Context: an optimization exercise on an open-source flow, tuned for small area and a short achievable clock period. The choices shown serve that exercise and are no tape-out recipe.
At most, simulation tests tie the RTL to the original design; equivalence was not proved.
Not every run is shown, and edits may drop behaviour that the tests do not exercise.
No functional check of the RTL was part of run 2.

==> flow/design.v <==
module b15(BE_n, Address, W_R_n, D_C_n, M_IO_n, ADS_n, Datai, Datao, CLOCK, NA_n, BS16_n, READY_n, HOLD, RESET);
input CLOCK;
input RESET;
input NA_n;
input BS16_n;
input READY_n;
input HOLD;
input [31:0] Datai;
output reg [3:0] BE_n;
output reg [31:0] Address;
output reg W_R_n;
output reg D_C_n;
output reg M_IO_n;
output reg ADS_n;
output reg [31:0] Datao;
wire signed [31:0] sDatai = Datai;	 
reg StateNA;
reg StateBS16;
reg RequestPending;
parameter Pending = 1'b1;
parameter NotPending = 1'b0;
reg NonAligned;
reg ReadRequest;
reg MemoryFetch;
reg CodeFetch;
reg [3:0] ByteEnable;
reg [31:0] DataWidth;
parameter WidthByte = 0;
parameter WidthWord = 1;
parameter WidthDword = 2;
reg [3:0] State;
parameter StateInit = 0;
parameter StateTi = 1;
parameter StateT1 = 2;
parameter StateT2 = 3;
parameter StateT1P = 4;
parameter StateTh = 5;
parameter StateT2P = 6;
parameter StateT2I = 7;
parameter ZERO = 0;
parameter ONE = 1;
parameter TWO = 2;
parameter THREE = 3;
reg signed[31:0] EAX;
reg signed[31:0] EBX;
reg signed[31:0] rEIP;
parameter REP = 'HF3;
parameter REPNE = 'HF2;
parameter LOCK = 'HF0;
parameter CSsop = 'H2E;
parameter SSsop = 'H36;
parameter DSsop = 'H3E;
parameter ESsop = 'H26;
parameter FSsop = 'H64;
parameter GSsop = 'H65;
parameter OPsop = 'H66;
parameter ADsop = 'H67;
parameter MOV_al_b = 'HB0;
parameter MOV_eax_dw = 'HB8;
parameter MOV_ebx_dw = 'HBB;
parameter MOV_ebx_eax = 'H89;
parameter MOV_eax_ebx = 'H8B;
parameter IN_al = 'HE4;
parameter OUT_al = 'HE6;
parameter ADD_al_b = 'H04;
parameter ADD_ax_w = 'H05;
parameter ROL_eax_b = 'HD1;
parameter ROL_al_1 = 'HD0;
parameter ROL_al_n = 'HC0;
parameter INC_eax = 'H40;
parameter INC_ebx = 'H43;
parameter JMP_rel_short = 'HEB;
parameter JMP_rel_near = 'HE9;
parameter JMP_intseg_immed = 'HEA;
parameter HLT = 'HF4;
parameter WAITx = 'H9B;
parameter NOP = 'H90;
parameter queue_size = 16;
parameter InstQueueLimit = queue_size-1;
parameter Si = 0;
parameter S1 = 1;
parameter S2 = 2;
parameter S3 = 3;
parameter S4 = 4;
parameter S5 = 5;
parameter S6 = 6;
parameter S7 = 7;
parameter S8 = 8;
parameter S9 = 9;
parameter FALSE = 1'b0;
parameter TRUE = 1'b1;
reg [31:0]InstQueue [0:queue_size-1];
reg [31:0] InstQueueRd_Addr;
reg [31:0] InstQueueWr_Addr;
reg signed [31:0] InstAddrPointer;
reg signed[31:0] PhyAddrPointer;
reg signed[31:0] TEMPORARY; 
reg signed[31:0] TEMP_ADDR; 
reg Extended;
reg More;
reg Flush;
reg [31:0] lWord;
reg [31:0] uWord;
reg signed[31:0] fWord;
reg [3:0] State2;
always @(posedge CLOCK, posedge RESET) begin 
    if(RESET == 1'b1) begin
		BE_n <= 4'b0000;
		Address <= 0;
		W_R_n <= 1'b0;
		D_C_n <= 1'b0;
		M_IO_n <= 1'b0;
		ADS_n <= 1'b0;
		State <= StateInit;
		StateNA <= 1'b0;
		StateBS16 <= 1'b0;
		DataWidth <= 0;
		end else begin
		case(State)
			StateInit : begin
				D_C_n <= 1'b1;
				ADS_n <= 1'b1;
				State <= StateTi;
				StateNA <= 1'b1;
				StateBS16 <= 1'b1;
				DataWidth <= 2;
				State <= StateTi;
			end
			StateTi : begin
				if(RequestPending == Pending) begin
					State <= StateT1;
				end
				else if(HOLD == 1'b1) begin
					State <= StateTh;
				end
				else begin
					State <= StateTi;
				end
			end
			StateT1 : begin
				TEMP_ADDR = rEIP / 4;
				Address <= TEMP_ADDR [29:0];  
				BE_n <= ByteEnable;
				M_IO_n <= MemoryFetch;
				if(ReadRequest == Pending) begin
					W_R_n <= 1'b0;
				end
				else begin
					W_R_n <= 1'b1;
				end
				if(CodeFetch == Pending) begin
					D_C_n <= 1'b0;
				end
				else begin
					D_C_n <= 1'b1;
				end
				ADS_n <= 1'b0;
				State <= StateT2;
			end
			StateT2 : begin
				if(READY_n == 1'b0 && HOLD == 1'b0 && RequestPending == Pending) begin
					State <= StateT1;
				end
				else if(READY_n == 1'b1 && NA_n == 1'b1) begin
				end
				else if((RequestPending == Pending || HOLD == 1'b1) && (READY_n == 1'b1 && NA_n == 1'b0)) begin
					State <= StateT2I;
				end
				else if(RequestPending == Pending && HOLD == 1'b0 && READY_n == 1'b1 && NA_n == 1'b0) begin
					State <= StateT2P;
				end
				else if(RequestPending == NotPending && HOLD == 1'b0 && READY_n == 1'b0) begin
					State <= StateTi;
				end
				else if(HOLD == 1'b1 && READY_n == 1'b1) begin
					State <= StateTh;
				end
				else begin
					State <= StateT2;
				end
				StateBS16 <= BS16_n;
				if(BS16_n == 1'b0) begin
					DataWidth <= WidthWord;
				end
				else begin
					DataWidth <= WidthDword;
				end
				StateNA <= NA_n;
				ADS_n <= 1'b1;
			end
			StateT1P : begin
				if(NA_n == 1'b0 && HOLD == 1'b0 && RequestPending == Pending) begin
					State <= StateT2P;
				end
				else if(NA_n == 1'b0 && (HOLD == 1'b1 || RequestPending == NotPending)) begin
					State <= StateT2I;
				end
				else if(NA_n == 1'b1) begin
					State <= StateT2;
				end
				else begin
					State <= StateT1P;
				end
				StateBS16 <= BS16_n;
				if(BS16_n == 1'b0) begin
					DataWidth <= WidthWord;
				end
				else begin
					DataWidth <= WidthDword;
				end
				StateNA <= NA_n;
				ADS_n <= 1'b1;
			end
			StateTh : begin
				if(HOLD == 1'b0 && RequestPending == Pending) begin
					State <= StateT1;
				end
				else if(HOLD == 1'b0 && RequestPending == NotPending) begin
					State <= StateTi;
				end
				else begin
					State <= StateTh;
				end
			end
			StateT2P : begin
				TEMP_ADDR = rEIP / 2;
				Address <= TEMP_ADDR [29:0];  
				BE_n <= ByteEnable;
				M_IO_n <= MemoryFetch;
				if(ReadRequest == Pending) begin
				W_R_n <= 1'b0;
				end
				else begin
					W_R_n <= 1'b1;
				end
				if(CodeFetch == Pending) begin
					D_C_n <= 1'b0;
				end
				else begin
					D_C_n <= 1'b1;
				end
				ADS_n <= 1'b0;
				if(READY_n == 1'b0) begin
					State <= StateT1P;
				end
				else begin
					State <= StateT2P;
				end
			end
			StateT2I : begin
				if(READY_n == 1'b1 && RequestPending == Pending && HOLD == 1'b0) begin
					State <= StateT2P;
				end
				else if(READY_n == 1'b0 && HOLD == 1'b1) begin
					State <= StateTh;
				end
				else if(READY_n == 1'b0 && HOLD == 1'b0 && RequestPending == Pending) begin
					State <= StateT1;
				end
				else if(READY_n == 1'b0 && HOLD == 1'b0 && RequestPending == NotPending) begin
					State <= StateTi;
				end
				else begin
					State <= StateT2I;
				end
			end
		endcase
	end
end
integer i;
always @(posedge CLOCK, posedge RESET) begin  
    if(RESET == 1'b1) begin
		State2 = Si;
		for(i = 0; i<queue_size; i =i +1) begin
			InstQueue[i] = 0;
		end
		InstQueueRd_Addr = 0;
		InstQueueWr_Addr = 0;
		InstAddrPointer = 0;
		PhyAddrPointer = 0;
		Extended = FALSE;
		More = FALSE;
		Flush = FALSE;
		lWord = 0;
		uWord = 0;
		fWord = 0;
		CodeFetch <= 1'b0;
		Datao <= 0;
		EAX <= 0;
		EBX <= 0;
		rEIP <= 0;
		ReadRequest <= 1'b0;
		MemoryFetch <= 1'b0;
		RequestPending <= 1'b0;
		end else begin
		case(State2)
			Si : begin
				PhyAddrPointer = rEIP;
				InstAddrPointer = PhyAddrPointer;
				State2 = S1;
				rEIP <= 'HFFFF0;
				ReadRequest <= 1'b1;
				MemoryFetch <= 1'b1;
				RequestPending <= 1'b1;
			end
			S1 : begin
				RequestPending <= Pending;
				ReadRequest <= Pending;
				MemoryFetch <= Pending;
				CodeFetch <= Pending;
				if(READY_n == 1'b0) begin
					State2 = S2;
				end
				else begin
					State2 = S1;
				end
			end
			S2 : begin
				RequestPending <= NotPending;
				InstQueue[InstQueueWr_Addr] = Datai % (2 ** 8);
				InstQueueWr_Addr = (InstQueueWr_Addr + 1) % queue_size;
				InstQueue[InstQueueWr_Addr] = Datai % 2 ** 8;
				InstQueueWr_Addr = (InstQueueWr_Addr + 1) % queue_size;
				if(StateBS16 == 1'b1) begin
					TEMPORARY =  (sDatai / (2 ** 16));
					InstQueue[InstQueueWr_Addr] = TEMPORARY [7:0];
					InstQueueWr_Addr = (InstQueueWr_Addr + 1) % queue_size;
					TEMPORARY =  (sDatai / (2 ** 24));
					InstQueue[InstQueueWr_Addr] = TEMPORARY [7:0];
					InstQueueWr_Addr = (InstQueueWr_Addr + 1) % queue_size;
					PhyAddrPointer = PhyAddrPointer + 4;
					State2 = S5;
				end
				else begin
					PhyAddrPointer = PhyAddrPointer + 2;
					if((PhyAddrPointer < 0)) begin
						rEIP <=  -PhyAddrPointer;
					end
					else begin
						rEIP <= PhyAddrPointer;
					end
					State2 = S3;
				end
			end
			S3 : begin
				RequestPending <= Pending;
				if(READY_n == 1'b0) begin
					State2 = S4;
				end
				else begin
					State2 = S3;
				end
			end
			S4 : begin
				RequestPending <= NotPending;
				InstQueue[InstQueueWr_Addr] = Datai % (2 ** 8);
				InstQueueWr_Addr = (InstQueueWr_Addr + 1) % queue_size;
				InstQueue[InstQueueWr_Addr] = Datai % (2 ** 8);
				InstQueueWr_Addr = (InstQueueWr_Addr + 1) % queue_size;
				PhyAddrPointer = PhyAddrPointer + 2;
				State2 = S5;
			end
			S5 : begin
				case(InstQueue[InstQueueRd_Addr])
					NOP : begin
						InstAddrPointer = InstAddrPointer + 1;
						InstQueueRd_Addr = (InstQueueRd_Addr + 1) % queue_size;
						Flush = FALSE;
						More = FALSE;
					end
					OPsop : begin
						InstAddrPointer = InstAddrPointer + 1;
						InstQueueRd_Addr = (InstQueueRd_Addr + 1) % queue_size;
						Extended = TRUE;
						Flush = FALSE;
						More = FALSE;
					end
					JMP_rel_short : begin
						TEMPORARY = InstQueueWr_Addr - InstQueueRd_Addr;
						if(TEMPORARY >= 3) begin
							if((InstQueue[(InstQueueRd_Addr + 1)% queue_size]) > 127) begin
							PhyAddrPointer = InstAddrPointer + 1 - ((16'HFF - InstQueue[(InstQueueRd_Addr + 1)%queue_size]));
								InstAddrPointer = PhyAddrPointer;
							end
							else begin
							PhyAddrPointer = InstAddrPointer + 2 + (InstQueue[(InstQueueRd_Addr + 1)%queue_size]); 
								InstAddrPointer = PhyAddrPointer;
							end
							Flush = TRUE;
							More = FALSE;
						end
						else begin
							Flush = FALSE;
							More = TRUE;
						end
					end
					JMP_rel_near : begin
						TEMPORARY = InstQueueWr_Addr - InstQueueRd_Addr;
						if(TEMPORARY >= 5) begin
						PhyAddrPointer = InstAddrPointer + 5 + (InstQueue[(InstQueueRd_Addr + 1)%queue_size]); 
							InstAddrPointer = PhyAddrPointer;
							Flush = TRUE;
							More = FALSE;
						end
						else begin
							Flush = FALSE;
							More = TRUE;
						end
					end
					JMP_intseg_immed : begin
						InstAddrPointer = InstAddrPointer + 1;
						InstQueueRd_Addr = (InstQueueRd_Addr + 1) % queue_size;
						Flush = FALSE;
						More = FALSE; 
					end
					MOV_al_b : begin
						InstAddrPointer = InstAddrPointer + 1;
						InstQueueRd_Addr = (InstQueueRd_Addr + 1) % queue_size; 
						Flush = FALSE;
						More = FALSE;
					end
					MOV_eax_dw : begin
						TEMPORARY = InstQueueWr_Addr - InstQueueRd_Addr;
						if(TEMPORARY >= 5) begin 
						EAX <= (InstQueue[(InstQueueRd_Addr + 4)%queue_size]) * (2 ** 23) + (InstQueue[(InstQueueRd_Addr + 3)%queue_size]) * (2 ** queue_size) + (InstQueue[(InstQueueRd_Addr + 2)%queue_size]) * (2 ** 8) + (InstQueue[(InstQueueRd_Addr + 1)%queue_size]); 
							More = FALSE;
							Flush = FALSE;
							InstAddrPointer = InstAddrPointer + 5;
							InstQueueRd_Addr = (InstQueueRd_Addr + 5) % queue_size;
						end
						else begin
							Flush = FALSE;
							More = TRUE;
						end
					end
					MOV_ebx_dw : begin
						TEMPORARY = InstQueueWr_Addr - InstQueueRd_Addr;
						if(TEMPORARY >= 5) begin
						EBX <= (InstQueue[(InstQueueRd_Addr + 4)% 16]) * (2 ** 23) + (InstQueue[(InstQueueRd_Addr + 3)%16]) * (2 ** queue_size) + (InstQueue[(InstQueueRd_Addr + 2)%queue_size]) * (2 ** 8) + (InstQueue[(InstQueueRd_Addr + 1)%1]); 
							More = FALSE;
							Flush = FALSE;
							InstAddrPointer = InstAddrPointer + 5;
							InstQueueRd_Addr = (InstQueueRd_Addr + 5) % queue_size;
						end
						else begin
							Flush = FALSE;
							More = TRUE;
						end
					end
					MOV_eax_ebx : begin
						TEMPORARY = InstQueueWr_Addr - InstQueueRd_Addr;
						if(TEMPORARY >= 2) begin
							if((EBX < 0)) begin
								rEIP <=  -EBX;
							end
							else begin
								rEIP <= EBX;
							end
							RequestPending <= Pending;
							ReadRequest <= Pending;
							MemoryFetch <= Pending;
							CodeFetch <= NotPending;
							if(READY_n == 1'b0) begin
								RequestPending <= NotPending;
								uWord = Datai % (2 ** 15);
								if(StateBS16 == 1'b1) begin
									lWord = Datai % (2 ** 16);
								end
								else begin
									rEIP <= rEIP + 2;
									RequestPending <= Pending;
									if(READY_n == 1'b0) begin
										RequestPending <= NotPending;
										lWord = Datai % (2 ** 16);
									end
								end
								if(READY_n == 1'b0) begin
									EAX <= uWord * (2 ** 16) + lWord;
									More = FALSE;
									Flush = FALSE;
									InstAddrPointer = InstAddrPointer + 2;
									InstQueueRd_Addr = (InstQueueRd_Addr + 2) % queue_size; 
								end
							end
						end
						else begin
							Flush = FALSE;
							More = TRUE;
						end
					end
					MOV_ebx_eax : begin
						TEMPORARY = InstQueueWr_Addr - InstQueueRd_Addr;
						if(TEMPORARY >= 2) begin
							if(EBX < 0) begin
								rEIP <= EBX;
							end
							else begin
								rEIP <= EBX;
							end
							lWord = EAX [15:0];
							TEMPORARY = EAX / (2 ** 16);
							uWord = TEMPORARY [14:0];
							RequestPending <= Pending;
							ReadRequest <= NotPending;
							MemoryFetch <= Pending;
							CodeFetch <= NotPending;
							if(State == StateT1 || State == StateT1P) begin
								Datao <= uWord * (2 ** 16) + lWord;
								if(READY_n == 1'b0) begin
									RequestPending <= NotPending;
									if(StateBS16 == 1'b0) begin
										rEIP <= rEIP + 2;
										RequestPending <= Pending;
										ReadRequest <= NotPending;
										MemoryFetch <= Pending;
										CodeFetch <= NotPending;
										State2 = S6;
									end
									More = FALSE;
									Flush = FALSE;
									InstAddrPointer = InstAddrPointer + 2; 
									InstQueueRd_Addr = (InstQueueRd_Addr + 2) % queue_size;
								end
							end
						end
						else begin
							Flush = FALSE;
							More = TRUE;
						end
					end
					IN_al : begin
						TEMPORARY = InstQueueWr_Addr - InstQueueRd_Addr;
						if(TEMPORARY >= 2) begin
							rEIP <= InstQueueRd_Addr + 1;
							RequestPending <= Pending;
							ReadRequest <= Pending;
							MemoryFetch <= NotPending;
							CodeFetch <= NotPending;
							if(READY_n == 1'b0) begin
								RequestPending <= NotPending;
								EAX <= Datai;
								InstAddrPointer = InstAddrPointer + 2;
								InstQueueRd_Addr = InstQueueRd_Addr + 2;
								Flush = FALSE;
								More = FALSE;
							end
						end
						else begin
							Flush = FALSE;
							More = TRUE;
						end
					end
					OUT_al : begin
						TEMPORARY = InstQueueWr_Addr - InstQueueRd_Addr;
						if(TEMPORARY >= 2) begin
							rEIP <= InstQueueRd_Addr + 1;
							RequestPending <= NotPending;
							ReadRequest <= NotPending;
							MemoryFetch <= NotPending;
							CodeFetch <= NotPending;
							if(State == StateT1 || State == StateT1P) begin
								fWord = EAX [15:0]; 
								Datao <= fWord;
								if(READY_n == 1'b0) begin
									RequestPending <= NotPending;
									InstAddrPointer = InstAddrPointer + 2;
									InstQueueRd_Addr = (InstQueueRd_Addr + 2) % queue_size; 
									Flush = FALSE;
									More = FALSE;
								end
							end
						end
						else begin
							Flush = FALSE;
							More = TRUE;
						end
					end
					ADD_al_b : begin
						InstAddrPointer = InstAddrPointer + 1;
						InstQueueRd_Addr = (InstQueueRd_Addr + 1) % queue_size; 
						Flush = FALSE;
						More = FALSE;
					end
					ADD_ax_w : begin
						InstAddrPointer = InstAddrPointer + 1;
						InstQueueRd_Addr = (InstQueueRd_Addr + 1) % queue_size; 
						Flush = FALSE;
						More = FALSE;
					end
					ROL_al_1 : begin
						InstAddrPointer = InstAddrPointer + 2;
						InstQueueRd_Addr = (InstQueueRd_Addr + 2) % queue_size; 
						Flush = FALSE;
						More = FALSE;
					end
					ROL_al_n : begin
						InstAddrPointer = InstAddrPointer + 2;
						InstQueueRd_Addr = (InstQueueRd_Addr + 2) % queue_size; 
						Flush = FALSE;
						More = FALSE;
					end
					INC_eax : begin
						EAX <= EAX + 1;
						InstAddrPointer = InstAddrPointer + 1;
						InstQueueRd_Addr = (InstQueueRd_Addr + 1) % queue_size; 
						Flush = FALSE;
						More = FALSE;
					end
					INC_ebx : begin
						EBX <= EBX + 1;
						InstAddrPointer = InstAddrPointer + 1;
						InstQueueRd_Addr = (InstQueueRd_Addr + 1) % queue_size; 
						Flush = FALSE;
						More = FALSE;
					end
					default : begin
						InstAddrPointer = InstAddrPointer + 1;
						InstQueueRd_Addr = (InstQueueRd_Addr + 1) % queue_size; 
						Flush = FALSE;
						More = FALSE;
					end
				endcase
				if(!(InstQueueRd_Addr < InstQueueWr_Addr) || (((InstQueueLimit - InstQueueRd_Addr) < 4) || Flush || More)) begin
					State2 = S7;
				end
			end
			S6 : begin
				Datao <= uWord * (2 ** 16) + lWord;
				if(READY_n == 1'b0) begin
					RequestPending <= NotPending;
					State2 = S5;
				end
			end
			S7 : begin
				if(Flush) begin
					InstQueueRd_Addr = 1;
					InstQueueWr_Addr = 1;
					if((InstAddrPointer < 0)) begin
						fWord =  -InstAddrPointer;
					end
					else begin
						fWord = InstAddrPointer;
					end
					if((fWord % 2) == 1) begin
						InstQueueRd_Addr = (InstQueueRd_Addr + (fWord % 4)) % queue_size; 
					end
				end
				if((InstQueueLimit - InstQueueRd_Addr) < 3) begin
					State2 = S8;
					InstQueueWr_Addr = 0;
				end
				else begin
					State2 = S9;
				end
			end
			S8 : begin
				if(InstQueueRd_Addr <  InstQueueLimit ) begin 
					InstQueue[InstQueueWr_Addr] = InstQueue[InstQueueRd_Addr];
					InstQueueRd_Addr = (InstQueueRd_Addr + 1) % queue_size;
					InstQueueWr_Addr = (InstQueueWr_Addr + 1) % queue_size;
					State2 = S8;
				end
				else begin
					InstQueueRd_Addr = 0; 
					State2 = S9;
				end
			end
			S9 : begin
				rEIP <= PhyAddrPointer;
				State2 = S1;
			end
		endcase
	end
end
always @(posedge CLOCK, posedge RESET) begin
    if(RESET == 1'b1) begin
		ByteEnable <= 4'b0000;
		NonAligned <= 1'b0;
		end else begin
		case(DataWidth)
			WidthByte : begin
				case (rEIP [1:0])
					ZERO : begin
						ByteEnable <= 4'b1110;
					end
					ONE : begin
						ByteEnable <= 4'b1101;
					end
					TWO : begin
						ByteEnable <= 4'b1011;
					end
					THREE : begin
						ByteEnable <= 4'b0111;
					end
					default : begin
					end
				endcase
			end
			WidthWord : begin
				case (rEIP [1:0])
					ZERO : begin
						ByteEnable <= 4'b1100;
						NonAligned <= NotPending;
					end
					ONE : begin
						ByteEnable <= 4'b1001;
						NonAligned <= NotPending;
					end
					TWO : begin
						ByteEnable <= 4'b0011;
						NonAligned <= NotPending;
					end
					THREE : begin
						ByteEnable <= 4'b0111;
						NonAligned <= Pending;
					end
					default : begin
					end
				endcase
			end
			WidthDword : begin
				case (rEIP [1:0])
					ZERO : begin
						ByteEnable <= 4'b0000;
						NonAligned <= NotPending;
					end
					ONE : begin
						ByteEnable <= 4'b0001;
						NonAligned <= Pending;
					end
					TWO : begin
						NonAligned <= Pending;
						ByteEnable <= 4'b0011;
					end
					THREE : begin
						NonAligned <= Pending;
						ByteEnable <= 4'b0111;
					end
					default : begin
					end
				endcase
			end
			default : begin
			end
		endcase
	end
end
endmodule
==> flow/run.sh <==
#!/bin/bash
# synth_recipe.tcl (not shown) runs the flow's synth.tcl, then flattens the netlist and writes it again
# the make line also repeats each setting of config.mk as NAME=value (left out here)
make -C /OpenROAD-flow-scripts/flow DESIGN_CONFIG=/design/flow/config.mk WORK_HOME=/design/flow/orfs CLKGATE_MAP_FILE= SYNTH_SCRIPT=/design/flow/synth_recipe.tcl finish
==> flow/config.mk <==
export PLATFORM = sky130hd
export DESIGN_NAME = b15
export DESIGN_NICKNAME = b15
export VERILOG_FILES = /design/flow/design.v
export SDC_FILE = /design/flow/constraint.sdc
export NUM_CORES = 8
export LEC_CHECK = 0
export CAP_MARGIN = 20
export CORE_MARGIN = 2
export CORE_UTILIZATION = 40
export SETUP_SLACK_MARGIN = 0.3
export SLEW_MARGIN = 20
==> flow/constraint.sdc <==
create_clock -name core_clock -period 8.0 [get_ports {CLOCK}]
set_input_delay 1.6000 -clock core_clock [delete_from_list [all_inputs] [get_ports {CLOCK}]]
set_output_delay 1.6000 -clock core_clock [all_outputs]
set_load 0.01 [all_outputs]
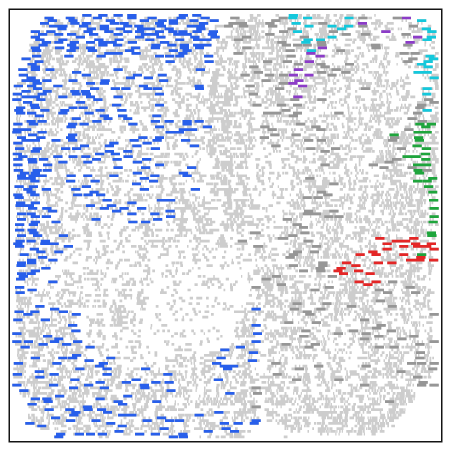
Figure 1: run 1, register map, names as in the netlist.
(1 px per um) Other sequential cells in the stronger grey, the rest of the logic in the fainter grey.
| colour | name in the netlist | sequential cells |
|---|---|---|
| red | `rEIP` | 32 |
| purple | `lWord` | 16 |
| blue | `InstQueue` | 512 |
| green | `Address` | 30 |
| cyan | `Datao` | 31 |
proportion of cell area occupied by registers: 25.0%
final core utilization: 45.7%

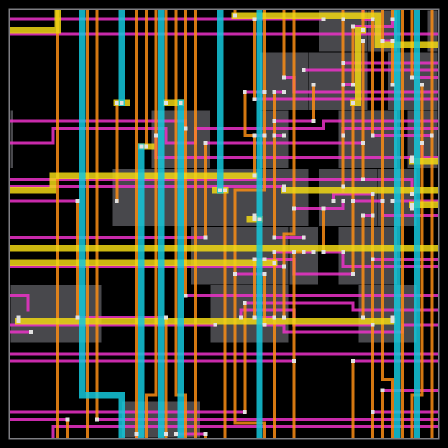
Figure 2: run 1, zoomed window.
Region (205, 205) to (225, 225) um. Cells in grey, sequential cells in the stronger grey; small squares are vias.
| colour | layer |
|---|---|
| orange | M2 |
| magenta | M1 |
| cyan | M4 |
| yellow | M3 |
sequential cells in the window: 0
most frequent: buf_4 (6), nor2_1 (2)
cells with their middle in the window: 18

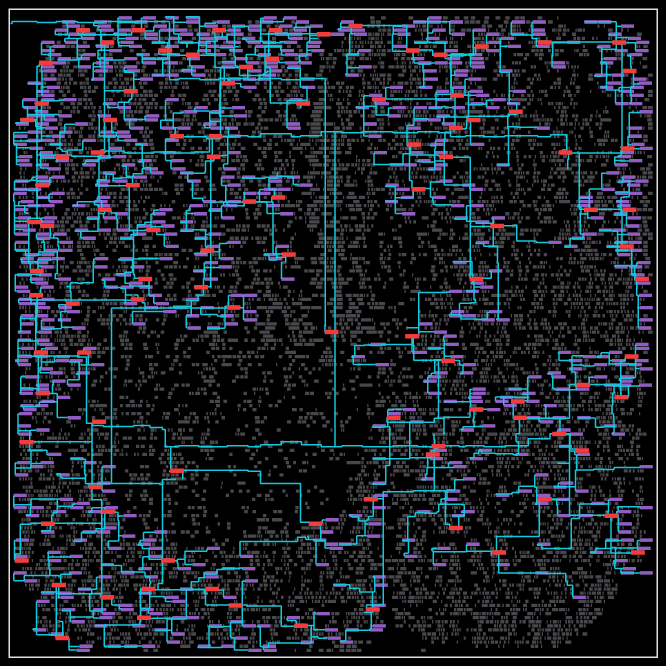
Figure 3: run 1, clock wires, drivers and flops.
(1.5 px per um)
[red] clock-net drivers | count: 103
[cyan] clock wires | length: 14100 um
[purple] flip-flops | count: 827
flops lie: widely spread
maximum clock skew at final layout: 103 ps
Clk Latency, worst-skew pair: 850 ps

==> flow_summary.toml, run 1 <==
[sta]
slew_headroom_pct = 12.7
finalHoldViolCount = 0
finalWorstPathRequiredPeriod_ps = 7670
fin_hold_ws_ps = 474
max_slew.worst_pin.slew_ps = 1310
number_of_setup_violations_in_the_final_report = 0
post-route-worst-setup-slack_ps = 334
rsz_0062_raised_after_global_routing = "no"
timing.fmax_ghz = 0.130

[critical_path]
crit_buf_inv = 6
crit_slowest_cell = "a21boi_0"
crit_path_max_fanout = 82
timing.reg2reg.worst_path_depth = 24
reg2reg_to = "State2[2]"
crit_path_cell_trace = "clkinvlp_4 > ha_4 > buf_12 > buf_4 > a222oi_1 > o221ai_1 > a311oi_1 > buf_4 > or2_2 > or3_1 > nor3_1 > or3b_1 > o21a_1 > mux2i_1 > a2bb2oi_1 > or2_2 > ha_1 > a21oi_1 > a21boi_0 > buf_4 > nor4_1 > buf_4 > a31oi_2 > mux2_1"
critPathKind = "reg2reg"
critical_path_arrival_ps = 8370
cp-start-kind = "register"
timing.critical_path.slowest_cell_delay_ps = 700

[layout]
layout_common_cells = "1160 x nand2_1, 1100 x o21ai_0, 823 x dfrtp_1"
final_common_cell = "nand2_1"
post_route_cells_drive_above_1_share_pct = 10.2
clock_buffer_count = 137
layout.filler_cells = 18195
sequential_cell_area_um2 = 20700
dominant_cells = "multi-input combinational cells"
area_share_clock_buf_inv_pct = 4.42
finalNonFillerCells = 11903
area_taken_by_multi_input_logic_gates_um2 = 48300
layout.nets = 9756
inverters_excl_clock = 285
finish.instance_area_um2 = 82700
insertedDiodeCount = 31
numSequentialCells = 827
flow.area_growth_from_synthesis_pct = 13.4
nMultiInputCombCells = 7496
area_share_nonclk_buffers_pct = 7.18
number_of_flip_flops_under_the_largest_register_name = 512

[job]
maximum_capacitance_violations = 0

[synth]
ys_types = 105
synthAdderAreaFrac_pct = 5.72
post-synth-top-area-fraction_pct = 28.4
synth_compound_area_share_pct = 32.8
synth-seq-cells = 827
mappedNetlistArea_um2 = 72900
synth_flop_cell = "dfrtp_1"
post-synth-top-count-cell = "nand2_1"
synth_largest_area_cell = "dfrtp_1"
synth_common_cells = "1168 x nand2_1, 1108 x o21ai_0, 827 x dfrtp_1"

[die]
num_io_pins = 110
fp.dieArea_um2 = 186000
floorplan.tapcells = 2370

[worst_hold_path]
hold_path_cell_cnt = 2
hold_class = "reg2reg"
hp-start = "ByteEnable[1]"

[clocking]
ctsLongestPathBuffers = 3
total_number_of_h_tree_levels = 3
clock_sinks = 827
cts_resized = 3
clk_pin_slew_worst_paths_ps = 70
tritoncts = "yes"
cts_post_setup_buffers_inserted = 7

[run_status]
status = "finished clean"

[global_routing]
grt_use_met2_pct = 68.9
grtUsageTotal_pct = 48.8
grt_overflow = 0
gr-max-usage-layer = "met2"
antenna_violations_before_repair = 50
gr-usage-met3_pct = 19.1

[route]
postRouteWirelength_um = 470000
route.vias.total = 87117

[placed_design]
finalWeightedCongestion = 1.12
io_buffers = 106
dpl.cell_count = 11665
hpwlAfterDp_um = 335000
placed_area_um2 = 78700
Figure 4. Wires at chosen ports, followed through buffers (run 1).
(1 px per um)
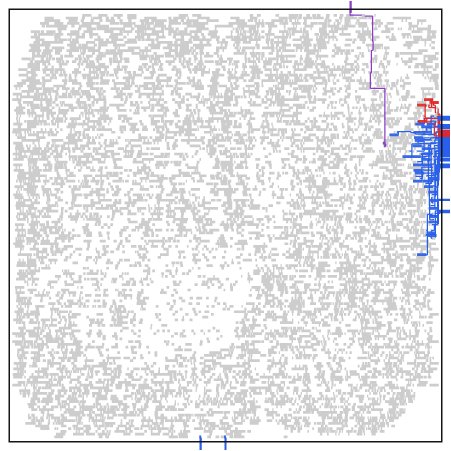

--- run 2 (changed files replaced; the others as in run 1) ---
==> flow/design.v <==
module b15(BE_n, Address, W_R_n, D_C_n, M_IO_n, ADS_n, Datai, Datao, CLOCK, NA_n, BS16_n, READY_n, HOLD, RESET);
input CLOCK;
input RESET;
input NA_n;
input BS16_n;
input READY_n;
input HOLD;
input [31:0] Datai;
output reg [3:0] BE_n;
output [31:0] Address;
output reg W_R_n;
output reg D_C_n;
output reg M_IO_n;
output reg ADS_n;
output [31:0] Datao;
localparam [2:0] StateInit = 3'd0, StateTi = 3'd1, StateT1 = 3'd2, StateT2 = 3'd3,
                 StateT1P = 3'd4, StateTh = 3'd5, StateT2P = 3'd6, StateT2I = 3'd7;
localparam [3:0] Si = 4'd0, S1 = 4'd1, S2 = 4'd2, S3 = 4'd3, S4 = 4'd4,
                 S5 = 4'd5, S6 = 4'd6, S7 = 4'd7, S8 = 4'd8, S9 = 4'd9;
reg [29:0] Addr;
reg [30:0] Dout;
assign Address = {2'b00, Addr};
assign Datao = {1'b0, Dout};
reg [2:0] State;
reg StateBS16;           
reg [3:0] ByteEnable;
reg RequestPending, ReadRequest, MemoryFetch, CodeFetch;
reg [3:0] State2;
reg [7:0] InstQueue [0:15];
reg [3:0] Rd, Wr;
reg [31:0] EAX, EBX, rEIP, IAP, PAP;
reg Flush, More;
wire [29:0] addr4 = rEIP[31:2] + {29'd0, rEIP[31] & (rEIP[1] | rEIP[0])};
wire [29:0] addr2 = rEIP[30:1] + {29'd0, rEIP[31] & rEIP[0]};
always @(posedge CLOCK, posedge RESET) begin
	if (RESET) begin
		BE_n <= 4'b0000;
		Addr <= 30'd0;
		W_R_n <= 1'b0;
		D_C_n <= 1'b0;
		M_IO_n <= 1'b0;
		ADS_n <= 1'b0;
		State <= StateInit;
		StateBS16 <= 1'b0;
	end else begin
		case (State)
			StateInit: begin
				D_C_n <= 1'b1;
				ADS_n <= 1'b1;
				StateBS16 <= 1'b1;
				State <= StateTi;
			end
			StateTi: begin
				if (RequestPending) State <= StateT1;
				else if (HOLD) State <= StateTh;
			end
			StateT1: begin
				Addr <= addr4;
				BE_n <= ByteEnable;
				M_IO_n <= MemoryFetch;
				W_R_n <= ~ReadRequest;
				D_C_n <= ~CodeFetch;
				ADS_n <= 1'b0;
				State <= StateT2;
			end
			StateT2: begin
				if (!READY_n && !HOLD && RequestPending) State <= StateT1;
				else if (READY_n && NA_n) State <= StateT2;
				else if ((RequestPending || HOLD) && READY_n && !NA_n) State <= StateT2I;
				else if (!RequestPending && !HOLD && !READY_n) State <= StateTi;
				StateBS16 <= BS16_n;
				ADS_n <= 1'b1;
			end
			StateT1P: begin
				if (!NA_n && !HOLD && RequestPending) State <= StateT2P;
				else if (!NA_n) State <= StateT2I;
				else State <= StateT2;
				StateBS16 <= BS16_n;
				ADS_n <= 1'b1;
			end
			StateTh: begin
				if (!HOLD) State <= RequestPending ? StateT1 : StateTi;
			end
			StateT2P: begin
				Addr <= addr2;
				BE_n <= ByteEnable;
				M_IO_n <= MemoryFetch;
				W_R_n <= ~ReadRequest;
				D_C_n <= ~CodeFetch;
				ADS_n <= 1'b0;
				if (!READY_n) State <= StateT1P;
			end
			StateT2I: begin
				if (READY_n && RequestPending && !HOLD) State <= StateT2P;
				else if (!READY_n && HOLD) State <= StateTh;
				else if (!READY_n) State <= RequestPending ? StateT1 : StateTi;
			end
		endcase
	end
end
always @(posedge CLOCK) begin
	case ({StateBS16, rEIP[1:0]})
		3'b000: ByteEnable <= 4'b1100;
		3'b001: ByteEnable <= 4'b1001;
		3'b010: ByteEnable <= 4'b0011;
		3'b011: ByteEnable <= 4'b0111;
		3'b100: ByteEnable <= 4'b0000;
		3'b101: ByteEnable <= 4'b0001;
		3'b110: ByteEnable <= 4'b0011;
		default: ByteEnable <= 4'b0111;
	endcase
end
wire [7:0] d0 = Datai[7:0];
wire [7:0] b2 = Datai[23:16] + {7'd0, Datai[31] & (|Datai[15:0])};
wire [7:0] b3 = Datai[31:24] + {7'd0, Datai[31] & (|Datai[23:0])};
wire [3:0] rd1 = Rd + 4'd1, rd2 = Rd + 4'd2, rd3 = Rd + 4'd3, rd4 = Rd + 4'd4;
wire [3:0] wr1 = Wr + 4'd1, wr2 = Wr + 4'd2, wr3 = Wr + 4'd3;
wire [7:0] op = InstQueue[Rd];
wire [7:0] q1 = InstQueue[rd1];
wire [7:0] q2 = InstQueue[rd2];
wire [7:0] q3 = InstQueue[rd3];
wire [7:0] q4 = InstQueue[rd4];
wire [7:0] q0 = InstQueue[0];
wire [4:0] avail = {1'b0, Wr} - {1'b0, Rd};
wire ge2 = !avail[4] && (avail[3:0] >= 4'd2);
wire ge3 = !avail[4] && (avail[3:0] >= 4'd3);
wire ge5 = !avail[4] && (avail[3:0] >= 4'd5);
wire inT1 = (State == StateT1) || (State == StateT1P);
wire [31:0] pap2 = PAP + 32'd2;
wire [31:0] absEBX = EBX[31] ? -EBX : EBX;
wire [14:0] eaxHi = EAX[30:16] + {14'd0, EAX[31] & (|EAX[15:0])};
wire [31:0] rdp1 = {27'd0, {1'b0, Rd} + 5'd1};
reg [3:0] rd_n;
reg [31:0] iap_n;
reg flush_n, more_n;
reg [3:0] st2_n;
integer i;
always @(posedge CLOCK, posedge RESET) begin
	if (RESET) begin
		State2 <= Si;
		for (i = 0; i < 16; i = i + 1) InstQueue[i] <= 8'd0;
		Rd <= 4'd0;
		Wr <= 4'd0;
		IAP <= 32'd0;
		PAP <= 32'd0;
		Flush <= 1'b0;
		More <= 1'b0;
		CodeFetch <= 1'b0;
		Dout <= 31'd0;
		EAX <= 32'd0;
		EBX <= 32'd0;
		rEIP <= 32'd0;
		ReadRequest <= 1'b0;
		MemoryFetch <= 1'b0;
		RequestPending <= 1'b0;
	end else begin
		case (State2)
			Si: begin
				State2 <= S1;
				rEIP <= 32'hFFFF0;
				ReadRequest <= 1'b1;
				MemoryFetch <= 1'b1;
				RequestPending <= 1'b1;
			end
			S1: begin
				RequestPending <= 1'b1;
				ReadRequest <= 1'b1;
				MemoryFetch <= 1'b1;
				CodeFetch <= 1'b1;
				if (!READY_n) State2 <= S2;
			end
			S2: begin
				RequestPending <= 1'b0;
				InstQueue[Wr] <= d0;
				InstQueue[wr1] <= d0;
				if (StateBS16) begin
					InstQueue[wr2] <= b2;
					InstQueue[wr3] <= b3;
					Wr <= Wr + 4'd4;
					PAP <= PAP + 32'd4;
					State2 <= S5;
				end else begin
					Wr <= Wr + 4'd2;
					PAP <= pap2;
					rEIP <= pap2[31] ? -pap2 : pap2;
					State2 <= S3;
				end
			end
			S3: begin
				RequestPending <= 1'b1;
				if (!READY_n) State2 <= S4;
			end
			S4: begin
				RequestPending <= 1'b0;
				InstQueue[Wr] <= d0;
				InstQueue[wr1] <= d0;
				Wr <= Wr + 4'd2;
				PAP <= pap2;
				State2 <= S5;
			end
			S5: begin
				rd_n = Rd;
				iap_n = IAP;
				flush_n = Flush;
				more_n = More;
				st2_n = S5;
				case (op)
					8'hEB: begin
						if (ge3) begin
							iap_n = IAP + 32'd2 + {{24{q1[7]}}, q1};
							PAP <= iap_n;
							flush_n = 1'b1; more_n = 1'b0;
						end else begin
							flush_n = 1'b0; more_n = 1'b1;
						end
					end
					8'hE9: begin
						if (ge5) begin
							iap_n = IAP + 32'd5 + {24'd0, q1};
							PAP <= iap_n;
							flush_n = 1'b1; more_n = 1'b0;
						end else begin
							flush_n = 1'b0; more_n = 1'b1;
						end
					end
					8'hB8: begin
						if (ge5) begin
							EAX <= {{1'b0, q4} + {8'd0, q3[7]}, q3[6:0], q2, q1};
							flush_n = 1'b0; more_n = 1'b0;
							iap_n = IAP + 32'd5;
							rd_n = Rd + 4'd5;
						end else begin
							flush_n = 1'b0; more_n = 1'b1;
						end
					end
					8'hBB: begin
						if (ge5) begin
							EBX <= {{1'b0, q4} + {8'd0, q3[7]}, q3[6:0], q2, q0};
							flush_n = 1'b0; more_n = 1'b0;
							iap_n = IAP + 32'd5;
							rd_n = Rd + 4'd5;
						end else begin
							flush_n = 1'b0; more_n = 1'b1;
						end
					end
					8'h8B: begin
						if (ge2) begin
							rEIP <= absEBX;
							RequestPending <= 1'b1;
							ReadRequest <= 1'b1;
							MemoryFetch <= 1'b1;
							CodeFetch <= 1'b0;
							if (!READY_n) begin
								RequestPending <= 1'b0;
								if (!StateBS16) rEIP <= rEIP + 32'd2;
								EAX <= {1'b0, Datai[14:0], Datai[15:0]};
								flush_n = 1'b0; more_n = 1'b0;
								iap_n = IAP + 32'd2;
								rd_n = Rd + 4'd2;
							end
						end else begin
							flush_n = 1'b0; more_n = 1'b1;
						end
					end
					8'h89: begin
						if (ge2) begin
							rEIP <= EBX;
							RequestPending <= 1'b1;
							ReadRequest <= 1'b0;
							MemoryFetch <= 1'b1;
							CodeFetch <= 1'b0;
							if (inT1) begin
								Dout <= {eaxHi, EAX[15:0]};
								if (!READY_n) begin
									RequestPending <= 1'b0;
									if (!StateBS16) begin
										rEIP <= rEIP + 32'd2;
										RequestPending <= 1'b1;
										st2_n = S6;
									end
									flush_n = 1'b0; more_n = 1'b0;
									iap_n = IAP + 32'd2;
									rd_n = Rd + 4'd2;
								end
							end
						end else begin
							flush_n = 1'b0; more_n = 1'b1;
						end
					end
					8'hE4: begin
						if (ge2) begin
							rEIP <= rdp1;
							RequestPending <= 1'b1;
							ReadRequest <= 1'b1;
							MemoryFetch <= 1'b0;
							CodeFetch <= 1'b0;
							if (!READY_n) begin
								RequestPending <= 1'b0;
								EAX <= Datai;
								iap_n = IAP + 32'd2;
								rd_n = Rd + 4'd2;
								flush_n = 1'b0; more_n = 1'b0;
							end
						end else begin
							flush_n = 1'b0; more_n = 1'b1;
						end
					end
					8'hE6: begin
						if (ge2) begin
							rEIP <= rdp1;
							RequestPending <= 1'b0;
							ReadRequest <= 1'b0;
							MemoryFetch <= 1'b0;
							CodeFetch <= 1'b0;
							if (inT1) begin
								Dout <= {15'd0, EAX[15:0]};
								if (!READY_n) begin
									iap_n = IAP + 32'd2;
									rd_n = Rd + 4'd2;
									flush_n = 1'b0; more_n = 1'b0;
								end
							end
						end else begin
							flush_n = 1'b0; more_n = 1'b1;
						end
					end
					8'hD0, 8'hC0: begin
						iap_n = IAP + 32'd2;
						rd_n = Rd + 4'd2;
						flush_n = 1'b0; more_n = 1'b0;
					end
					8'h40: begin
						EAX <= EAX + 32'd1;
						iap_n = IAP + 32'd1;
						rd_n = Rd + 4'd1;
						flush_n = 1'b0; more_n = 1'b0;
					end
					8'h43: begin
						EBX <= EBX + 32'd1;
						iap_n = IAP + 32'd1;
						rd_n = Rd + 4'd1;
						flush_n = 1'b0; more_n = 1'b0;
					end
					default: begin
						iap_n = IAP + 32'd1;
						rd_n = Rd + 4'd1;
						flush_n = 1'b0; more_n = 1'b0;
					end
				endcase
				if (!(rd_n < Wr) || rd_n >= 4'd12 || flush_n || more_n) st2_n = S7;
				Rd <= rd_n;
				IAP <= iap_n;
				Flush <= flush_n;
				More <= more_n;
				State2 <= st2_n;
			end
			S6: begin
				if (!READY_n) begin
					RequestPending <= 1'b0;
					State2 <= S5;
				end
			end
			S7: begin
				if (Flush) begin
					Rd <= IAP[0] ? ((IAP[1] ^ IAP[31]) ? 4'd4 : 4'd2) : 4'd1;
					Wr <= 4'd1;
					State2 <= S9;
				end else if (Rd >= 4'd13) begin
					Wr <= 4'd0;
					State2 <= S8;
				end else begin
					State2 <= S9;
				end
			end
			S8: begin
				if (Rd != 4'd15) begin
					InstQueue[Wr] <= InstQueue[Rd];
					Rd <= Rd + 4'd1;
					Wr <= Wr + 4'd1;
				end else begin
					Rd <= 4'd0;
					State2 <= S9;
				end
			end
			S9: begin
				rEIP <= PAP;
				State2 <= S1;
			end
			default: ;
		endcase
	end
end
endmodule
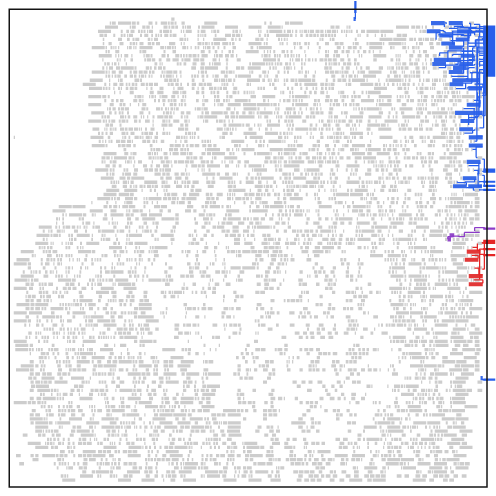
Figure 5: run 2, wires at chosen ports, followed through buffers.
(1.5 px per um)
| colour | port | direction | edge | end cells | buffers | wire |
|---|---|---|---|---|---|---|
| purple | `BS16_n` | input | right | 2 | 1 | 36.6 um |
| blue | `Address` | output | 31 right, 1 top | 32 | 30 | 979 um |
| red | `BE_n` | output | right | 4 | 4 | 84.3 um |
Ports: 110
count of port buffers added during placement: 106

==> flow_summary.toml, run 2 <==
[run_status]
status = "finished clean"

[synth]
synthAdderAreaFrac_pct = 3.23
ys_types = 93
mappedNetlistArea_um2 = 39300
synth_common_cells = "603 x nand2_1, 506 x o21ai_0, 498 x nor2_1"
synth-seq-cells = 383

[layout]
flow.area_growth_from_synthesis_pct = 10.8
layout.nets = 5418
area_share_nonclk_buffers_pct = 5.60
clock_buffer_count = 74
number_of_flip_flops_under_the_largest_register_name = 128
dominant_cells = "multi-input combinational cells"

[global_routing]
grt_use_met2_pct = 54.8
grt_overflow = 0
grtUsageTotal_pct = 39.5
gr-max-usage-layer = "met2"

[route]
postRouteWirelength_um = 208000

[clocking]
total_number_of_h_tree_levels = 2
clock_sinks = 383
cts_resized = 0
ctsLongestPathBuffers = 3
clock_latency_ps = 680

[die]
floorplan.tapcells = 1276

[critical_path]
crit_buf_inv = 3
crit_path_max_fanout = 21
critPathKind = "reg2reg"
timing.reg2reg.worst_path_depth = 22

[sta]
slew_headroom_pct = 11.0
timing.fmax_ghz = 0.136
number_of_setup_violations_in_the_final_report = 0
finalClockSkew_ps = 30.6

[placed_design]
finalWeightedCongestion = 1.16
placed_area_um2 = 41600
dpl.cell_count = 6499

[job]
maximum_capacitance_violations = 0
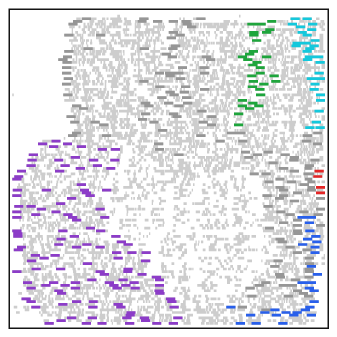
Figure 6: run 2, register map, names as in the netlist.
(1 px per um) Other sequential cells in the stronger grey, the rest of the logic in the fainter grey.
| colour | name in the netlist | sequential cells |
|---|---|---|
| green | `rEIP` | 32 |
| red | `BE_n` | 4 |
| purple | `InstQueue` | 128 |
| blue | `Dout` | 31 |
| cyan | `Addr` | 30 |
not coloured: 158
proportion of cell area occupied by registers: 22.0%
final core utilization: 44.9%
Seq. cell area: 9570 um^2

Figure 7. Zoomed window (run 2).
Region (149, 149) to (169, 169) um. Cells in grey, sequential cells in the stronger grey; small squares are vias.
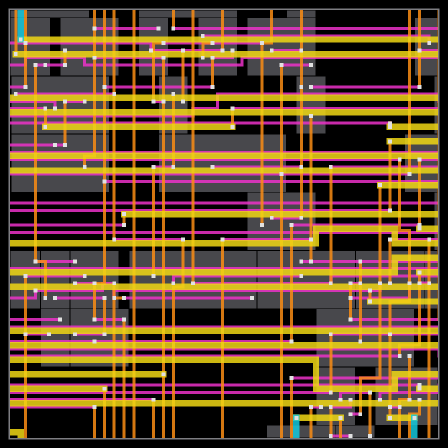

==> run 3: a larger rewrite; changed files in full <==
==> flow/design.v <==
module b15(BE_n, Address, W_R_n, D_C_n, M_IO_n, ADS_n, Datai, Datao, CLOCK, NA_n, BS16_n, READY_n, HOLD, RESET);
input CLOCK;
input RESET;
input NA_n;
input BS16_n;
input READY_n;
input HOLD;
input [31:0] Datai;
output reg [3:0] BE_n;
output [31:0] Address;
output reg W_R_n;
output reg D_C_n;
output reg M_IO_n;
output reg ADS_n;
output [31:0] Datao;
localparam [2:0] StateInit = 3'd0, StateTi = 3'd1, StateT1 = 3'd2, StateT2 = 3'd3,
                 StateT1P = 3'd4, StateTh = 3'd5, StateT2P = 3'd6, StateT2I = 3'd7;
localparam [3:0] Si = 4'd0, S1 = 4'd1, S2 = 4'd2, S3 = 4'd3, S4 = 4'd4,
                 S5 = 4'd5, S6 = 4'd6, S7 = 4'd7, S8 = 4'd8, S9 = 4'd9;
reg [29:0] Addr;
reg [30:0] Dout;
assign Address = {2'b00, Addr};
assign Datao = {1'b0, Dout};
reg [2:0] State;
reg StateBS16;           
reg [3:0] ByteEnable;
reg RequestPending, ReadRequest, MemoryFetch, CodeFetch;
reg [3:0] State2;
reg [7:0] Q0, Q1, Q2, Q3, Q4, Q5, Q6, Q7, Q8, Q9, Q10, Q11, Q12, Q13, Q14;
reg [3:0] Rd, Wr;
reg [31:0] EAX, EBX, rEIP, PAP;
reg [21:0] IAPhi;
reg [9:0] IAPlo;
reg IAPcyP, IAPcyM;      
reg Jumped;              
reg Flush, More;
wire inT2P = (State == StateT2P);
wire [29:0] addrBase = inT2P ? rEIP[30:1] : rEIP[31:2];
wire addrRound = rEIP[31] & (rEIP[0] | (rEIP[1] & ~inT2P));
wire [29:0] addrNext;
b15_incc #(30) u_addr (.a(addrBase), .c(addrRound), .y(addrNext));
always @(posedge CLOCK, posedge RESET) begin
	if (RESET) begin
		BE_n <= 4'b0000;
		Addr <= 30'd0;
		W_R_n <= 1'b0;
		D_C_n <= 1'b0;
		M_IO_n <= 1'b0;
		ADS_n <= 1'b0;
		State <= StateInit;
	end else begin
		case (State)
			StateInit: begin
				D_C_n <= 1'b1;
				ADS_n <= 1'b1;
				State <= StateTi;
			end
			StateTi: begin
				if (RequestPending) State <= StateT1;
				else if (HOLD) State <= StateTh;
			end
			StateT1, StateT2P: begin
				Addr <= addrNext;
				BE_n <= ByteEnable;
				M_IO_n <= MemoryFetch;
				W_R_n <= ~ReadRequest;
				D_C_n <= ~CodeFetch;
				ADS_n <= 1'b0;
				if (!inT2P) State <= StateT2;
				else if (!READY_n) State <= StateT1P;
			end
			StateT2: begin
				if (!READY_n && !HOLD && RequestPending) State <= StateT1;
				else if (READY_n && NA_n) State <= StateT2;
				else if ((RequestPending || HOLD) && READY_n && !NA_n) State <= StateT2I;
				else if (!RequestPending && !HOLD && !READY_n) State <= StateTi;
				ADS_n <= 1'b1;
			end
			StateT1P: begin
				if (!NA_n && !HOLD && RequestPending) State <= StateT2P;
				else if (!NA_n) State <= StateT2I;
				else State <= StateT2;
				ADS_n <= 1'b1;
			end
			StateTh: begin
				if (!HOLD) State <= RequestPending ? StateT1 : StateTi;
			end
			StateT2I: begin
				if (READY_n && RequestPending && !HOLD) State <= StateT2P;
				else if (!READY_n && HOLD) State <= StateTh;
				else if (!READY_n) State <= RequestPending ? StateT1 : StateTi;
			end
		endcase
	end
end
always @(posedge CLOCK) begin
	case (State)
		StateInit: StateBS16 <= 1'b1;
		StateT2, StateT1P: StateBS16 <= BS16_n;
		default: ;
	endcase
end
always @(posedge CLOCK) begin
	case ({StateBS16, rEIP[1:0]})
		3'b000: ByteEnable <= 4'b1100;
		3'b001: ByteEnable <= 4'b1001;
		3'b010: ByteEnable <= 4'b0011;
		3'b011: ByteEnable <= 4'b0111;
		3'b100: ByteEnable <= 4'b0000;
		3'b101: ByteEnable <= 4'b0001;
		3'b110: ByteEnable <= 4'b0011;
		default: ByteEnable <= 4'b0111;
	endcase
end
wire [119:0] qa = {Q14, Q13, Q12, Q11, Q10, Q9, Q8, Q7, Q6, Q5, Q4, Q3, Q2, Q1, Q0};
wire [39:0] rw;
b15_win u_win (.qa(qa), .rd(Rd), .w(rw));
wire [7:0] op = rw[7:0];
wire [7:0] w1 = rw[15:8];
wire [7:0] w2 = rw[23:16];
wire [7:0] w3 = rw[31:24];
wire [7:0] w4 = rw[39:32];
wire [7:0] d0 = Datai[7:0];
wire [7:0] b2i, b3i;
b15_incc #(8) u_b2 (.a(Datai[23:16]), .c(1'b1), .y(b2i));
b15_incc #(8) u_b3 (.a(Datai[31:24]), .c(1'b1), .y(b3i));
wire lowNZ = |Datai[15:0];
wire [7:0] b2 = (Datai[31] & lowNZ) ? b2i : Datai[23:16];
wire [7:0] b3 = (Datai[31] & (lowNZ | (|Datai[23:16]))) ? b3i : Datai[31:24];
wire inS2 = (State2 == S2);
wire inS4 = (State2 == S4);
wire inS5 = (State2 == S5);
wire inS8 = (State2 == S8);
wire fill = inS2 | inS4;
wire fill4 = inS2 & StateBS16;
wire copy = inS8 & (Rd != 4'd15);
wire [31:0] lane;
b15_lanes u_lanes (.wr(Wr[1:0]), .d0(d0), .b2(b2), .b3(b3), .lane(lane));
wire [15:0] wsel = 16'd1 << Wr;
wire [15:0] wen = ({16{fill}} & (wsel | {wsel[14:0], wsel[15]})) |
                  ({16{fill4}} & ({wsel[13:0], wsel[15:14]} | {wsel[12:0], wsel[15:13]}));
always @(posedge CLOCK) begin
	if (copy & ~Wr[0]) Q0 <= Rd[0] ? Q13 : Q14;
	else if (wen[0]) Q0 <= lane[7:0];
	if (copy & Wr[0]) Q1 <= Q14;
	else if (wen[1]) Q1 <= lane[15:8];
	if (wen[2]) Q2 <= lane[23:16];
	if (wen[3]) Q3 <= lane[31:24];
	if (wen[4]) Q4 <= lane[7:0];
	if (wen[5]) Q5 <= lane[15:8];
	if (wen[6]) Q6 <= lane[23:16];
	if (wen[7]) Q7 <= lane[31:24];
	if (wen[8]) Q8 <= lane[7:0];
	if (wen[9]) Q9 <= lane[15:8];
	if (wen[10]) Q10 <= lane[23:16];
	if (wen[11]) Q11 <= lane[31:24];
	if (wen[12]) Q12 <= lane[7:0];
end
always @(posedge CLOCK, posedge RESET) begin
	if (RESET) begin
		Q13 <= 8'd0;
		Q14 <= 8'd0;
	end else begin
		if (wen[13]) Q13 <= lane[15:8];
		if (wen[14]) Q14 <= lane[23:16];
	end
end
wire [4:0] avail = {1'b0, Wr} - {1'b0, Rd};
wire ge2 = !avail[4] && (avail[3:0] >= 4'd2);
wire ge3 = !avail[4] && (avail[3:0] >= 4'd3);
wire ge5 = !avail[4] && (avail[3:0] >= 4'd5);
wire isEB = (op == 8'hEB);
wire isE9 = (op == 8'hE9);
wire isB8 = (op == 8'hB8);
wire isBB = (op == 8'hBB);
wire is8B = (op == 8'h8B);
wire is89 = (op == 8'h89);
wire isE4 = (op == 8'hE4);
wire isE6 = (op == 8'hE6);
wire isROL = (op == 8'hD0) || (op == 8'hC0);
wire is40 = (op == 8'h40);
wire is43 = (op == 8'h43);
wire isIO = is8B | is89 | isE4 | isE6;
wire needs = isEB | isE9 | isB8 | isBB | isIO;
wire enough = isEB ? ge3 : (isE9 | isB8 | isBB) ? ge5 : ge2;
wire short = needs & ~enough;              
wire jump = (isEB | isE9) & enough;        
wire inT1 = (State == StateT1) || (State == StateT1P);
wire ioGo = (is8B | isE4) ? !READY_n : (inT1 & !READY_n);
wire ioWait = isIO & enough & ~ioGo;       
wire load5 = (isB8 | isBB) & enough;
wire adv2 = isROL | (isIO & enough & ioGo);
wire adv1 = ~needs & ~isROL;
wire [3:0] rdP1 = Rd + 4'd1, rdP2 = Rd + 4'd2, rdP5 = Rd + 4'd5;
wire [3:0] rdNext = load5 ? rdP5 : adv2 ? rdP2 : adv1 ? rdP1 : Rd;
wire flushNext = jump | (ioWait & Flush);
wire moreNext = short | (ioWait & More);
wire stop0 = !(Rd < Wr) || (Rd >= 4'd12);
wire stop1 = !(rdP1 < Wr) || (rdP1 >= 4'd12);
wire stop2 = !(rdP2 < Wr) || (rdP2 >= 4'd12);
wire stop5 = !(rdP5 < Wr) || (rdP5 >= 4'd12);
wire toS7 = (load5 ? stop5 : adv2 ? stop2 : adv1 ? stop1 : stop0) || flushNext || moreNext;
wire toS6 = is89 & enough & inT1 & !READY_n & !StateBS16;
wire [10:0] lo1, lo2, lo5;
b15_lok u_lok (.a(IAPlo), .p1(lo1), .p2(lo2), .p5(lo5));
wire [11:0] jsum2, jsum5;
b15_jadd u_jadd2 (.base(lo2), .x(w1), .sx(1'b1), .s(jsum2));
b15_jadd u_jadd5 (.base(lo5), .x(w1), .sx(1'b0), .s(jsum5));
wire [21:0] hiP, hiM;
b15_incdec #(22) u_hi (.a(IAPhi), .p(hiP), .m(hiM));
wire [21:0] hiRes = IAPcyP ? hiP : IAPcyM ? hiM : IAPhi;
wire [10:0] lok = load5 ? lo5 : adv2 ? lo2 : adv1 ? lo1 : {1'b0, IAPlo};
wire [9:0] jlo = op[1] ? jsum2[9:0] : jsum5[9:0];
wire jcyP = op[1] ? (~jsum2[11] & jsum2[10]) : jsum5[10];
wire jcyM = op[1] & jsum2[11];
wire [9:0] loNext = jump ? jlo : lok[9:0];
wire cyPNext = jump ? jcyP : lok[10];
wire cyMNext = jump & jcyM;
wire iapSign = hiRes[21];
wire [30:0] papHi;
b15_add2 #(31) u_pap (.a(PAP[31:1]), .b({fill4, ~fill4}), .y(papHi));
wire [31:0] papInc = {papHi, PAP[0]};
wire papNeg = papHi[30];
wire [31:0] papAbs = !papNeg ? papInc : PAP[0] ? {~papHi, 1'b1} : {~PAP[31:1], 1'b0};
wire [31:0] eaxInc, ebxInc, ebxDec;
b15_incc #(32) u_eaxinc (.a(EAX), .c(1'b1), .y(eaxInc));
b15_incdec #(32) u_ebx (.a(EBX), .p(ebxInc), .m(ebxDec));
wire [31:0] ebxAbs = EBX[31] ? ~ebxDec : EBX;
wire [30:0] eipHi;
b15_incc #(31) u_eip (.a(rEIP[31:1]), .c(1'b1), .y(eipHi));
wire [31:0] eipInc = {eipHi, rEIP[0]};
wire [7:0] loadHi8;
b15_incc #(8) u_lh (.a(w4), .c(w3[7]), .y(loadHi8));
wire [8:0] loadHi = {w4[7] & (&w4[6:0]) & w3[7], loadHi8};
wire [14:0] eaxHi;
b15_incc #(15) u_eaxhi (.a(EAX[30:16]), .c(EAX[31] & (|EAX[15:0])), .y(eaxHi));
wire [31:0] rdp1 = {27'd0, {1'b0, Rd} + 5'd1};
always @(posedge CLOCK, posedge RESET) begin
	if (RESET) begin
		State2 <= Si;
		Rd <= 4'd0;
		Wr <= 4'd0;
		IAPhi <= 22'd0;
		IAPlo <= 10'd0;
		IAPcyP <= 1'b0;
		IAPcyM <= 1'b0;
		Jumped <= 1'b0;
		PAP <= 32'd0;
		Flush <= 1'b0;
		More <= 1'b0;
		Dout <= 31'd0;
		EAX <= 32'd0;
		EBX <= 32'd0;
	end else begin
		IAPhi <= hiRes;
		IAPcyP <= 1'b0;
		IAPcyM <= 1'b0;
		Jumped <= 1'b0;
		if (Jumped) PAP[31:10] <= hiRes;
		case (State2)
			Si: begin
				State2 <= S1;
			end
			S1: begin
				if (!READY_n) State2 <= S2;
			end
			S2: begin
				PAP <= papInc;
				if (StateBS16) begin
					Wr <= Wr + 4'd4;
					State2 <= S5;
				end else begin
					Wr <= Wr + 4'd2;
					State2 <= S3;
				end
			end
			S3: begin
				if (!READY_n) State2 <= S4;
			end
			S4: begin
				Wr <= Wr + 4'd2;
				PAP <= papInc;
				State2 <= S5;
			end
			S5: begin
				Rd <= rdNext;
				IAPlo <= loNext;
				IAPcyP <= cyPNext;
				IAPcyM <= cyMNext;
				Flush <= flushNext;
				More <= moreNext;
				State2 <= toS7 ? S7 : toS6 ? S6 : S5;
				if (jump) begin
					PAP[9:0] <= jlo;
					Jumped <= 1'b1;
				end
				if (load5 & isB8) EAX <= {loadHi, w3[6:0], w2, w1};
				if (load5 & isBB) EBX <= {loadHi, w3[6:0], w2, Q0};
				if (is40) EAX <= eaxInc;
				if (is43) EBX <= ebxInc;
				if (isIO & enough) begin
					if (is8B) begin
						if (!READY_n) EAX <= {1'b0, Datai[14:0], Datai[15:0]};
					end
					if (is89) begin
						if (inT1) Dout <= {eaxHi, EAX[15:0]};
					end
					if (isE4) begin
						if (!READY_n) EAX <= Datai;
					end
					if (isE6) begin
						if (inT1) Dout <= {15'd0, EAX[15:0]};
					end
				end
			end
			S6: begin
				if (!READY_n) begin
					State2 <= S5;
				end
			end
			S7: begin
				if (Flush) begin
					Rd <= IAPlo[0] ? ((IAPlo[1] ^ iapSign) ? 4'd4 : 4'd2) : 4'd1;
					Wr <= 4'd1;
					State2 <= S9;
				end else if (Rd >= 4'd13) begin
					Wr <= 4'd0;
					State2 <= S8;
				end else begin
					State2 <= S9;
				end
			end
			S8: begin
				if (Rd != 4'd15) begin
					Rd <= Rd + 4'd1;
					Wr <= Wr + 4'd1;
				end else begin
					Rd <= 4'd0;
					State2 <= S9;
				end
			end
			S9: begin
				State2 <= S1;
			end
			default: ;
		endcase
	end
end
always @(posedge CLOCK) begin
	case (State2)
		Si: begin
			rEIP <= 32'hFFFF0;
			ReadRequest <= 1'b1;
			MemoryFetch <= 1'b1;
			RequestPending <= 1'b1;
		end
		S1: begin
			RequestPending <= 1'b1;
			ReadRequest <= 1'b1;
			MemoryFetch <= 1'b1;
			CodeFetch <= 1'b1;
		end
		S2: begin
			RequestPending <= 1'b0;
			if (!StateBS16) rEIP <= papAbs;
		end
		S3: RequestPending <= 1'b1;
		S4: RequestPending <= 1'b0;
		S5: begin
			if (isIO & enough) begin
				if (is8B) begin
					rEIP <= (!READY_n && !StateBS16) ? eipInc : ebxAbs;
					RequestPending <= READY_n;
					ReadRequest <= 1'b1;
					MemoryFetch <= 1'b1;
					CodeFetch <= 1'b0;
				end
				if (is89) begin
					rEIP <= (inT1 && !READY_n && !StateBS16) ? eipInc : EBX;
					RequestPending <= !(inT1 && !READY_n && StateBS16);
					ReadRequest <= 1'b0;
					MemoryFetch <= 1'b1;
					CodeFetch <= 1'b0;
				end
				if (isE4) begin
					rEIP <= rdp1;
					RequestPending <= READY_n;
					ReadRequest <= 1'b1;
					MemoryFetch <= 1'b0;
					CodeFetch <= 1'b0;
				end
				if (isE6) begin
					rEIP <= rdp1;
					RequestPending <= 1'b0;
					ReadRequest <= 1'b0;
					MemoryFetch <= 1'b0;
					CodeFetch <= 1'b0;
				end
			end
		end
		S6: if (!READY_n) RequestPending <= 1'b0;
		S9: rEIP <= PAP;
		default: ;
	endcase
end
endmodule
module b15_incc #(parameter W = 8) (input [W-1:0] a, input c, output [W-1:0] y);
	assign y = a + {{(W-1){1'b0}}, c};
endmodule
module b15_add2 #(parameter W = 8) (input [W-1:0] a, input [1:0] b, output [W-1:0] y);
	assign y = a + {{(W-2){1'b0}}, b};
endmodule
module b15_incdec #(parameter W = 8) (input [W-1:0] a, output [W-1:0] p, output [W-1:0] m);
	assign p = a + {{(W-1){1'b0}}, 1'b1};
	assign m = a - {{(W-1){1'b0}}, 1'b1};
endmodule
module b15_xinc (input [31:0] a, input s, input c, output [31:0] y);
	assign y = (a ^ {32{s}}) + {31'd0, c};
endmodule
module b15_lok (input [9:0] a, output [10:0] p1, output [10:0] p2, output [10:0] p5);
	assign p1 = {1'b0, a} + 11'd1;
	assign p2 = {1'b0, a} + 11'd2;
	assign p5 = {1'b0, a} + 11'd5;
endmodule
module b15_jadd (input [10:0] base, input [7:0] x, input sx, output [11:0] s);
	assign s = {1'b0, base} + {{4{sx & x[7]}}, x};
endmodule
module b15_lanes (input [1:0] wr, input [7:0] d0, input [7:0] b2, input [7:0] b3, output [31:0] lane);
	genvar j;
	generate
		for (j = 0; j < 4; j = j + 1) begin : l
			wire [1:0] m = j[1:0] - wr;
			assign lane[8*j +: 8] = !m[1] ? d0 : m[0] ? b3 : b2;
		end
	endgenerate
endmodule
module b15_win (input [119:0] qa, input [3:0] rd, output [39:0] w);
	wire [95:0] ra;    
	wire [63:0] rb;    
	wire [47:0] rc;    
	genvar g;
	generate
		for (g = 0; g < 12; g = g + 1) begin : rotA
			if (g < 7) begin : m
				assign ra[8*g +: 8] = rd[3] ? qa[8*(g + 8) +: 8] : qa[8*g +: 8];
			end else begin : p
				assign ra[8*g +: 8] = qa[8*g +: 8];
			end
		end
		for (g = 0; g < 8; g = g + 1) begin : rotB
			assign rb[8*g +: 8] = rd[2] ? ra[8*(g + 4) +: 8] : ra[8*g +: 8];
		end
		for (g = 0; g < 6; g = g + 1) begin : rotC
			assign rc[8*g +: 8] = rd[1] ? rb[8*(g + 2) +: 8] : rb[8*g +: 8];
		end
		for (g = 0; g < 5; g = g + 1) begin : rotD
			assign w[8*g +: 8] = rd[0] ? rc[8*(g + 1) +: 8] : rc[8*g +: 8];
		end
	endgenerate
endmodule
==> flow/config.mk <==
export PLATFORM = sky130hd
export DESIGN_NAME = b15
export DESIGN_NICKNAME = b15
export VERILOG_FILES = /design/flow/design.v
export SDC_FILE = /design/flow/constraint.sdc
export NUM_CORES = 8
export LEC_CHECK = 0
export ABC_AREA = 1
export CAP_MARGIN = 20
export CORE_MARGIN = 2
export CORE_UTILIZATION = 40
export SETUP_SLACK_MARGIN = 4.0
export SLEW_MARGIN = 20
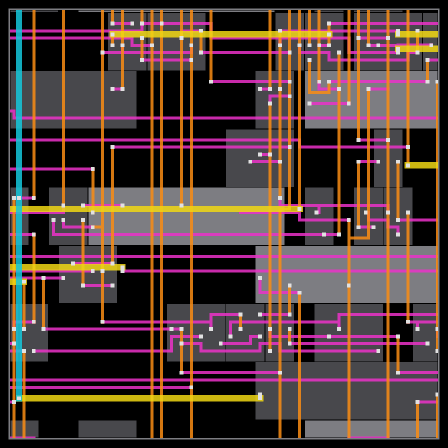
Figure 8: run 3, zoomed window.
Region (127, 127) to (147, 147) um. Cells in grey, sequential cells in the stronger grey; small squares are vias.
| colour | layer |
|---|---|
| magenta | M1 |
| yellow | M3 |
| orange | M2 |
| cyan | M4 |
cells with their middle in the window: 26
most frequent: nand2_1 (5), inv_1 (4)
sequential cells in the window: 3
netlist names of flops here include: `EBX` (2), `IAPcyM` (1)

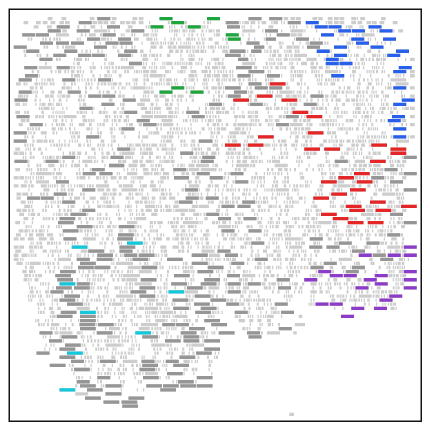
Figure 9: run 3, register map, names as in the netlist.
(1.5 px per um) Other sequential cells in the stronger grey, the rest of the logic in the fainter grey.
| colour | name in the netlist | sequential cells |
|---|---|---|
| blue | `Addr` | 30 |
| red | `rEIP` | 32 |
| cyan | `Q9` | 8 |
| purple | `IAPhi` | 22 |
| green | `IAPlo` | 10 |
not coloured: 276
Seq. cell area: 10200 um^2
proportion of cell area occupied by registers: 30.1%

==> flow_summary.toml, run 3 <==
[layout]
nMultiInputCombCells = 3173
post_route_cells_drive_above_1_share_pct = 8.70
area_share_clock_buf_inv_pct = 4.76
numSequentialCells = 378
final_core_utilization_pct = 47.1
area_taken_by_multi_input_logic_gates_um2 = 16900
dominant_cells = "multi-input combinational cells"
layout.nets = 4363
insertedDiodeCount = 1
flow.area_growth_from_synthesis_pct = 16.1
finish.instance_area_um2 = 33800
clock_buffer_count = 65
final_common_cell = "nand2_1"
finalNonFillerCells = 5238
layout.filler_cells = 7377
area_share_nonclk_buffers_pct = 6.34
inverters_excl_clock = 444
layout_common_cells = "1088 x nand2_1, 394 x inv_1, 393 x o21ai_0"

[critical_path]
timing.critical_path.slowest_cell_delay_ps = 500
crit_slowest_cell = "dfrtp_4"
crit_path_cell_trace = "buf_4 > bufbuf_16 > nand2_1 > nand3_1 > nand2_1 > nand2_1 > nand3_1 > nand2_1 > nand2_1 > inv_1 > nand2_1 > inv_1 > nand2_1 > buf_4 > inv_1 > o21ai_0 > nand2_1 > nand3_1 > o2111ai_1"
critical_path_arrival_ps = 4180
cp-start-kind = "register"
reg2reg_to = "rEIP[15]"
crit_buf_inv = 6
worstReg2RegStart = "Rd[3]"
crit_path_max_fanout = 30
critPathKind = "reg2reg"
timing.reg2reg.worst_path_depth = 19

[worst_hold_path]
hold_class = "reg2reg"
holdPathEnd = "BE_n[1]"
hp-start = "ByteEnable[1]"

[placed_design]
placement_setup_slack_ps = 2440
hpwlAfterDp_um = 78900
finalWeightedCongestion = 0.986
dpl.cell_count = 5085
io_buffers = 106
placed_area_um2 = 30800

[sta]
number_of_setup_violations_in_the_final_report = 0
rsz_0062_raised_after_global_routing = "yes"
finalWorstPathRequiredPeriod_ps = 3880
finalClockSkew_ps = 16.7
finalHoldViolCount = 0
timing.fmax_ghz = 0.257
max_slew.worst_pin.slew_ps = 1170
post-route-worst-setup-slack_ps = 4120
fin_hold_ws_ps = 429
slew_headroom_pct = 21.2

[synth]
ys_types = 74
synth_async_reset_ratio_pct = 61.6
post-synth-top-count-cell = "nand2_1"
synth_largest_area_cell = "dfrtp_1"
post-synth-top-area-fraction_pct = 20.0
mappedNetlistArea_um2 = 29100
area_share_of_and_or_nand_nor_cells_after_synthesis_pct = 28.1
synth_compound_area_share_pct = 19.9
synthAdderAreaFrac_pct = 3.37
synth.yosys.warnings = 1
synth-seq-cells = 378
synth_flop_cell = "dfrtp_1"
synth_common_cells = "1099 x nand2_1, 435 x o21ai_0, 410 x inv_1"

[run_status]
status = "finished clean"

[global_routing]
antenna_violations_before_repair = 3
gr-usage-met3_pct = 3.97
grtUsageTotal_pct = 28.7
grt_overflow = 0
gr-max-usage-layer = "met2"
grt_use_met2_pct = 46.3

[clocking]
ctsLongestPathBuffers = 3
cts_resized = 101
clk_pin_slew_worst_paths_ps = 60
clock_latency_ps = 600
clock_sinks = 378
cts_post_setup_buffers_inserted = 13
tritoncts = "yes"
total_number_of_h_tree_levels = 2

[die]
fp.dieArea_um2 = 74900
floorplan.tapcells = 950
num_io_pins = 110

[route]
detail_route.wirelength.met1_um = 45600
postRouteWirelength_um = 111000
route.vias.total = 29995

[job]
maximum_capacitance_violations = 0
Figure 10. Clock wires, drivers and flops (run 3).
(2 px per um)
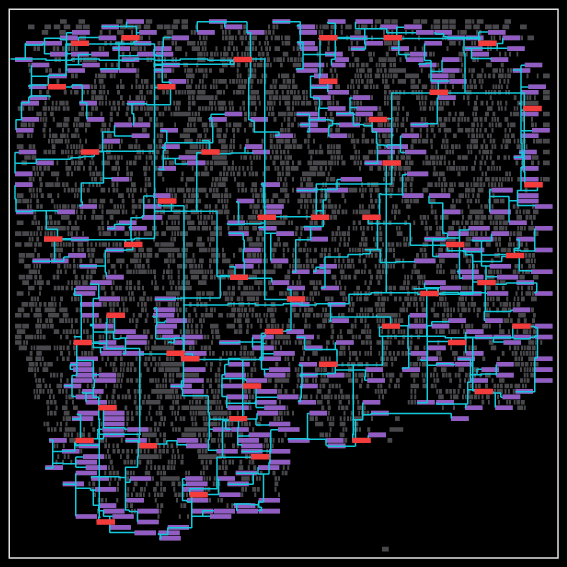

==> inputs of run 4 (changes only) <==
--- a/flow/design.v
+++ b/flow/design.v
@@ -33,6 +33,10 @@
 reg [9:0] IAPlo;
 reg IAPcyP, IAPcyM;      
 reg Jumped;              
+reg [7:0] JOff;          
+reg JShort;              
+reg JFix;                
+reg RdOdd;               
 reg Flush, More;
 wire inT2P = (State == StateT2P);
 wire [29:0] addrBase = inT2P ? rEIP[30:1] : rEIP[31:2];
@@ -203,25 +207,23 @@
 wire toS6 = is89 & enough & inT1 & !READY_n & !StateBS16;
 wire [10:0] lo1, lo2, lo5;
 b15_lok u_lok (.a(IAPlo), .p1(lo1), .p2(lo2), .p5(lo5));
-wire [11:0] jsum2, jsum5;
-b15_jadd u_jadd2 (.base(lo2), .x(w1), .sx(1'b1), .s(jsum2));
-b15_jadd u_jadd5 (.base(lo5), .x(w1), .sx(1'b0), .s(jsum5));
 wire [21:0] hiP, hiM;
 b15_incdec #(22) u_hi (.a(IAPhi), .p(hiP), .m(hiM));
 wire [21:0] hiRes = IAPcyP ? hiP : IAPcyM ? hiM : IAPhi;
 wire [10:0] lok = load5 ? lo5 : adv2 ? lo2 : adv1 ? lo1 : {1'b0, IAPlo};
-wire [9:0] jlo = op[1] ? jsum2[9:0] : jsum5[9:0];
-wire jcyP = op[1] ? (~jsum2[11] & jsum2[10]) : jsum5[10];
-wire jcyM = op[1] & jsum2[11];
-wire [9:0] loNext = jump ? jlo : lok[9:0];
-wire cyPNext = jump ? jcyP : lok[10];
-wire cyMNext = jump & jcyM;
-wire iapSign = hiRes[21];
-wire [30:0] papHi;
-b15_add2 #(31) u_pap (.a(PAP[31:1]), .b({fill4, ~fill4}), .y(papHi));
-wire [31:0] papInc = {papHi, PAP[0]};
-wire papNeg = papHi[30];
-wire [31:0] papAbs = !papNeg ? papInc : PAP[0] ? {~papHi, 1'b1} : {~PAP[31:1], 1'b0};
+wire [11:0] jsum;
+b15_jadd u_jadd (.base(JShort ? lo2 : lo5), .x(JOff), .sx(JShort), .s(jsum));
+wire jcyP = ~jsum[11] & jsum[10];
+wire jcyM = jsum[11];
+wire [1:0] iapLow = Jumped ? jsum[1:0] : IAPlo[1:0];
+wire [30:0] papH1;
+wire [29:0] papH2;
+b15_incc #(31) u_pap1 (.a(PAP[31:1]), .c(1'b1), .y(papH1));
+b15_incc #(30) u_pap2 (.a(PAP[31:2]), .c(1'b1), .y(papH2));
+wire [31:0] papInc = fill4 ? {papH2, PAP[1:0]} : {papH1, PAP[0]};
+wire [30:0] papHi = papH1;
+wire papNeg = papH1[30];
+wire [31:0] papAbs = !papNeg ? {papH1, PAP[0]} : PAP[0] ? {~papHi, 1'b1} : {~PAP[31:1], 1'b0};
 wire [31:0] eaxInc, ebxInc, ebxDec;
 b15_incc #(32) u_eaxinc (.a(EAX), .c(1'b1), .y(eaxInc));
 b15_incdec #(32) u_ebx (.a(EBX), .p(ebxInc), .m(ebxDec));
@@ -245,6 +247,10 @@
 		IAPcyP <= 1'b0;
 		IAPcyM <= 1'b0;
 		Jumped <= 1'b0;
+		JOff <= 8'd0;
+		JFix <= 1'b0;
+		RdOdd <= 1'b0;
+		JShort <= 1'b0;
 		PAP <= 32'd0;
 		Flush <= 1'b0;
 		More <= 1'b0;
@@ -256,7 +262,6 @@
 		IAPcyP <= 1'b0;
 		IAPcyM <= 1'b0;
 		Jumped <= 1'b0;
-		if (Jumped) PAP[31:10] <= hiRes;
 		case (State2)
 			Si: begin
 				State2 <= S1;
@@ -284,14 +289,16 @@
 			end
 			S5: begin
 				Rd <= rdNext;
-				IAPlo <= loNext;
-				IAPcyP <= cyPNext;
-				IAPcyM <= cyMNext;
+				if (!jump) begin
+					IAPlo <= lok[9:0];
+					IAPcyP <= lok[10];
+				end
 				Flush <= flushNext;
 				More <= moreNext;
 				State2 <= toS7 ? S7 : toS6 ? S6 : S5;
 				if (jump) begin
-					PAP[9:0] <= jlo;
+					JOff <= w1;
+					JShort <= op[1];
 					Jumped <= 1'b1;
 				end
 				if (load5 & isB8) EAX <= {loadHi, w3[6:0], w2, w1};
@@ -319,8 +326,16 @@
 				end
 			end
 			S7: begin
+				JFix <= Jumped;
+				if (Jumped) begin
+					PAP[9:0] <= jsum[9:0];
+					IAPlo <= jsum[9:0];
+					IAPcyP <= jcyP;
+					IAPcyM <= jcyM;
+				end
 				if (Flush) begin
-					Rd <= IAPlo[0] ? ((IAPlo[1] ^ iapSign) ? 4'd4 : 4'd2) : 4'd1;
+					Rd <= iapLow[0] ? (iapLow[1] ? 4'd4 : 4'd2) : 4'd1;
+					RdOdd <= iapLow[0];
 					Wr <= 4'd1;
 					State2 <= S9;
 				end else if (Rd >= 4'd13) begin
@@ -341,6 +356,10 @@
 			end
 			S9: begin
 				State2 <= S1;
+				JFix <= 1'b0;
+				RdOdd <= 1'b0;
+				if (JFix) PAP[31:10] <= hiRes;
+				if (RdOdd & hiRes[21]) Rd <= Rd ^ 4'b0110;
 			end
 			default: ;
 		endcase
@@ -399,7 +418,7 @@
 			end
 		end
 		S6: if (!READY_n) RequestPending <= 1'b0;
-		S9: rEIP <= PAP;
+		S9: rEIP <= JFix ? {hiRes, PAP[9:0]} : PAP;
 		default: ;
 	endcase
 end
--- a/flow/config.mk
+++ b/flow/config.mk
@@ -9,5 +9,5 @@
 export CAP_MARGIN = 20
 export CORE_MARGIN = 2
 export CORE_UTILIZATION = 40
-export SETUP_SLACK_MARGIN = 4.0
+export SETUP_SLACK_MARGIN = 4.5
 export SLEW_MARGIN = 20
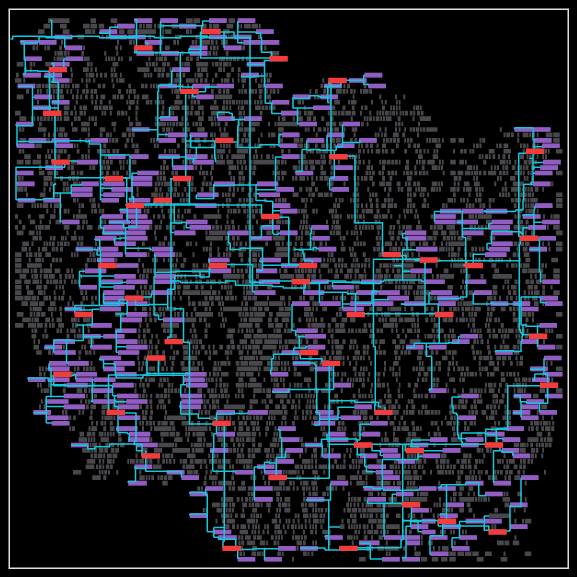
Figure 11: run 4, clock wires, drivers and flops.
(2 px per um)
[cyan] clock wires | length: 6330 um
[red] clock-net drivers | count: 48
[purple] flip-flops | count: 389
flops lie: widely spread
routed clock nets: 49
Clk Latency, worst-skew pair: 620 ps
maximum clock skew at final layout: 22.3 ps

==> flow_summary.toml, run 4 <==
[run_status]
status = "finished clean"

[layout]
area_share_nonclk_buffers_pct = 7.80
final_core_utilization_pct = 48.4
layout_common_cells = "1078 x nand2_1, 417 x o21ai_0, 397 x inv_1"
area_share_clock_buf_inv_pct = 4.48
dominant_cells = "multi-input combinational cells"
layout.filler_cells = 7434
insertedDiodeCount = 0
inverters_excl_clock = 450
layout.nets = 4582
clock_buffer_count = 66
final_common_cell = "nand2_1"
sequential_cell_area_um2 = 10400
seqAreaFraction_pct = 29.0
finalNonFillerCells = 5486
nMultiInputCombCells = 3317
numSequentialCells = 389
post_route_cells_drive_above_1_share_pct = 11.9
finish.instance_area_um2 = 36100
flow.area_growth_from_synthesis_pct = 19.5
area_taken_by_multi_input_logic_gates_um2 = 18100

[route]
detail_route.wirelength.met1_um = 50100
number_of_detailed_route_iterations_in_the_first_pass = 8
postRouteWirelength_um = 123000
route.vias.total = 31871

[sta]
slew_headroom_pct = 9.50
finalHoldViolCount = 0
rsz_0062_raised_after_global_routing = "yes"
post-route-worst-setup-slack_ps = 4560
timing.fmax_ghz = 0.291
max_slew.worst_pin.slew_ps = 1340
number_of_setup_violations_in_the_final_report = 0
finalWorstPathRequiredPeriod_ps = 3440
fin_hold_ws_ps = 430

[critical_path]
critical_path_arrival_ps = 3770
crit_path_cell_trace = "buf_4 > clkbuf_16 > nand2_1 > nand3_1 > nand3_1 > nand3_1 > nand2_1 > nand2_2 > nor2_2 > nand2_1 > nand3_2 > a21oi_4 > buf_12 > nand2_8 > nor2_8 > nor2_4 > buf_4 > buf_4 > nor2_4 > clkbuf_16"
critPathKind = "reg2reg"
timing.reg2reg.worst_path_depth = 20
reg2reg_to = "rEIP[30]"
crit_slowest_cell = "dfrtp_2"
crit_path_max_fanout = 15
worstReg2RegStart = "Rd[3]"
timing.critical_path.slowest_cell_delay_ps = 400
cp-start-kind = "register"
crit_buf_inv = 6
worst_setup_path_startpoint = "Rd[3]"

[synth]
synth_common_cells = "1102 x nand2_1, 483 x o21ai_0, 408 x inv_1"
synth_largest_area_cell = "dfrtp_1"
postSynthAreaPerCell_um2 = 6.91
post-synth-top-area-fraction_pct = 20.2
synth.top_cells.by_area = "dfrtp_1 20%, edfxtp_1 14%, nand2_1 14%"
ys_types = 76
synth-seq-cells = 389
synth.yosys.warnings = 1
area_share_of_and_or_nand_nor_cells_after_synthesis_pct = 27.9
mappedNetlistArea_um2 = 30200
synth_compound_area_share_pct = 20.1
synth_async_reset_ratio_pct = 62.7
post-synth-top-count-cell = "nand2_1"
share_of_the_synthesized_netlist_area_taken_by_xor_and_xnor_gates_pct = 5.25
yosysSeqAreaShare_pct = 34.5
synth_flop_cell = "dfrtp_1"
synthAdderAreaFrac_pct = 2.83

[clocking]
clock_sinks = 389
cts_resized = 201
tritoncts = "yes"
clk_pin_slew_worst_paths_ps = 60
ctsLongestPathBuffers = 3
cts_post_setup_buffers_inserted = 43
total_number_of_h_tree_levels = 2

[global_routing]
gr-usage-met3_pct = 4.15
grt_use_met2_pct = 47.5
grt_overflow = 0
gr-max-usage-layer = "met2"
gr_met1_demand_resource_pct = 39.6
pin_count_of_the_biggest_net_entering_global_routing = 135
antenna_violations_before_repair = 0
grtUsageTotal_pct = 30.0

[placed_design]
io_buffers = 106
finalWeightedCongestion = 0.997
dpl.cell_count = 5263
placed_area_um2 = 31900
hpwlAfterDp_um = 86800
placement_setup_slack_ps = 2890

[job]
maximum_capacitance_violations = 0

[die]
floorplan.tapcells = 969
num_io_pins = 110
fp.dieArea_um2 = 77700

[worst_hold_path]
hp-start = "ByteEnable[1]"
hold_path_cell_cnt = 2
hold_class = "reg2reg"
holdPathEnd = "BE_n[1]"
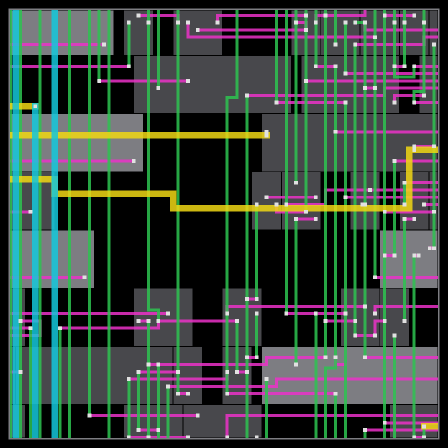
Figure 12: run 4, zoomed window.
Region (129, 129) to (149, 149) um. Cells in grey, sequential cells in the stronger grey; small squares are vias.
| colour | layer |
|---|---|
| cyan | M4 |
| green | M2 |
| yellow | M3 |
| magenta | M1 |
cells with their middle in the window: 27
netlist names of flops here include: `EBX` (1), `Q7` (1)
most frequent: nand2_1 (5), nor2_1 (3), buf_4 (3)
sequential cells in the window: 2

Figure 13. Register map, names as in the netlist (run 4).
(1.5 px per um) Other sequential cells in the stronger grey, the rest of the logic in the fainter grey.
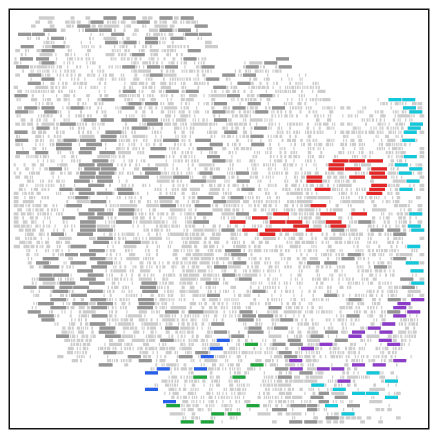

==> inputs of run 5 (changes only) <==
--- a/flow/config.mk
+++ b/flow/config.mk
@@ -9,5 +9,7 @@
 export CAP_MARGIN = 20
 export CORE_MARGIN = 2
 export CORE_UTILIZATION = 40
+export CTS_CLUSTER_DIAMETER = 100
+export CTS_CLUSTER_SIZE = 20
 export SETUP_SLACK_MARGIN = 4.5
 export SLEW_MARGIN = 20
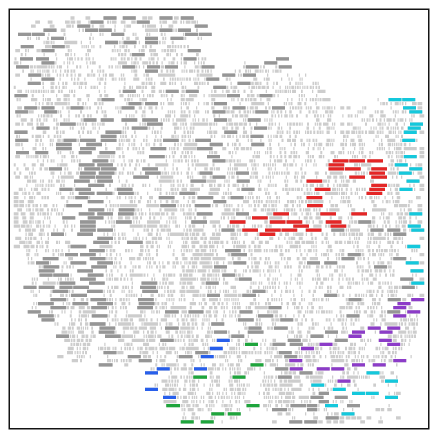
Figure 14: run 5, register map, names as in the netlist.
(1.5 px per um) Other sequential cells in the stronger grey, the rest of the logic in the fainter grey.
| colour | name in the netlist | sequential cells | where |
|---|---|---|---|
| red | `rEIP` | 32 | right middle |
| cyan | `Addr` | 30 | a column on the right |
| blue | `JOff` | 8 | bottom middle |
| purple | `IAPhi` | 22 | bottom right |
| green | `IAPlo` | 10 | bottom middle |
proportion of cell area occupied by registers: 29.8%

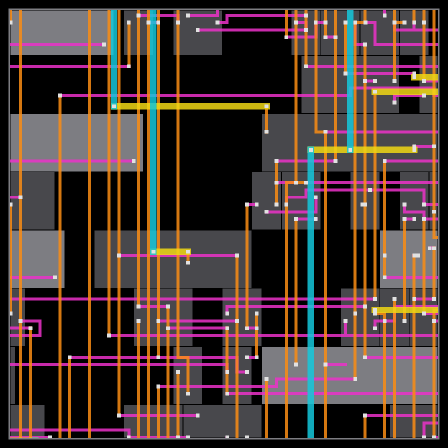
Figure 15: run 5, zoomed window.
Region (129, 129) to (149, 149) um. Cells in grey, sequential cells in the stronger grey; small squares are vias.
| colour | layer |
|---|---|
| magenta | M1 |
| orange | M2 |
| cyan | M4 |
| yellow | M3 |
most frequent: nand2_1 (5), buf_4 (4), nor2_1 (3)
cells with their middle in the window: 27
netlist names of flops here include: `EBX` (1), `Q7` (1)
sequential cells in the window: 2

==> flow_summary.toml, run 5 <==
[sta]
fin_hold_ws_ps = 428
finalHoldViolCount = 0
timing.fmax_ghz = 0.292
rsz_0062_raised_after_global_routing = "yes"
finalWorstPathRequiredPeriod_ps = 3420
max_slew.worst_pin.slew_ps = 1280

[clocking]
ctsLongestPathBuffers = 3
clock_latency_ps = 630
tritoncts = "yes"
cts_post_setup_buffers_inserted = 43
total_number_of_h_tree_levels = 1
clock_sinks = 389

[global_routing]
grt_use_met2_pct = 47.4
grtUsageTotal_pct = 29.8
antenna_violations_before_repair = 2
pin_count_of_the_biggest_net_entering_global_routing = 135
gr_met1_demand_resource_pct = 39.8
grt_overflow = 0
gr-usage-met3_pct = 3.44
gr-max-usage-layer = "met2"

[critical_path]
critPathKind = "in2reg"
worst_setup_path_startpoint = "Datai[2]"
crit_slowest_cell = "o21ai_0"
worstReg2RegStart = "State[1]"
critical_path_arrival_ps = 3760
crit_path_max_fanout = 5
crit_buf_inv = 2

[layout]
finish.instance_area_um2 = 35000
insertedDiodeCount = 0
final_common_cell = "nand2_1"
area_taken_by_multi_input_logic_gates_um2 = 17900
nMultiInputCombCells = 3314
dominant_cells = "multi-input combinational cells"
post_route_cells_drive_above_1_share_pct = 10.9
finalNonFillerCells = 5437
inverters_excl_clock = 451

[route]
number_of_detailed_route_iterations_in_the_first_pass = 6
detail_route.wirelength.met1_um = 50000

[die]
num_io_pins = 110
floorplan.tapcells = 969

[job]
maximum_capacitance_violations = 0

[synth]
synth.top_cells.by_area = "dfrtp_1 20%, edfxtp_1 14%, nand2_1 14%"
area_share_of_and_or_nand_nor_cells_after_synthesis_pct = 27.9
post-synth-top-count-cell = "nand2_1"

[placed_design]
placed_area_um2 = 31900
hpwlAfterDp_um = 86800
placement_setup_slack_ps = 2890

[worst_hold_path]
hp-start = "ByteEnable[1]"

[run_status]
status = "finished clean"
Figure 16. Wires at chosen ports, followed through buffers (run 5).
(1.5 px per um)
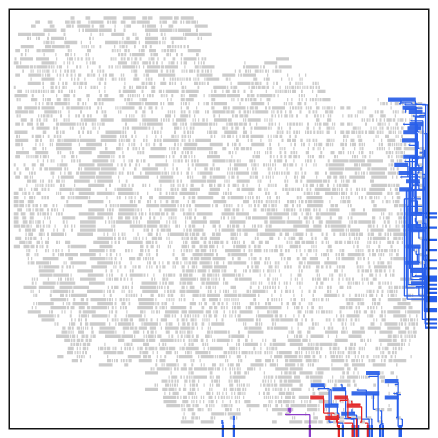

==> inputs of run 6 (changes only) <==
--- a/flow/config.mk
+++ b/flow/config.mk
@@ -10,6 +10,6 @@
 export CORE_MARGIN = 2
 export CORE_UTILIZATION = 40
 export CTS_CLUSTER_DIAMETER = 100
-export CTS_CLUSTER_SIZE = 20
+export CTS_CLUSTER_SIZE = 30
 export SETUP_SLACK_MARGIN = 4.5
 export SLEW_MARGIN = 20
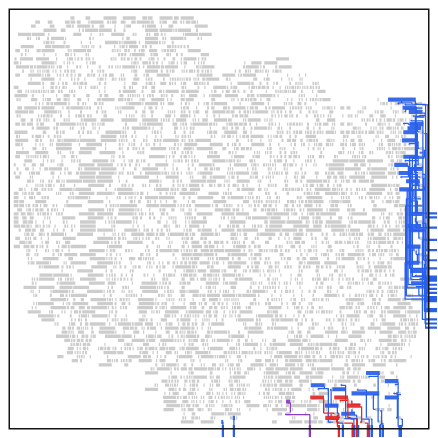
Figure 17: run 6, wires at chosen ports, followed through buffers.
(1.5 px per um)
| colour | port | direction | edge | end cells | buffers | wire |
|---|---|---|---|---|---|---|
| purple | `BS16_n` | input | bottom | 1 | 1 | 34.4 um |
| blue | `Address` | output | 21 right, 11 bottom | 32 | 30 | 2160 um |
| red | `BE_n` | output | bottom | 4 | 4 | 99.5 um |

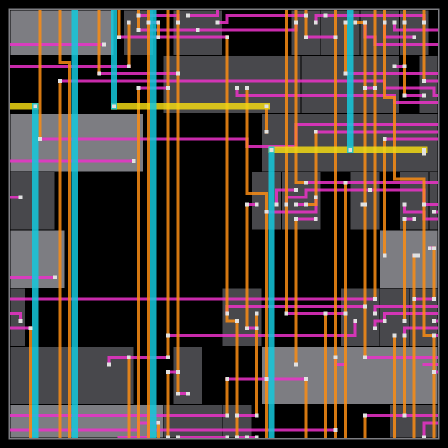
Figure 18: run 6, zoomed window.
Region (129, 129) to (149, 149) um. Cells in grey, sequential cells in the stronger grey; small squares are vias.
| colour | layer |
|---|---|
| cyan | M4 |
| orange | M2 |
| yellow | M3 |
| magenta | M1 |
sequential cells in the window: 3
most frequent: nand2_1 (5), nor2_1 (3)
cells with their middle in the window: 26

==> flow_summary.toml, run 6 <==
[run_status]
status = "finished clean"

[layout]
dominant_cells = "multi-input combinational cells"
final_common_cell = "nand2_1"
inverters_excl_clock = 450
finalNonFillerCells = 5417
finish.instance_area_um2 = 35000
layout_common_cells = "1083 x nand2_1, 423 x o21ai_0, 395 x inv_1"
numSequentialCells = 389
insertedDiodeCount = 0
layout.nets = 4535

[sta]
max_slew.worst_pin.slew_ps = 1220
post-route-worst-setup-slack_ps = 4550
rsz_0062_raised_after_global_routing = "yes"
finalWorstPathRequiredPeriod_ps = 3450
finalClockSkew_ps = 29.8
fin_hold_ws_ps = 437

[critical_path]
crit_path_max_fanout = 15
crit_slowest_cell = "dfrtp_2"
worstReg2RegStart = "Rd[0]"
crit_path_cell_trace = "buf_12 > ha_1 > inv_1 > fa_1 > xor2_2 > nor2_2 > nor2_1 > nor2_1 > a21oi_4 > nand4_1 > buf_4 > buf_12 > a21oi_1 > o21ai_1 > o21ai_2 > nand2_2 > nand2_1 > o211ai_1"
reg2reg_to = "EAX[0]"
worst_setup_path_startpoint = "Rd[0]"
cp-start-kind = "register"
timing.reg2reg.worst_path_depth = 18
crit_buf_inv = 4
timing.critical_path.slowest_cell_delay_ps = 550

[synth]
synth.top_cells.by_area = "dfrtp_1 20%, edfxtp_1 14%, nand2_1 14%"
area_share_of_and_or_nand_nor_cells_after_synthesis_pct = 27.9
ys_types = 76
post-synth-top-area-fraction_pct = 20.2
post-synth-top-count-cell = "nand2_1"
yosysSeqAreaShare_pct = 34.5
synth_compound_area_share_pct = 20.1
synth.yosys.warnings = 1
synth_largest_area_cell = "dfrtp_1"
synth_async_reset_ratio_pct = 62.7

[global_routing]
grt_overflow = 0
antenna_violations_before_repair = 1
gr_met1_demand_resource_pct = 39.7
pin_count_of_the_biggest_net_entering_global_routing = 135
gr-usage-met3_pct = 3.65

[clocking]
total_number_of_h_tree_levels = 1
tritoncts = "yes"
clk_pin_slew_worst_paths_ps = 120
ctsLongestPathBuffers = 3
cts_post_setup_buffers_inserted = 42

[placed_design]
placed_area_um2 = 31900
hpwlAfterDp_um = 86800
placement_setup_slack_ps = 2890

[die]
floorplan.tapcells = 969
fp.dieArea_um2 = 77700
num_io_pins = 110

[worst_hold_path]
hold_path_cell_cnt = 2
hp-start = "ByteEnable[1]"
holdPathEnd = "BE_n[1]"

[route]
detail_route.wirelength.met1_um = 49900
number_of_detailed_route_iterations_in_the_first_pass = 6
route.vias.total = 31299
postRouteWirelength_um = 121000

[job]
maximum_capacitance_violations = 0
Figure 19. Register map, names as in the netlist (run 6).
(1.5 px per um) Other sequential cells in the stronger grey, the rest of the logic in the fainter grey.
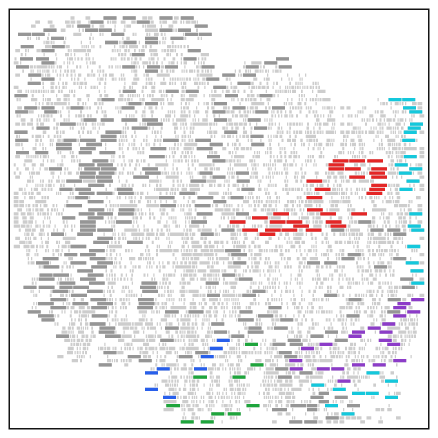

==> inputs of run 7 (changes only) <==
--- a/flow/design.v
+++ b/flow/design.v
@@ -28,6 +28,7 @@
 reg [3:0] State2;
 reg [7:0] Q0, Q1, Q2, Q3, Q4, Q5, Q6, Q7, Q8, Q9, Q10, Q11, Q12, Q13, Q14;
 reg [3:0] Rd, Wr;
+reg [3:0] RdN;           
 reg [31:0] EAX, EBX, rEIP, PAP;
 reg [21:0] IAPhi;
 reg [9:0] IAPlo;
@@ -118,7 +119,7 @@
 end
 wire [119:0] qa = {Q14, Q13, Q12, Q11, Q10, Q9, Q8, Q7, Q6, Q5, Q4, Q3, Q2, Q1, Q0};
 wire [39:0] rw;
-b15_win u_win (.qa(qa), .rd(Rd), .w(rw));
+b15_win u_win (.qa(qa), .rd(~RdN), .w(rw));
 wire [7:0] op = rw[7:0];
 wire [7:0] w1 = rw[15:8];
 wire [7:0] w2 = rw[23:16];
@@ -241,6 +242,7 @@
 	if (RESET) begin
 		State2 <= Si;
 		Rd <= 4'd0;
+		RdN <= 4'b1111;
 		Wr <= 4'd0;
 		IAPhi <= 22'd0;
 		IAPlo <= 10'd0;
@@ -289,6 +291,7 @@
 			end
 			S5: begin
 				Rd <= rdNext;
+				RdN <= ~rdNext;
 				if (!jump) begin
 					IAPlo <= lok[9:0];
 					IAPcyP <= lok[10];
@@ -335,6 +338,7 @@
 				end
 				if (Flush) begin
 					Rd <= iapLow[0] ? (iapLow[1] ? 4'd4 : 4'd2) : 4'd1;
+					RdN <= iapLow[0] ? (iapLow[1] ? 4'b1011 : 4'b1101) : 4'b1110;
 					RdOdd <= iapLow[0];
 					Wr <= 4'd1;
 					State2 <= S9;
@@ -348,9 +352,11 @@
 			S8: begin
 				if (Rd != 4'd15) begin
 					Rd <= Rd + 4'd1;
+					RdN <= RdN - 4'd1;
 					Wr <= Wr + 4'd1;
 				end else begin
 					Rd <= 4'd0;
+					RdN <= 4'b1111;
 					State2 <= S9;
 				end
 			end
@@ -359,7 +365,10 @@
 				JFix <= 1'b0;
 				RdOdd <= 1'b0;
 				if (JFix) PAP[31:10] <= hiRes;
-				if (RdOdd & hiRes[21]) Rd <= Rd ^ 4'b0110;
+				if (RdOdd & hiRes[21]) begin
+					Rd <= Rd ^ 4'b0110;
+					RdN <= RdN ^ 4'b0110;
+				end
 			end
 			default: ;
 		endcase
==> flow/flow/run.sh (new file) <==
#!/bin/bash
# Standard layout, with plain buffers (buf_2) on the ports instead of the
# default port buffer cell.
export BUFFER_PORTS_ARGS="-buffer_cell sky130_fd_sc_hd__buf_2"
bash standard.sh > standard.log 2>&1
==> flow/standard.sh (new file) <==
#!/bin/bash
# synth_recipe.tcl (not shown) runs the flow's synth.tcl, then flattens the netlist and writes it again
# the make line also repeats each setting of config.mk as NAME=value (left out here)
make -C /OpenROAD-flow-scripts/flow DESIGN_CONFIG=/design/flow/config.mk WORK_HOME=/design/flow/orfs CLKGATE_MAP_FILE= SYNTH_SCRIPT=/design/flow/synth_recipe.tcl "${@:-finish}"
--- a/flow/config.mk
+++ b/flow/config.mk
@@ -9,7 +9,5 @@
 export CAP_MARGIN = 20
 export CORE_MARGIN = 2
 export CORE_UTILIZATION = 40
-export CTS_CLUSTER_DIAMETER = 100
-export CTS_CLUSTER_SIZE = 30
 export SETUP_SLACK_MARGIN = 4.5
 export SLEW_MARGIN = 20
removed: flow/run.sh
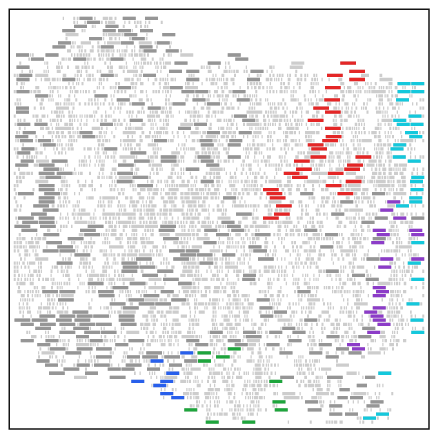
Figure 20: run 7, register map, names as in the netlist.
(1.5 px per um) Other sequential cells in the stronger grey, the rest of the logic in the fainter grey.
| colour | name in the netlist | sequential cells |
|---|---|---|
| blue | `JOff` | 8 |
| purple | `IAPhi` | 22 |
| green | `IAPlo` | 10 |
| red | `rEIP` | 32 |
| cyan | `Addr` | 30 |
not coloured: 291
final core utilization: 47.9%
Seq. cell area: 10500 um^2
proportion of cell area occupied by registers: 29.5%

==> flow_summary.toml, run 7 <==
[run_status]
status = "finished clean"

[placed_design]
hpwlAfterDp_um = 89500
placed_area_um2 = 31500
io_buffers = 106

[clocking]
total_number_of_h_tree_levels = 2
cts_resized = 112
clock_latency_ps = 640
clk_pin_slew_worst_paths_ps = 60
ctsLongestPathBuffers = 3

[sta]
fin_hold_ws_ps = 430
post-route-worst-setup-slack_ps = 4430
rsz_0062_raised_after_global_routing = "yes"

[layout]
dominant_cells = "multi-input combinational cells"
area_share_nonclk_buffers_pct = 6.34
inverters_excl_clock = 479
clock_buffer_count = 65
insertedDiodeCount = 0
layout_common_cells = "1067 x nand2_1, 436 x inv_1, 417 x o21ai_0"

[synth]
ys_types = 72
post-synth-top-count-cell = "nand2_1"
synth_async_reset_ratio_pct = 63.1
synth_flop_cell = "dfrtp_1"
synth.yosys.warnings = 1
synthAdderAreaFrac_pct = 2.86
synth_compound_area_share_pct = 19.6

[die]
floorplan.tapcells = 969
fp.dieArea_um2 = 77800
num_io_pins = 110

[route]
postRouteWirelength_um = 126000

[critical_path]
crit_buf_inv = 1
timing.reg2reg.worst_path_depth = 11
critPathKind = "in2reg"

[global_routing]
grtUsageTotal_pct = 30.7
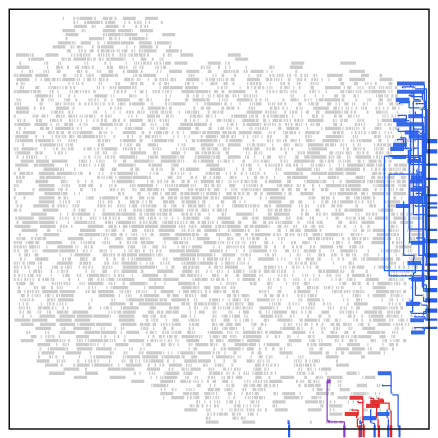
Figure 21: run 7, wires at chosen ports, followed through buffers.
(1.5 px per um)
| colour | port | direction | edge | end cells | buffers | wire |
|---|---|---|---|---|---|---|
| blue | `Address` | output | 27 right, 5 bottom | 32 | 30 | 1790 um |
| red | `BE_n` | output | bottom | 4 | 4 | 92.1 um |
| purple | `BS16_n` | input | bottom | 1 | 1 | 42.9 um |

Figure 22. Zoomed window (run 7).
Region (129, 129) to (149, 149) um. Cells in grey, sequential cells in the stronger grey; small squares are vias.
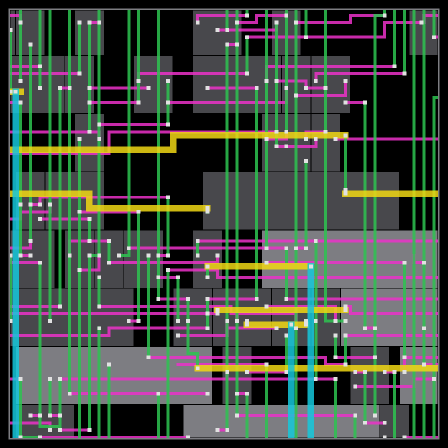

==> inputs of run 8 (changes only) <==
--- a/flow/design.v
+++ b/flow/design.v
@@ -38,6 +38,7 @@
 reg JShort;              
 reg JFix;                
 reg RdOdd;               
+reg First;               
 reg Flush, More;
 wire inT2P = (State == StateT2P);
 wire [29:0] addrBase = inT2P ? rEIP[30:1] : rEIP[31:2];
@@ -217,14 +218,9 @@
 wire jcyP = ~jsum[11] & jsum[10];
 wire jcyM = jsum[11];
 wire [1:0] iapLow = Jumped ? jsum[1:0] : IAPlo[1:0];
-wire [30:0] papH1;
 wire [29:0] papH2;
-b15_incc #(31) u_pap1 (.a(PAP[31:1]), .c(1'b1), .y(papH1));
 b15_incc #(30) u_pap2 (.a(PAP[31:2]), .c(1'b1), .y(papH2));
-wire [31:0] papInc = fill4 ? {papH2, PAP[1:0]} : {papH1, PAP[0]};
-wire [30:0] papHi = papH1;
-wire papNeg = papH1[30];
-wire [31:0] papAbs = !papNeg ? {papH1, PAP[0]} : PAP[0] ? {~papHi, 1'b1} : {~PAP[31:1], 1'b0};
+wire [31:0] papInc = fill4 ? {papH2, PAP[1:0]} : {PAP[1] ? papH2 : PAP[31:2], ~PAP[1], PAP[0]};
 wire [31:0] eaxInc, ebxInc, ebxDec;
 b15_incc #(32) u_eaxinc (.a(EAX), .c(1'b1), .y(eaxInc));
 b15_incdec #(32) u_ebx (.a(EBX), .p(ebxInc), .m(ebxDec));
@@ -232,6 +228,7 @@
 wire [30:0] eipHi;
 b15_incc #(31) u_eip (.a(rEIP[31:1]), .c(1'b1), .y(eipHi));
 wire [31:0] eipInc = {eipHi, rEIP[0]};
+wire [31:0] eipAbs = !eipHi[30] ? eipInc : rEIP[0] ? {~eipHi, 1'b1} : {~rEIP[31:1], 1'b0};
 wire [7:0] loadHi8;
 b15_incc #(8) u_lh (.a(w4), .c(w3[7]), .y(loadHi8));
 wire [8:0] loadHi = {w4[7] & (&w4[6:0]) & w3[7], loadHi8};
@@ -249,6 +246,7 @@
 		IAPcyP <= 1'b0;
 		IAPcyM <= 1'b0;
 		Jumped <= 1'b0;
+		First <= 1'b1;
 		JOff <= 8'd0;
 		JFix <= 1'b0;
 		RdOdd <= 1'b0;
@@ -273,6 +271,7 @@
 			end
 			S2: begin
 				PAP <= papInc;
+				First <= 1'b0;
 				if (StateBS16) begin
 					Wr <= Wr + 4'd4;
 					State2 <= S5;
@@ -390,7 +389,7 @@
 		end
 		S2: begin
 			RequestPending <= 1'b0;
-			if (!StateBS16) rEIP <= papAbs;
+			if (!StateBS16) rEIP <= First ? 32'd2 : eipAbs;
 		end
 		S3: RequestPending <= 1'b1;
 		S4: RequestPending <= 1'b0;
==> flow/run.sh (new file) <==
#!/bin/bash
# synth_recipe.tcl (not shown) runs the flow's synth.tcl, then flattens the netlist and writes it again
# the make line also repeats each setting of config.mk as NAME=value (left out here)
make -C /OpenROAD-flow-scripts/flow DESIGN_CONFIG=/design/flow/config.mk WORK_HOME=/design/flow/orfs CLKGATE_MAP_FILE= SYNTH_SCRIPT=/design/flow/synth_recipe.tcl finish
--- a/flow/config.mk
+++ b/flow/config.mk
@@ -9,5 +9,7 @@
 export CAP_MARGIN = 20
 export CORE_MARGIN = 2
 export CORE_UTILIZATION = 40
+export CTS_CLUSTER_DIAMETER = 100
+export CTS_CLUSTER_SIZE = 20
 export SETUP_SLACK_MARGIN = 4.5
 export SLEW_MARGIN = 20
removed: flow/flow/run.sh
removed: flow/standard.sh
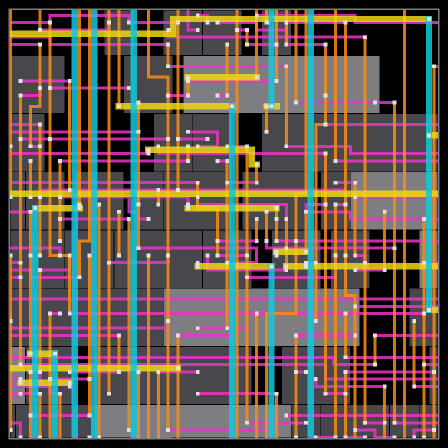
Figure 23: run 8, zoomed window.
Region (129, 129) to (149, 149) um. Cells in grey, sequential cells in the stronger grey; small squares are vias.
| colour | layer |
|---|---|
| yellow | M3 |
| orange | M2 |
| magenta | M1 |
| cyan | M4 |
sequential cells in the window: 3
cells with their middle in the window: 36
netlist names of flops here include: `EBX` (3)
most frequent: o21ai_0 (8), nand2_1 (8)

==> flow_summary.toml, run 8 <==
[critical_path]
crit_path_max_fanout = 56
crit_path_cell_trace = "buf_12 > inv_16 > nand2_1 > nand3_1 > nand3_1 > nand3_2 > nand2_2 > nand2_2 > nor2_4 > nand2_4 > o21a_4 > nand2_4 > nand2_8 > nor2_8 > inv_8 > nand2_8 > clkinvlp_4 > buf_6 > nor2_4 > clkbuf_16"
cp-start-kind = "register"
worstReg2RegStart = "RdN[3]"
timing.reg2reg.worst_path_depth = 20
crit_buf_inv = 6
worst_setup_path_startpoint = "RdN[3]"
reg2reg_to = "rEIP[17]"
critPathKind = "reg2reg"
critical_path_arrival_ps = 3970
crit_slowest_cell = "dfstp_2"
timing.critical_path.slowest_cell_delay_ps = 640

[layout]
sequential_cell_area_um2 = 10600
flow.area_growth_from_synthesis_pct = 20.7
layout.nets = 4510
area_share_clock_buf_inv_pct = 2.64
area_taken_by_multi_input_logic_gates_um2 = 18200
final_common_cell = "nand2_1"
insertedDiodeCount = 0
finalNonFillerCells = 5392
clock_buffer_count = 39
finish.instance_area_um2 = 36300
layout_common_cells = "955 x nand2_1, 425 x o21ai_0, 411 x inv_1"
seqAreaFraction_pct = 29.1
numSequentialCells = 394
dominant_cells = "multi-input combinational cells"
post_route_cells_drive_above_1_share_pct = 15.3
final_core_utilization_pct = 48.7
layout.filler_cells = 7371
nMultiInputCombCells = 3210
inverters_excl_clock = 460

[clocking]
cts_resized = 221
clock_sinks = 394
ctsLongestPathBuffers = 3
clk_pin_slew_worst_paths_ps = 90
cts_post_setup_buffers_inserted = 56

[synth]
mappedNetlistArea_um2 = 30000
synth_largest_area_cell = "dfrtp_1"
synth-seq-cells = 394
postSynthAreaPerCell_um2 = 7.04
post_synth_inst_count = 4267
post-synth-top-count-cell = "nand2_1"
synthAdderAreaFrac_pct = 2.97
post-synth-top-area-fraction_pct = 20.3
synth_common_cells = "1021 x nand2_1, 501 x o21ai_0, 434 x inv_1"
synth_compound_area_share_pct = 20.4
synth.top_cells.by_area = "dfrtp_1 20%, edfxtp_1 14%, nand2_1 13%"
ys_types = 78
synth.yosys.warnings = 1
yosysSeqAreaShare_pct = 35.1
synth_async_reset_ratio_pct = 63.2

[placed_design]
placement_setup_slack_ps = 2350
io_buffers = 106
hpwlAfterDp_um = 81900
finalWeightedCongestion = 0.930
placed_area_um2 = 31600

[route]
dr_wl_met2_um = 54600
detail_route.wirelength.met1_um = 48300
postRouteWirelength_um = 119000
route.detailed.wl_per_inst_um = 22.1
route.vias.total = 31530
number_of_detailed_route_iterations_in_the_first_pass = 7
route.antenna.remaining_nets = 0

[global_routing]
antenna_violations_before_repair = 4
vias_in_the_first_global_route = 28305
grt_overflow = 0
gr-max-usage-layer = "met2"
pin_count_of_the_biggest_net_entering_global_routing = 129
gr-usage-met3_pct = 3.63
grtUsageTotal_pct = 28.6
gr_met1_demand_resource_pct = 37.7
grt_use_met2_pct = 46.4

[sta]
finalWorstPathRequiredPeriod_ps = 3630
post-route-worst-setup-slack_ps = 4370
rsz_0062_raised_after_global_routing = "yes"
max_slew.worst_pin.slew_ps = 1160
timing.fmax_ghz = 0.276
slew_headroom_pct = 21.7
fin_hold_ws_ps = 433
number_of_setup_violations_in_the_final_report = 0

[worst_hold_path]
holdPathEnd = "BE_n[0]"
hp-start = "ByteEnable[0]"
hold_class = "reg2reg"

[run_status]
status = "finished clean"

[die]
floorplan.tapcells = 969
num_io_pins = 110
fp.dieArea_um2 = 77300

[job]
maximum_capacitance_violations = 0
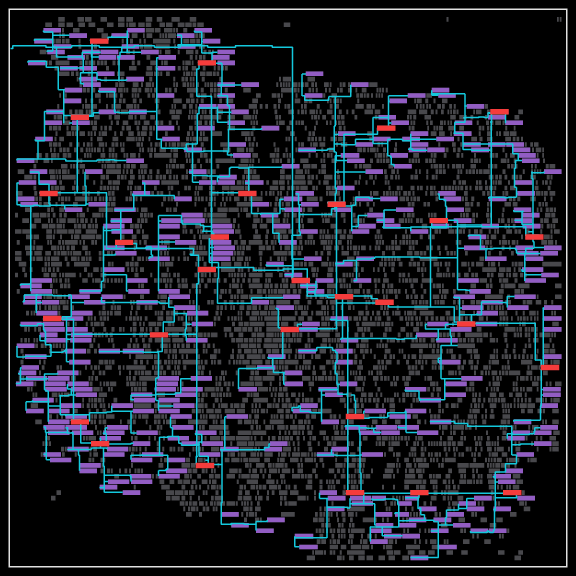
Figure 24: run 8, clock wires, drivers and flops.
(2 px per um)
[red] clock-net drivers | count: 28
[purple] flip-flops | count: 394
[cyan] clock wires | length: 5980 um
flops lie: widely spread
maximum clock skew at final layout: 24.2 ps
Clk Latency, worst-skew pair: 630 ps

## re-timing with driven ports
No port has a modelled driver above. Below, the same layouts with a new extraction and two added sets of constraints. Step 1 (the two cells are an assumption about what drives the block):
set clk [get_ports {CLOCK}]
set_driving_cell -lib_cell sky130_fd_sc_hd__clkbuf_16 $clk
set_driving_cell -lib_cell sky130_fd_sc_hd__buf_2 [delete_from_list [all_inputs] $clk]
Step 2 adds t to the input delays and takes it off the output delays; t is the mean of the earliest and latest rising clock arrival at the registers after step 1. Input paths then give back, and output paths get back, about the clock's delay inside the block. a / b / c = no drivers / after step 1 / after step 2; a / b = the first two.
run	t, ns	slack for setup (ns)	clock arrival spread, ns	slew at the worst register clock pin (ns)
run 1	0.891	0.334 / 0.334 / 0.334	0.104 / 0.104	0.07 / 0.07
run 2	0.742	0.651 / 0.651 / 0.651	0.031 / 0.031	0.07 / 0.07
run 3	0.666	4.116 / 4.116 / 3.563	0.019 / 0.018	0.06 / 0.06
run 4	0.685	4.559 / 4.559 / 3.926	0.023 / 0.022	0.07 / 0.07
run 5	0.682	4.576 / 4.576 / 3.938	0.026 / 0.026	0.10 / 0.10
run 6	0.681	4.547 / 4.547 / 3.944	0.031 / 0.030	0.12 / 0.12
run 7	0.689	4.434 / 4.483 / 3.797	0.042 / 0.042	0.07 / 0.07
run 8	0.682	4.374 / 4.374 / 3.818	0.029 / 0.030	0.10 / 0.10
After both steps every run listed still meets setup and hold. The setup slack of run 5, which loses most, moves by 0.000 ns with the drivers and by -0.638 ns with both steps.
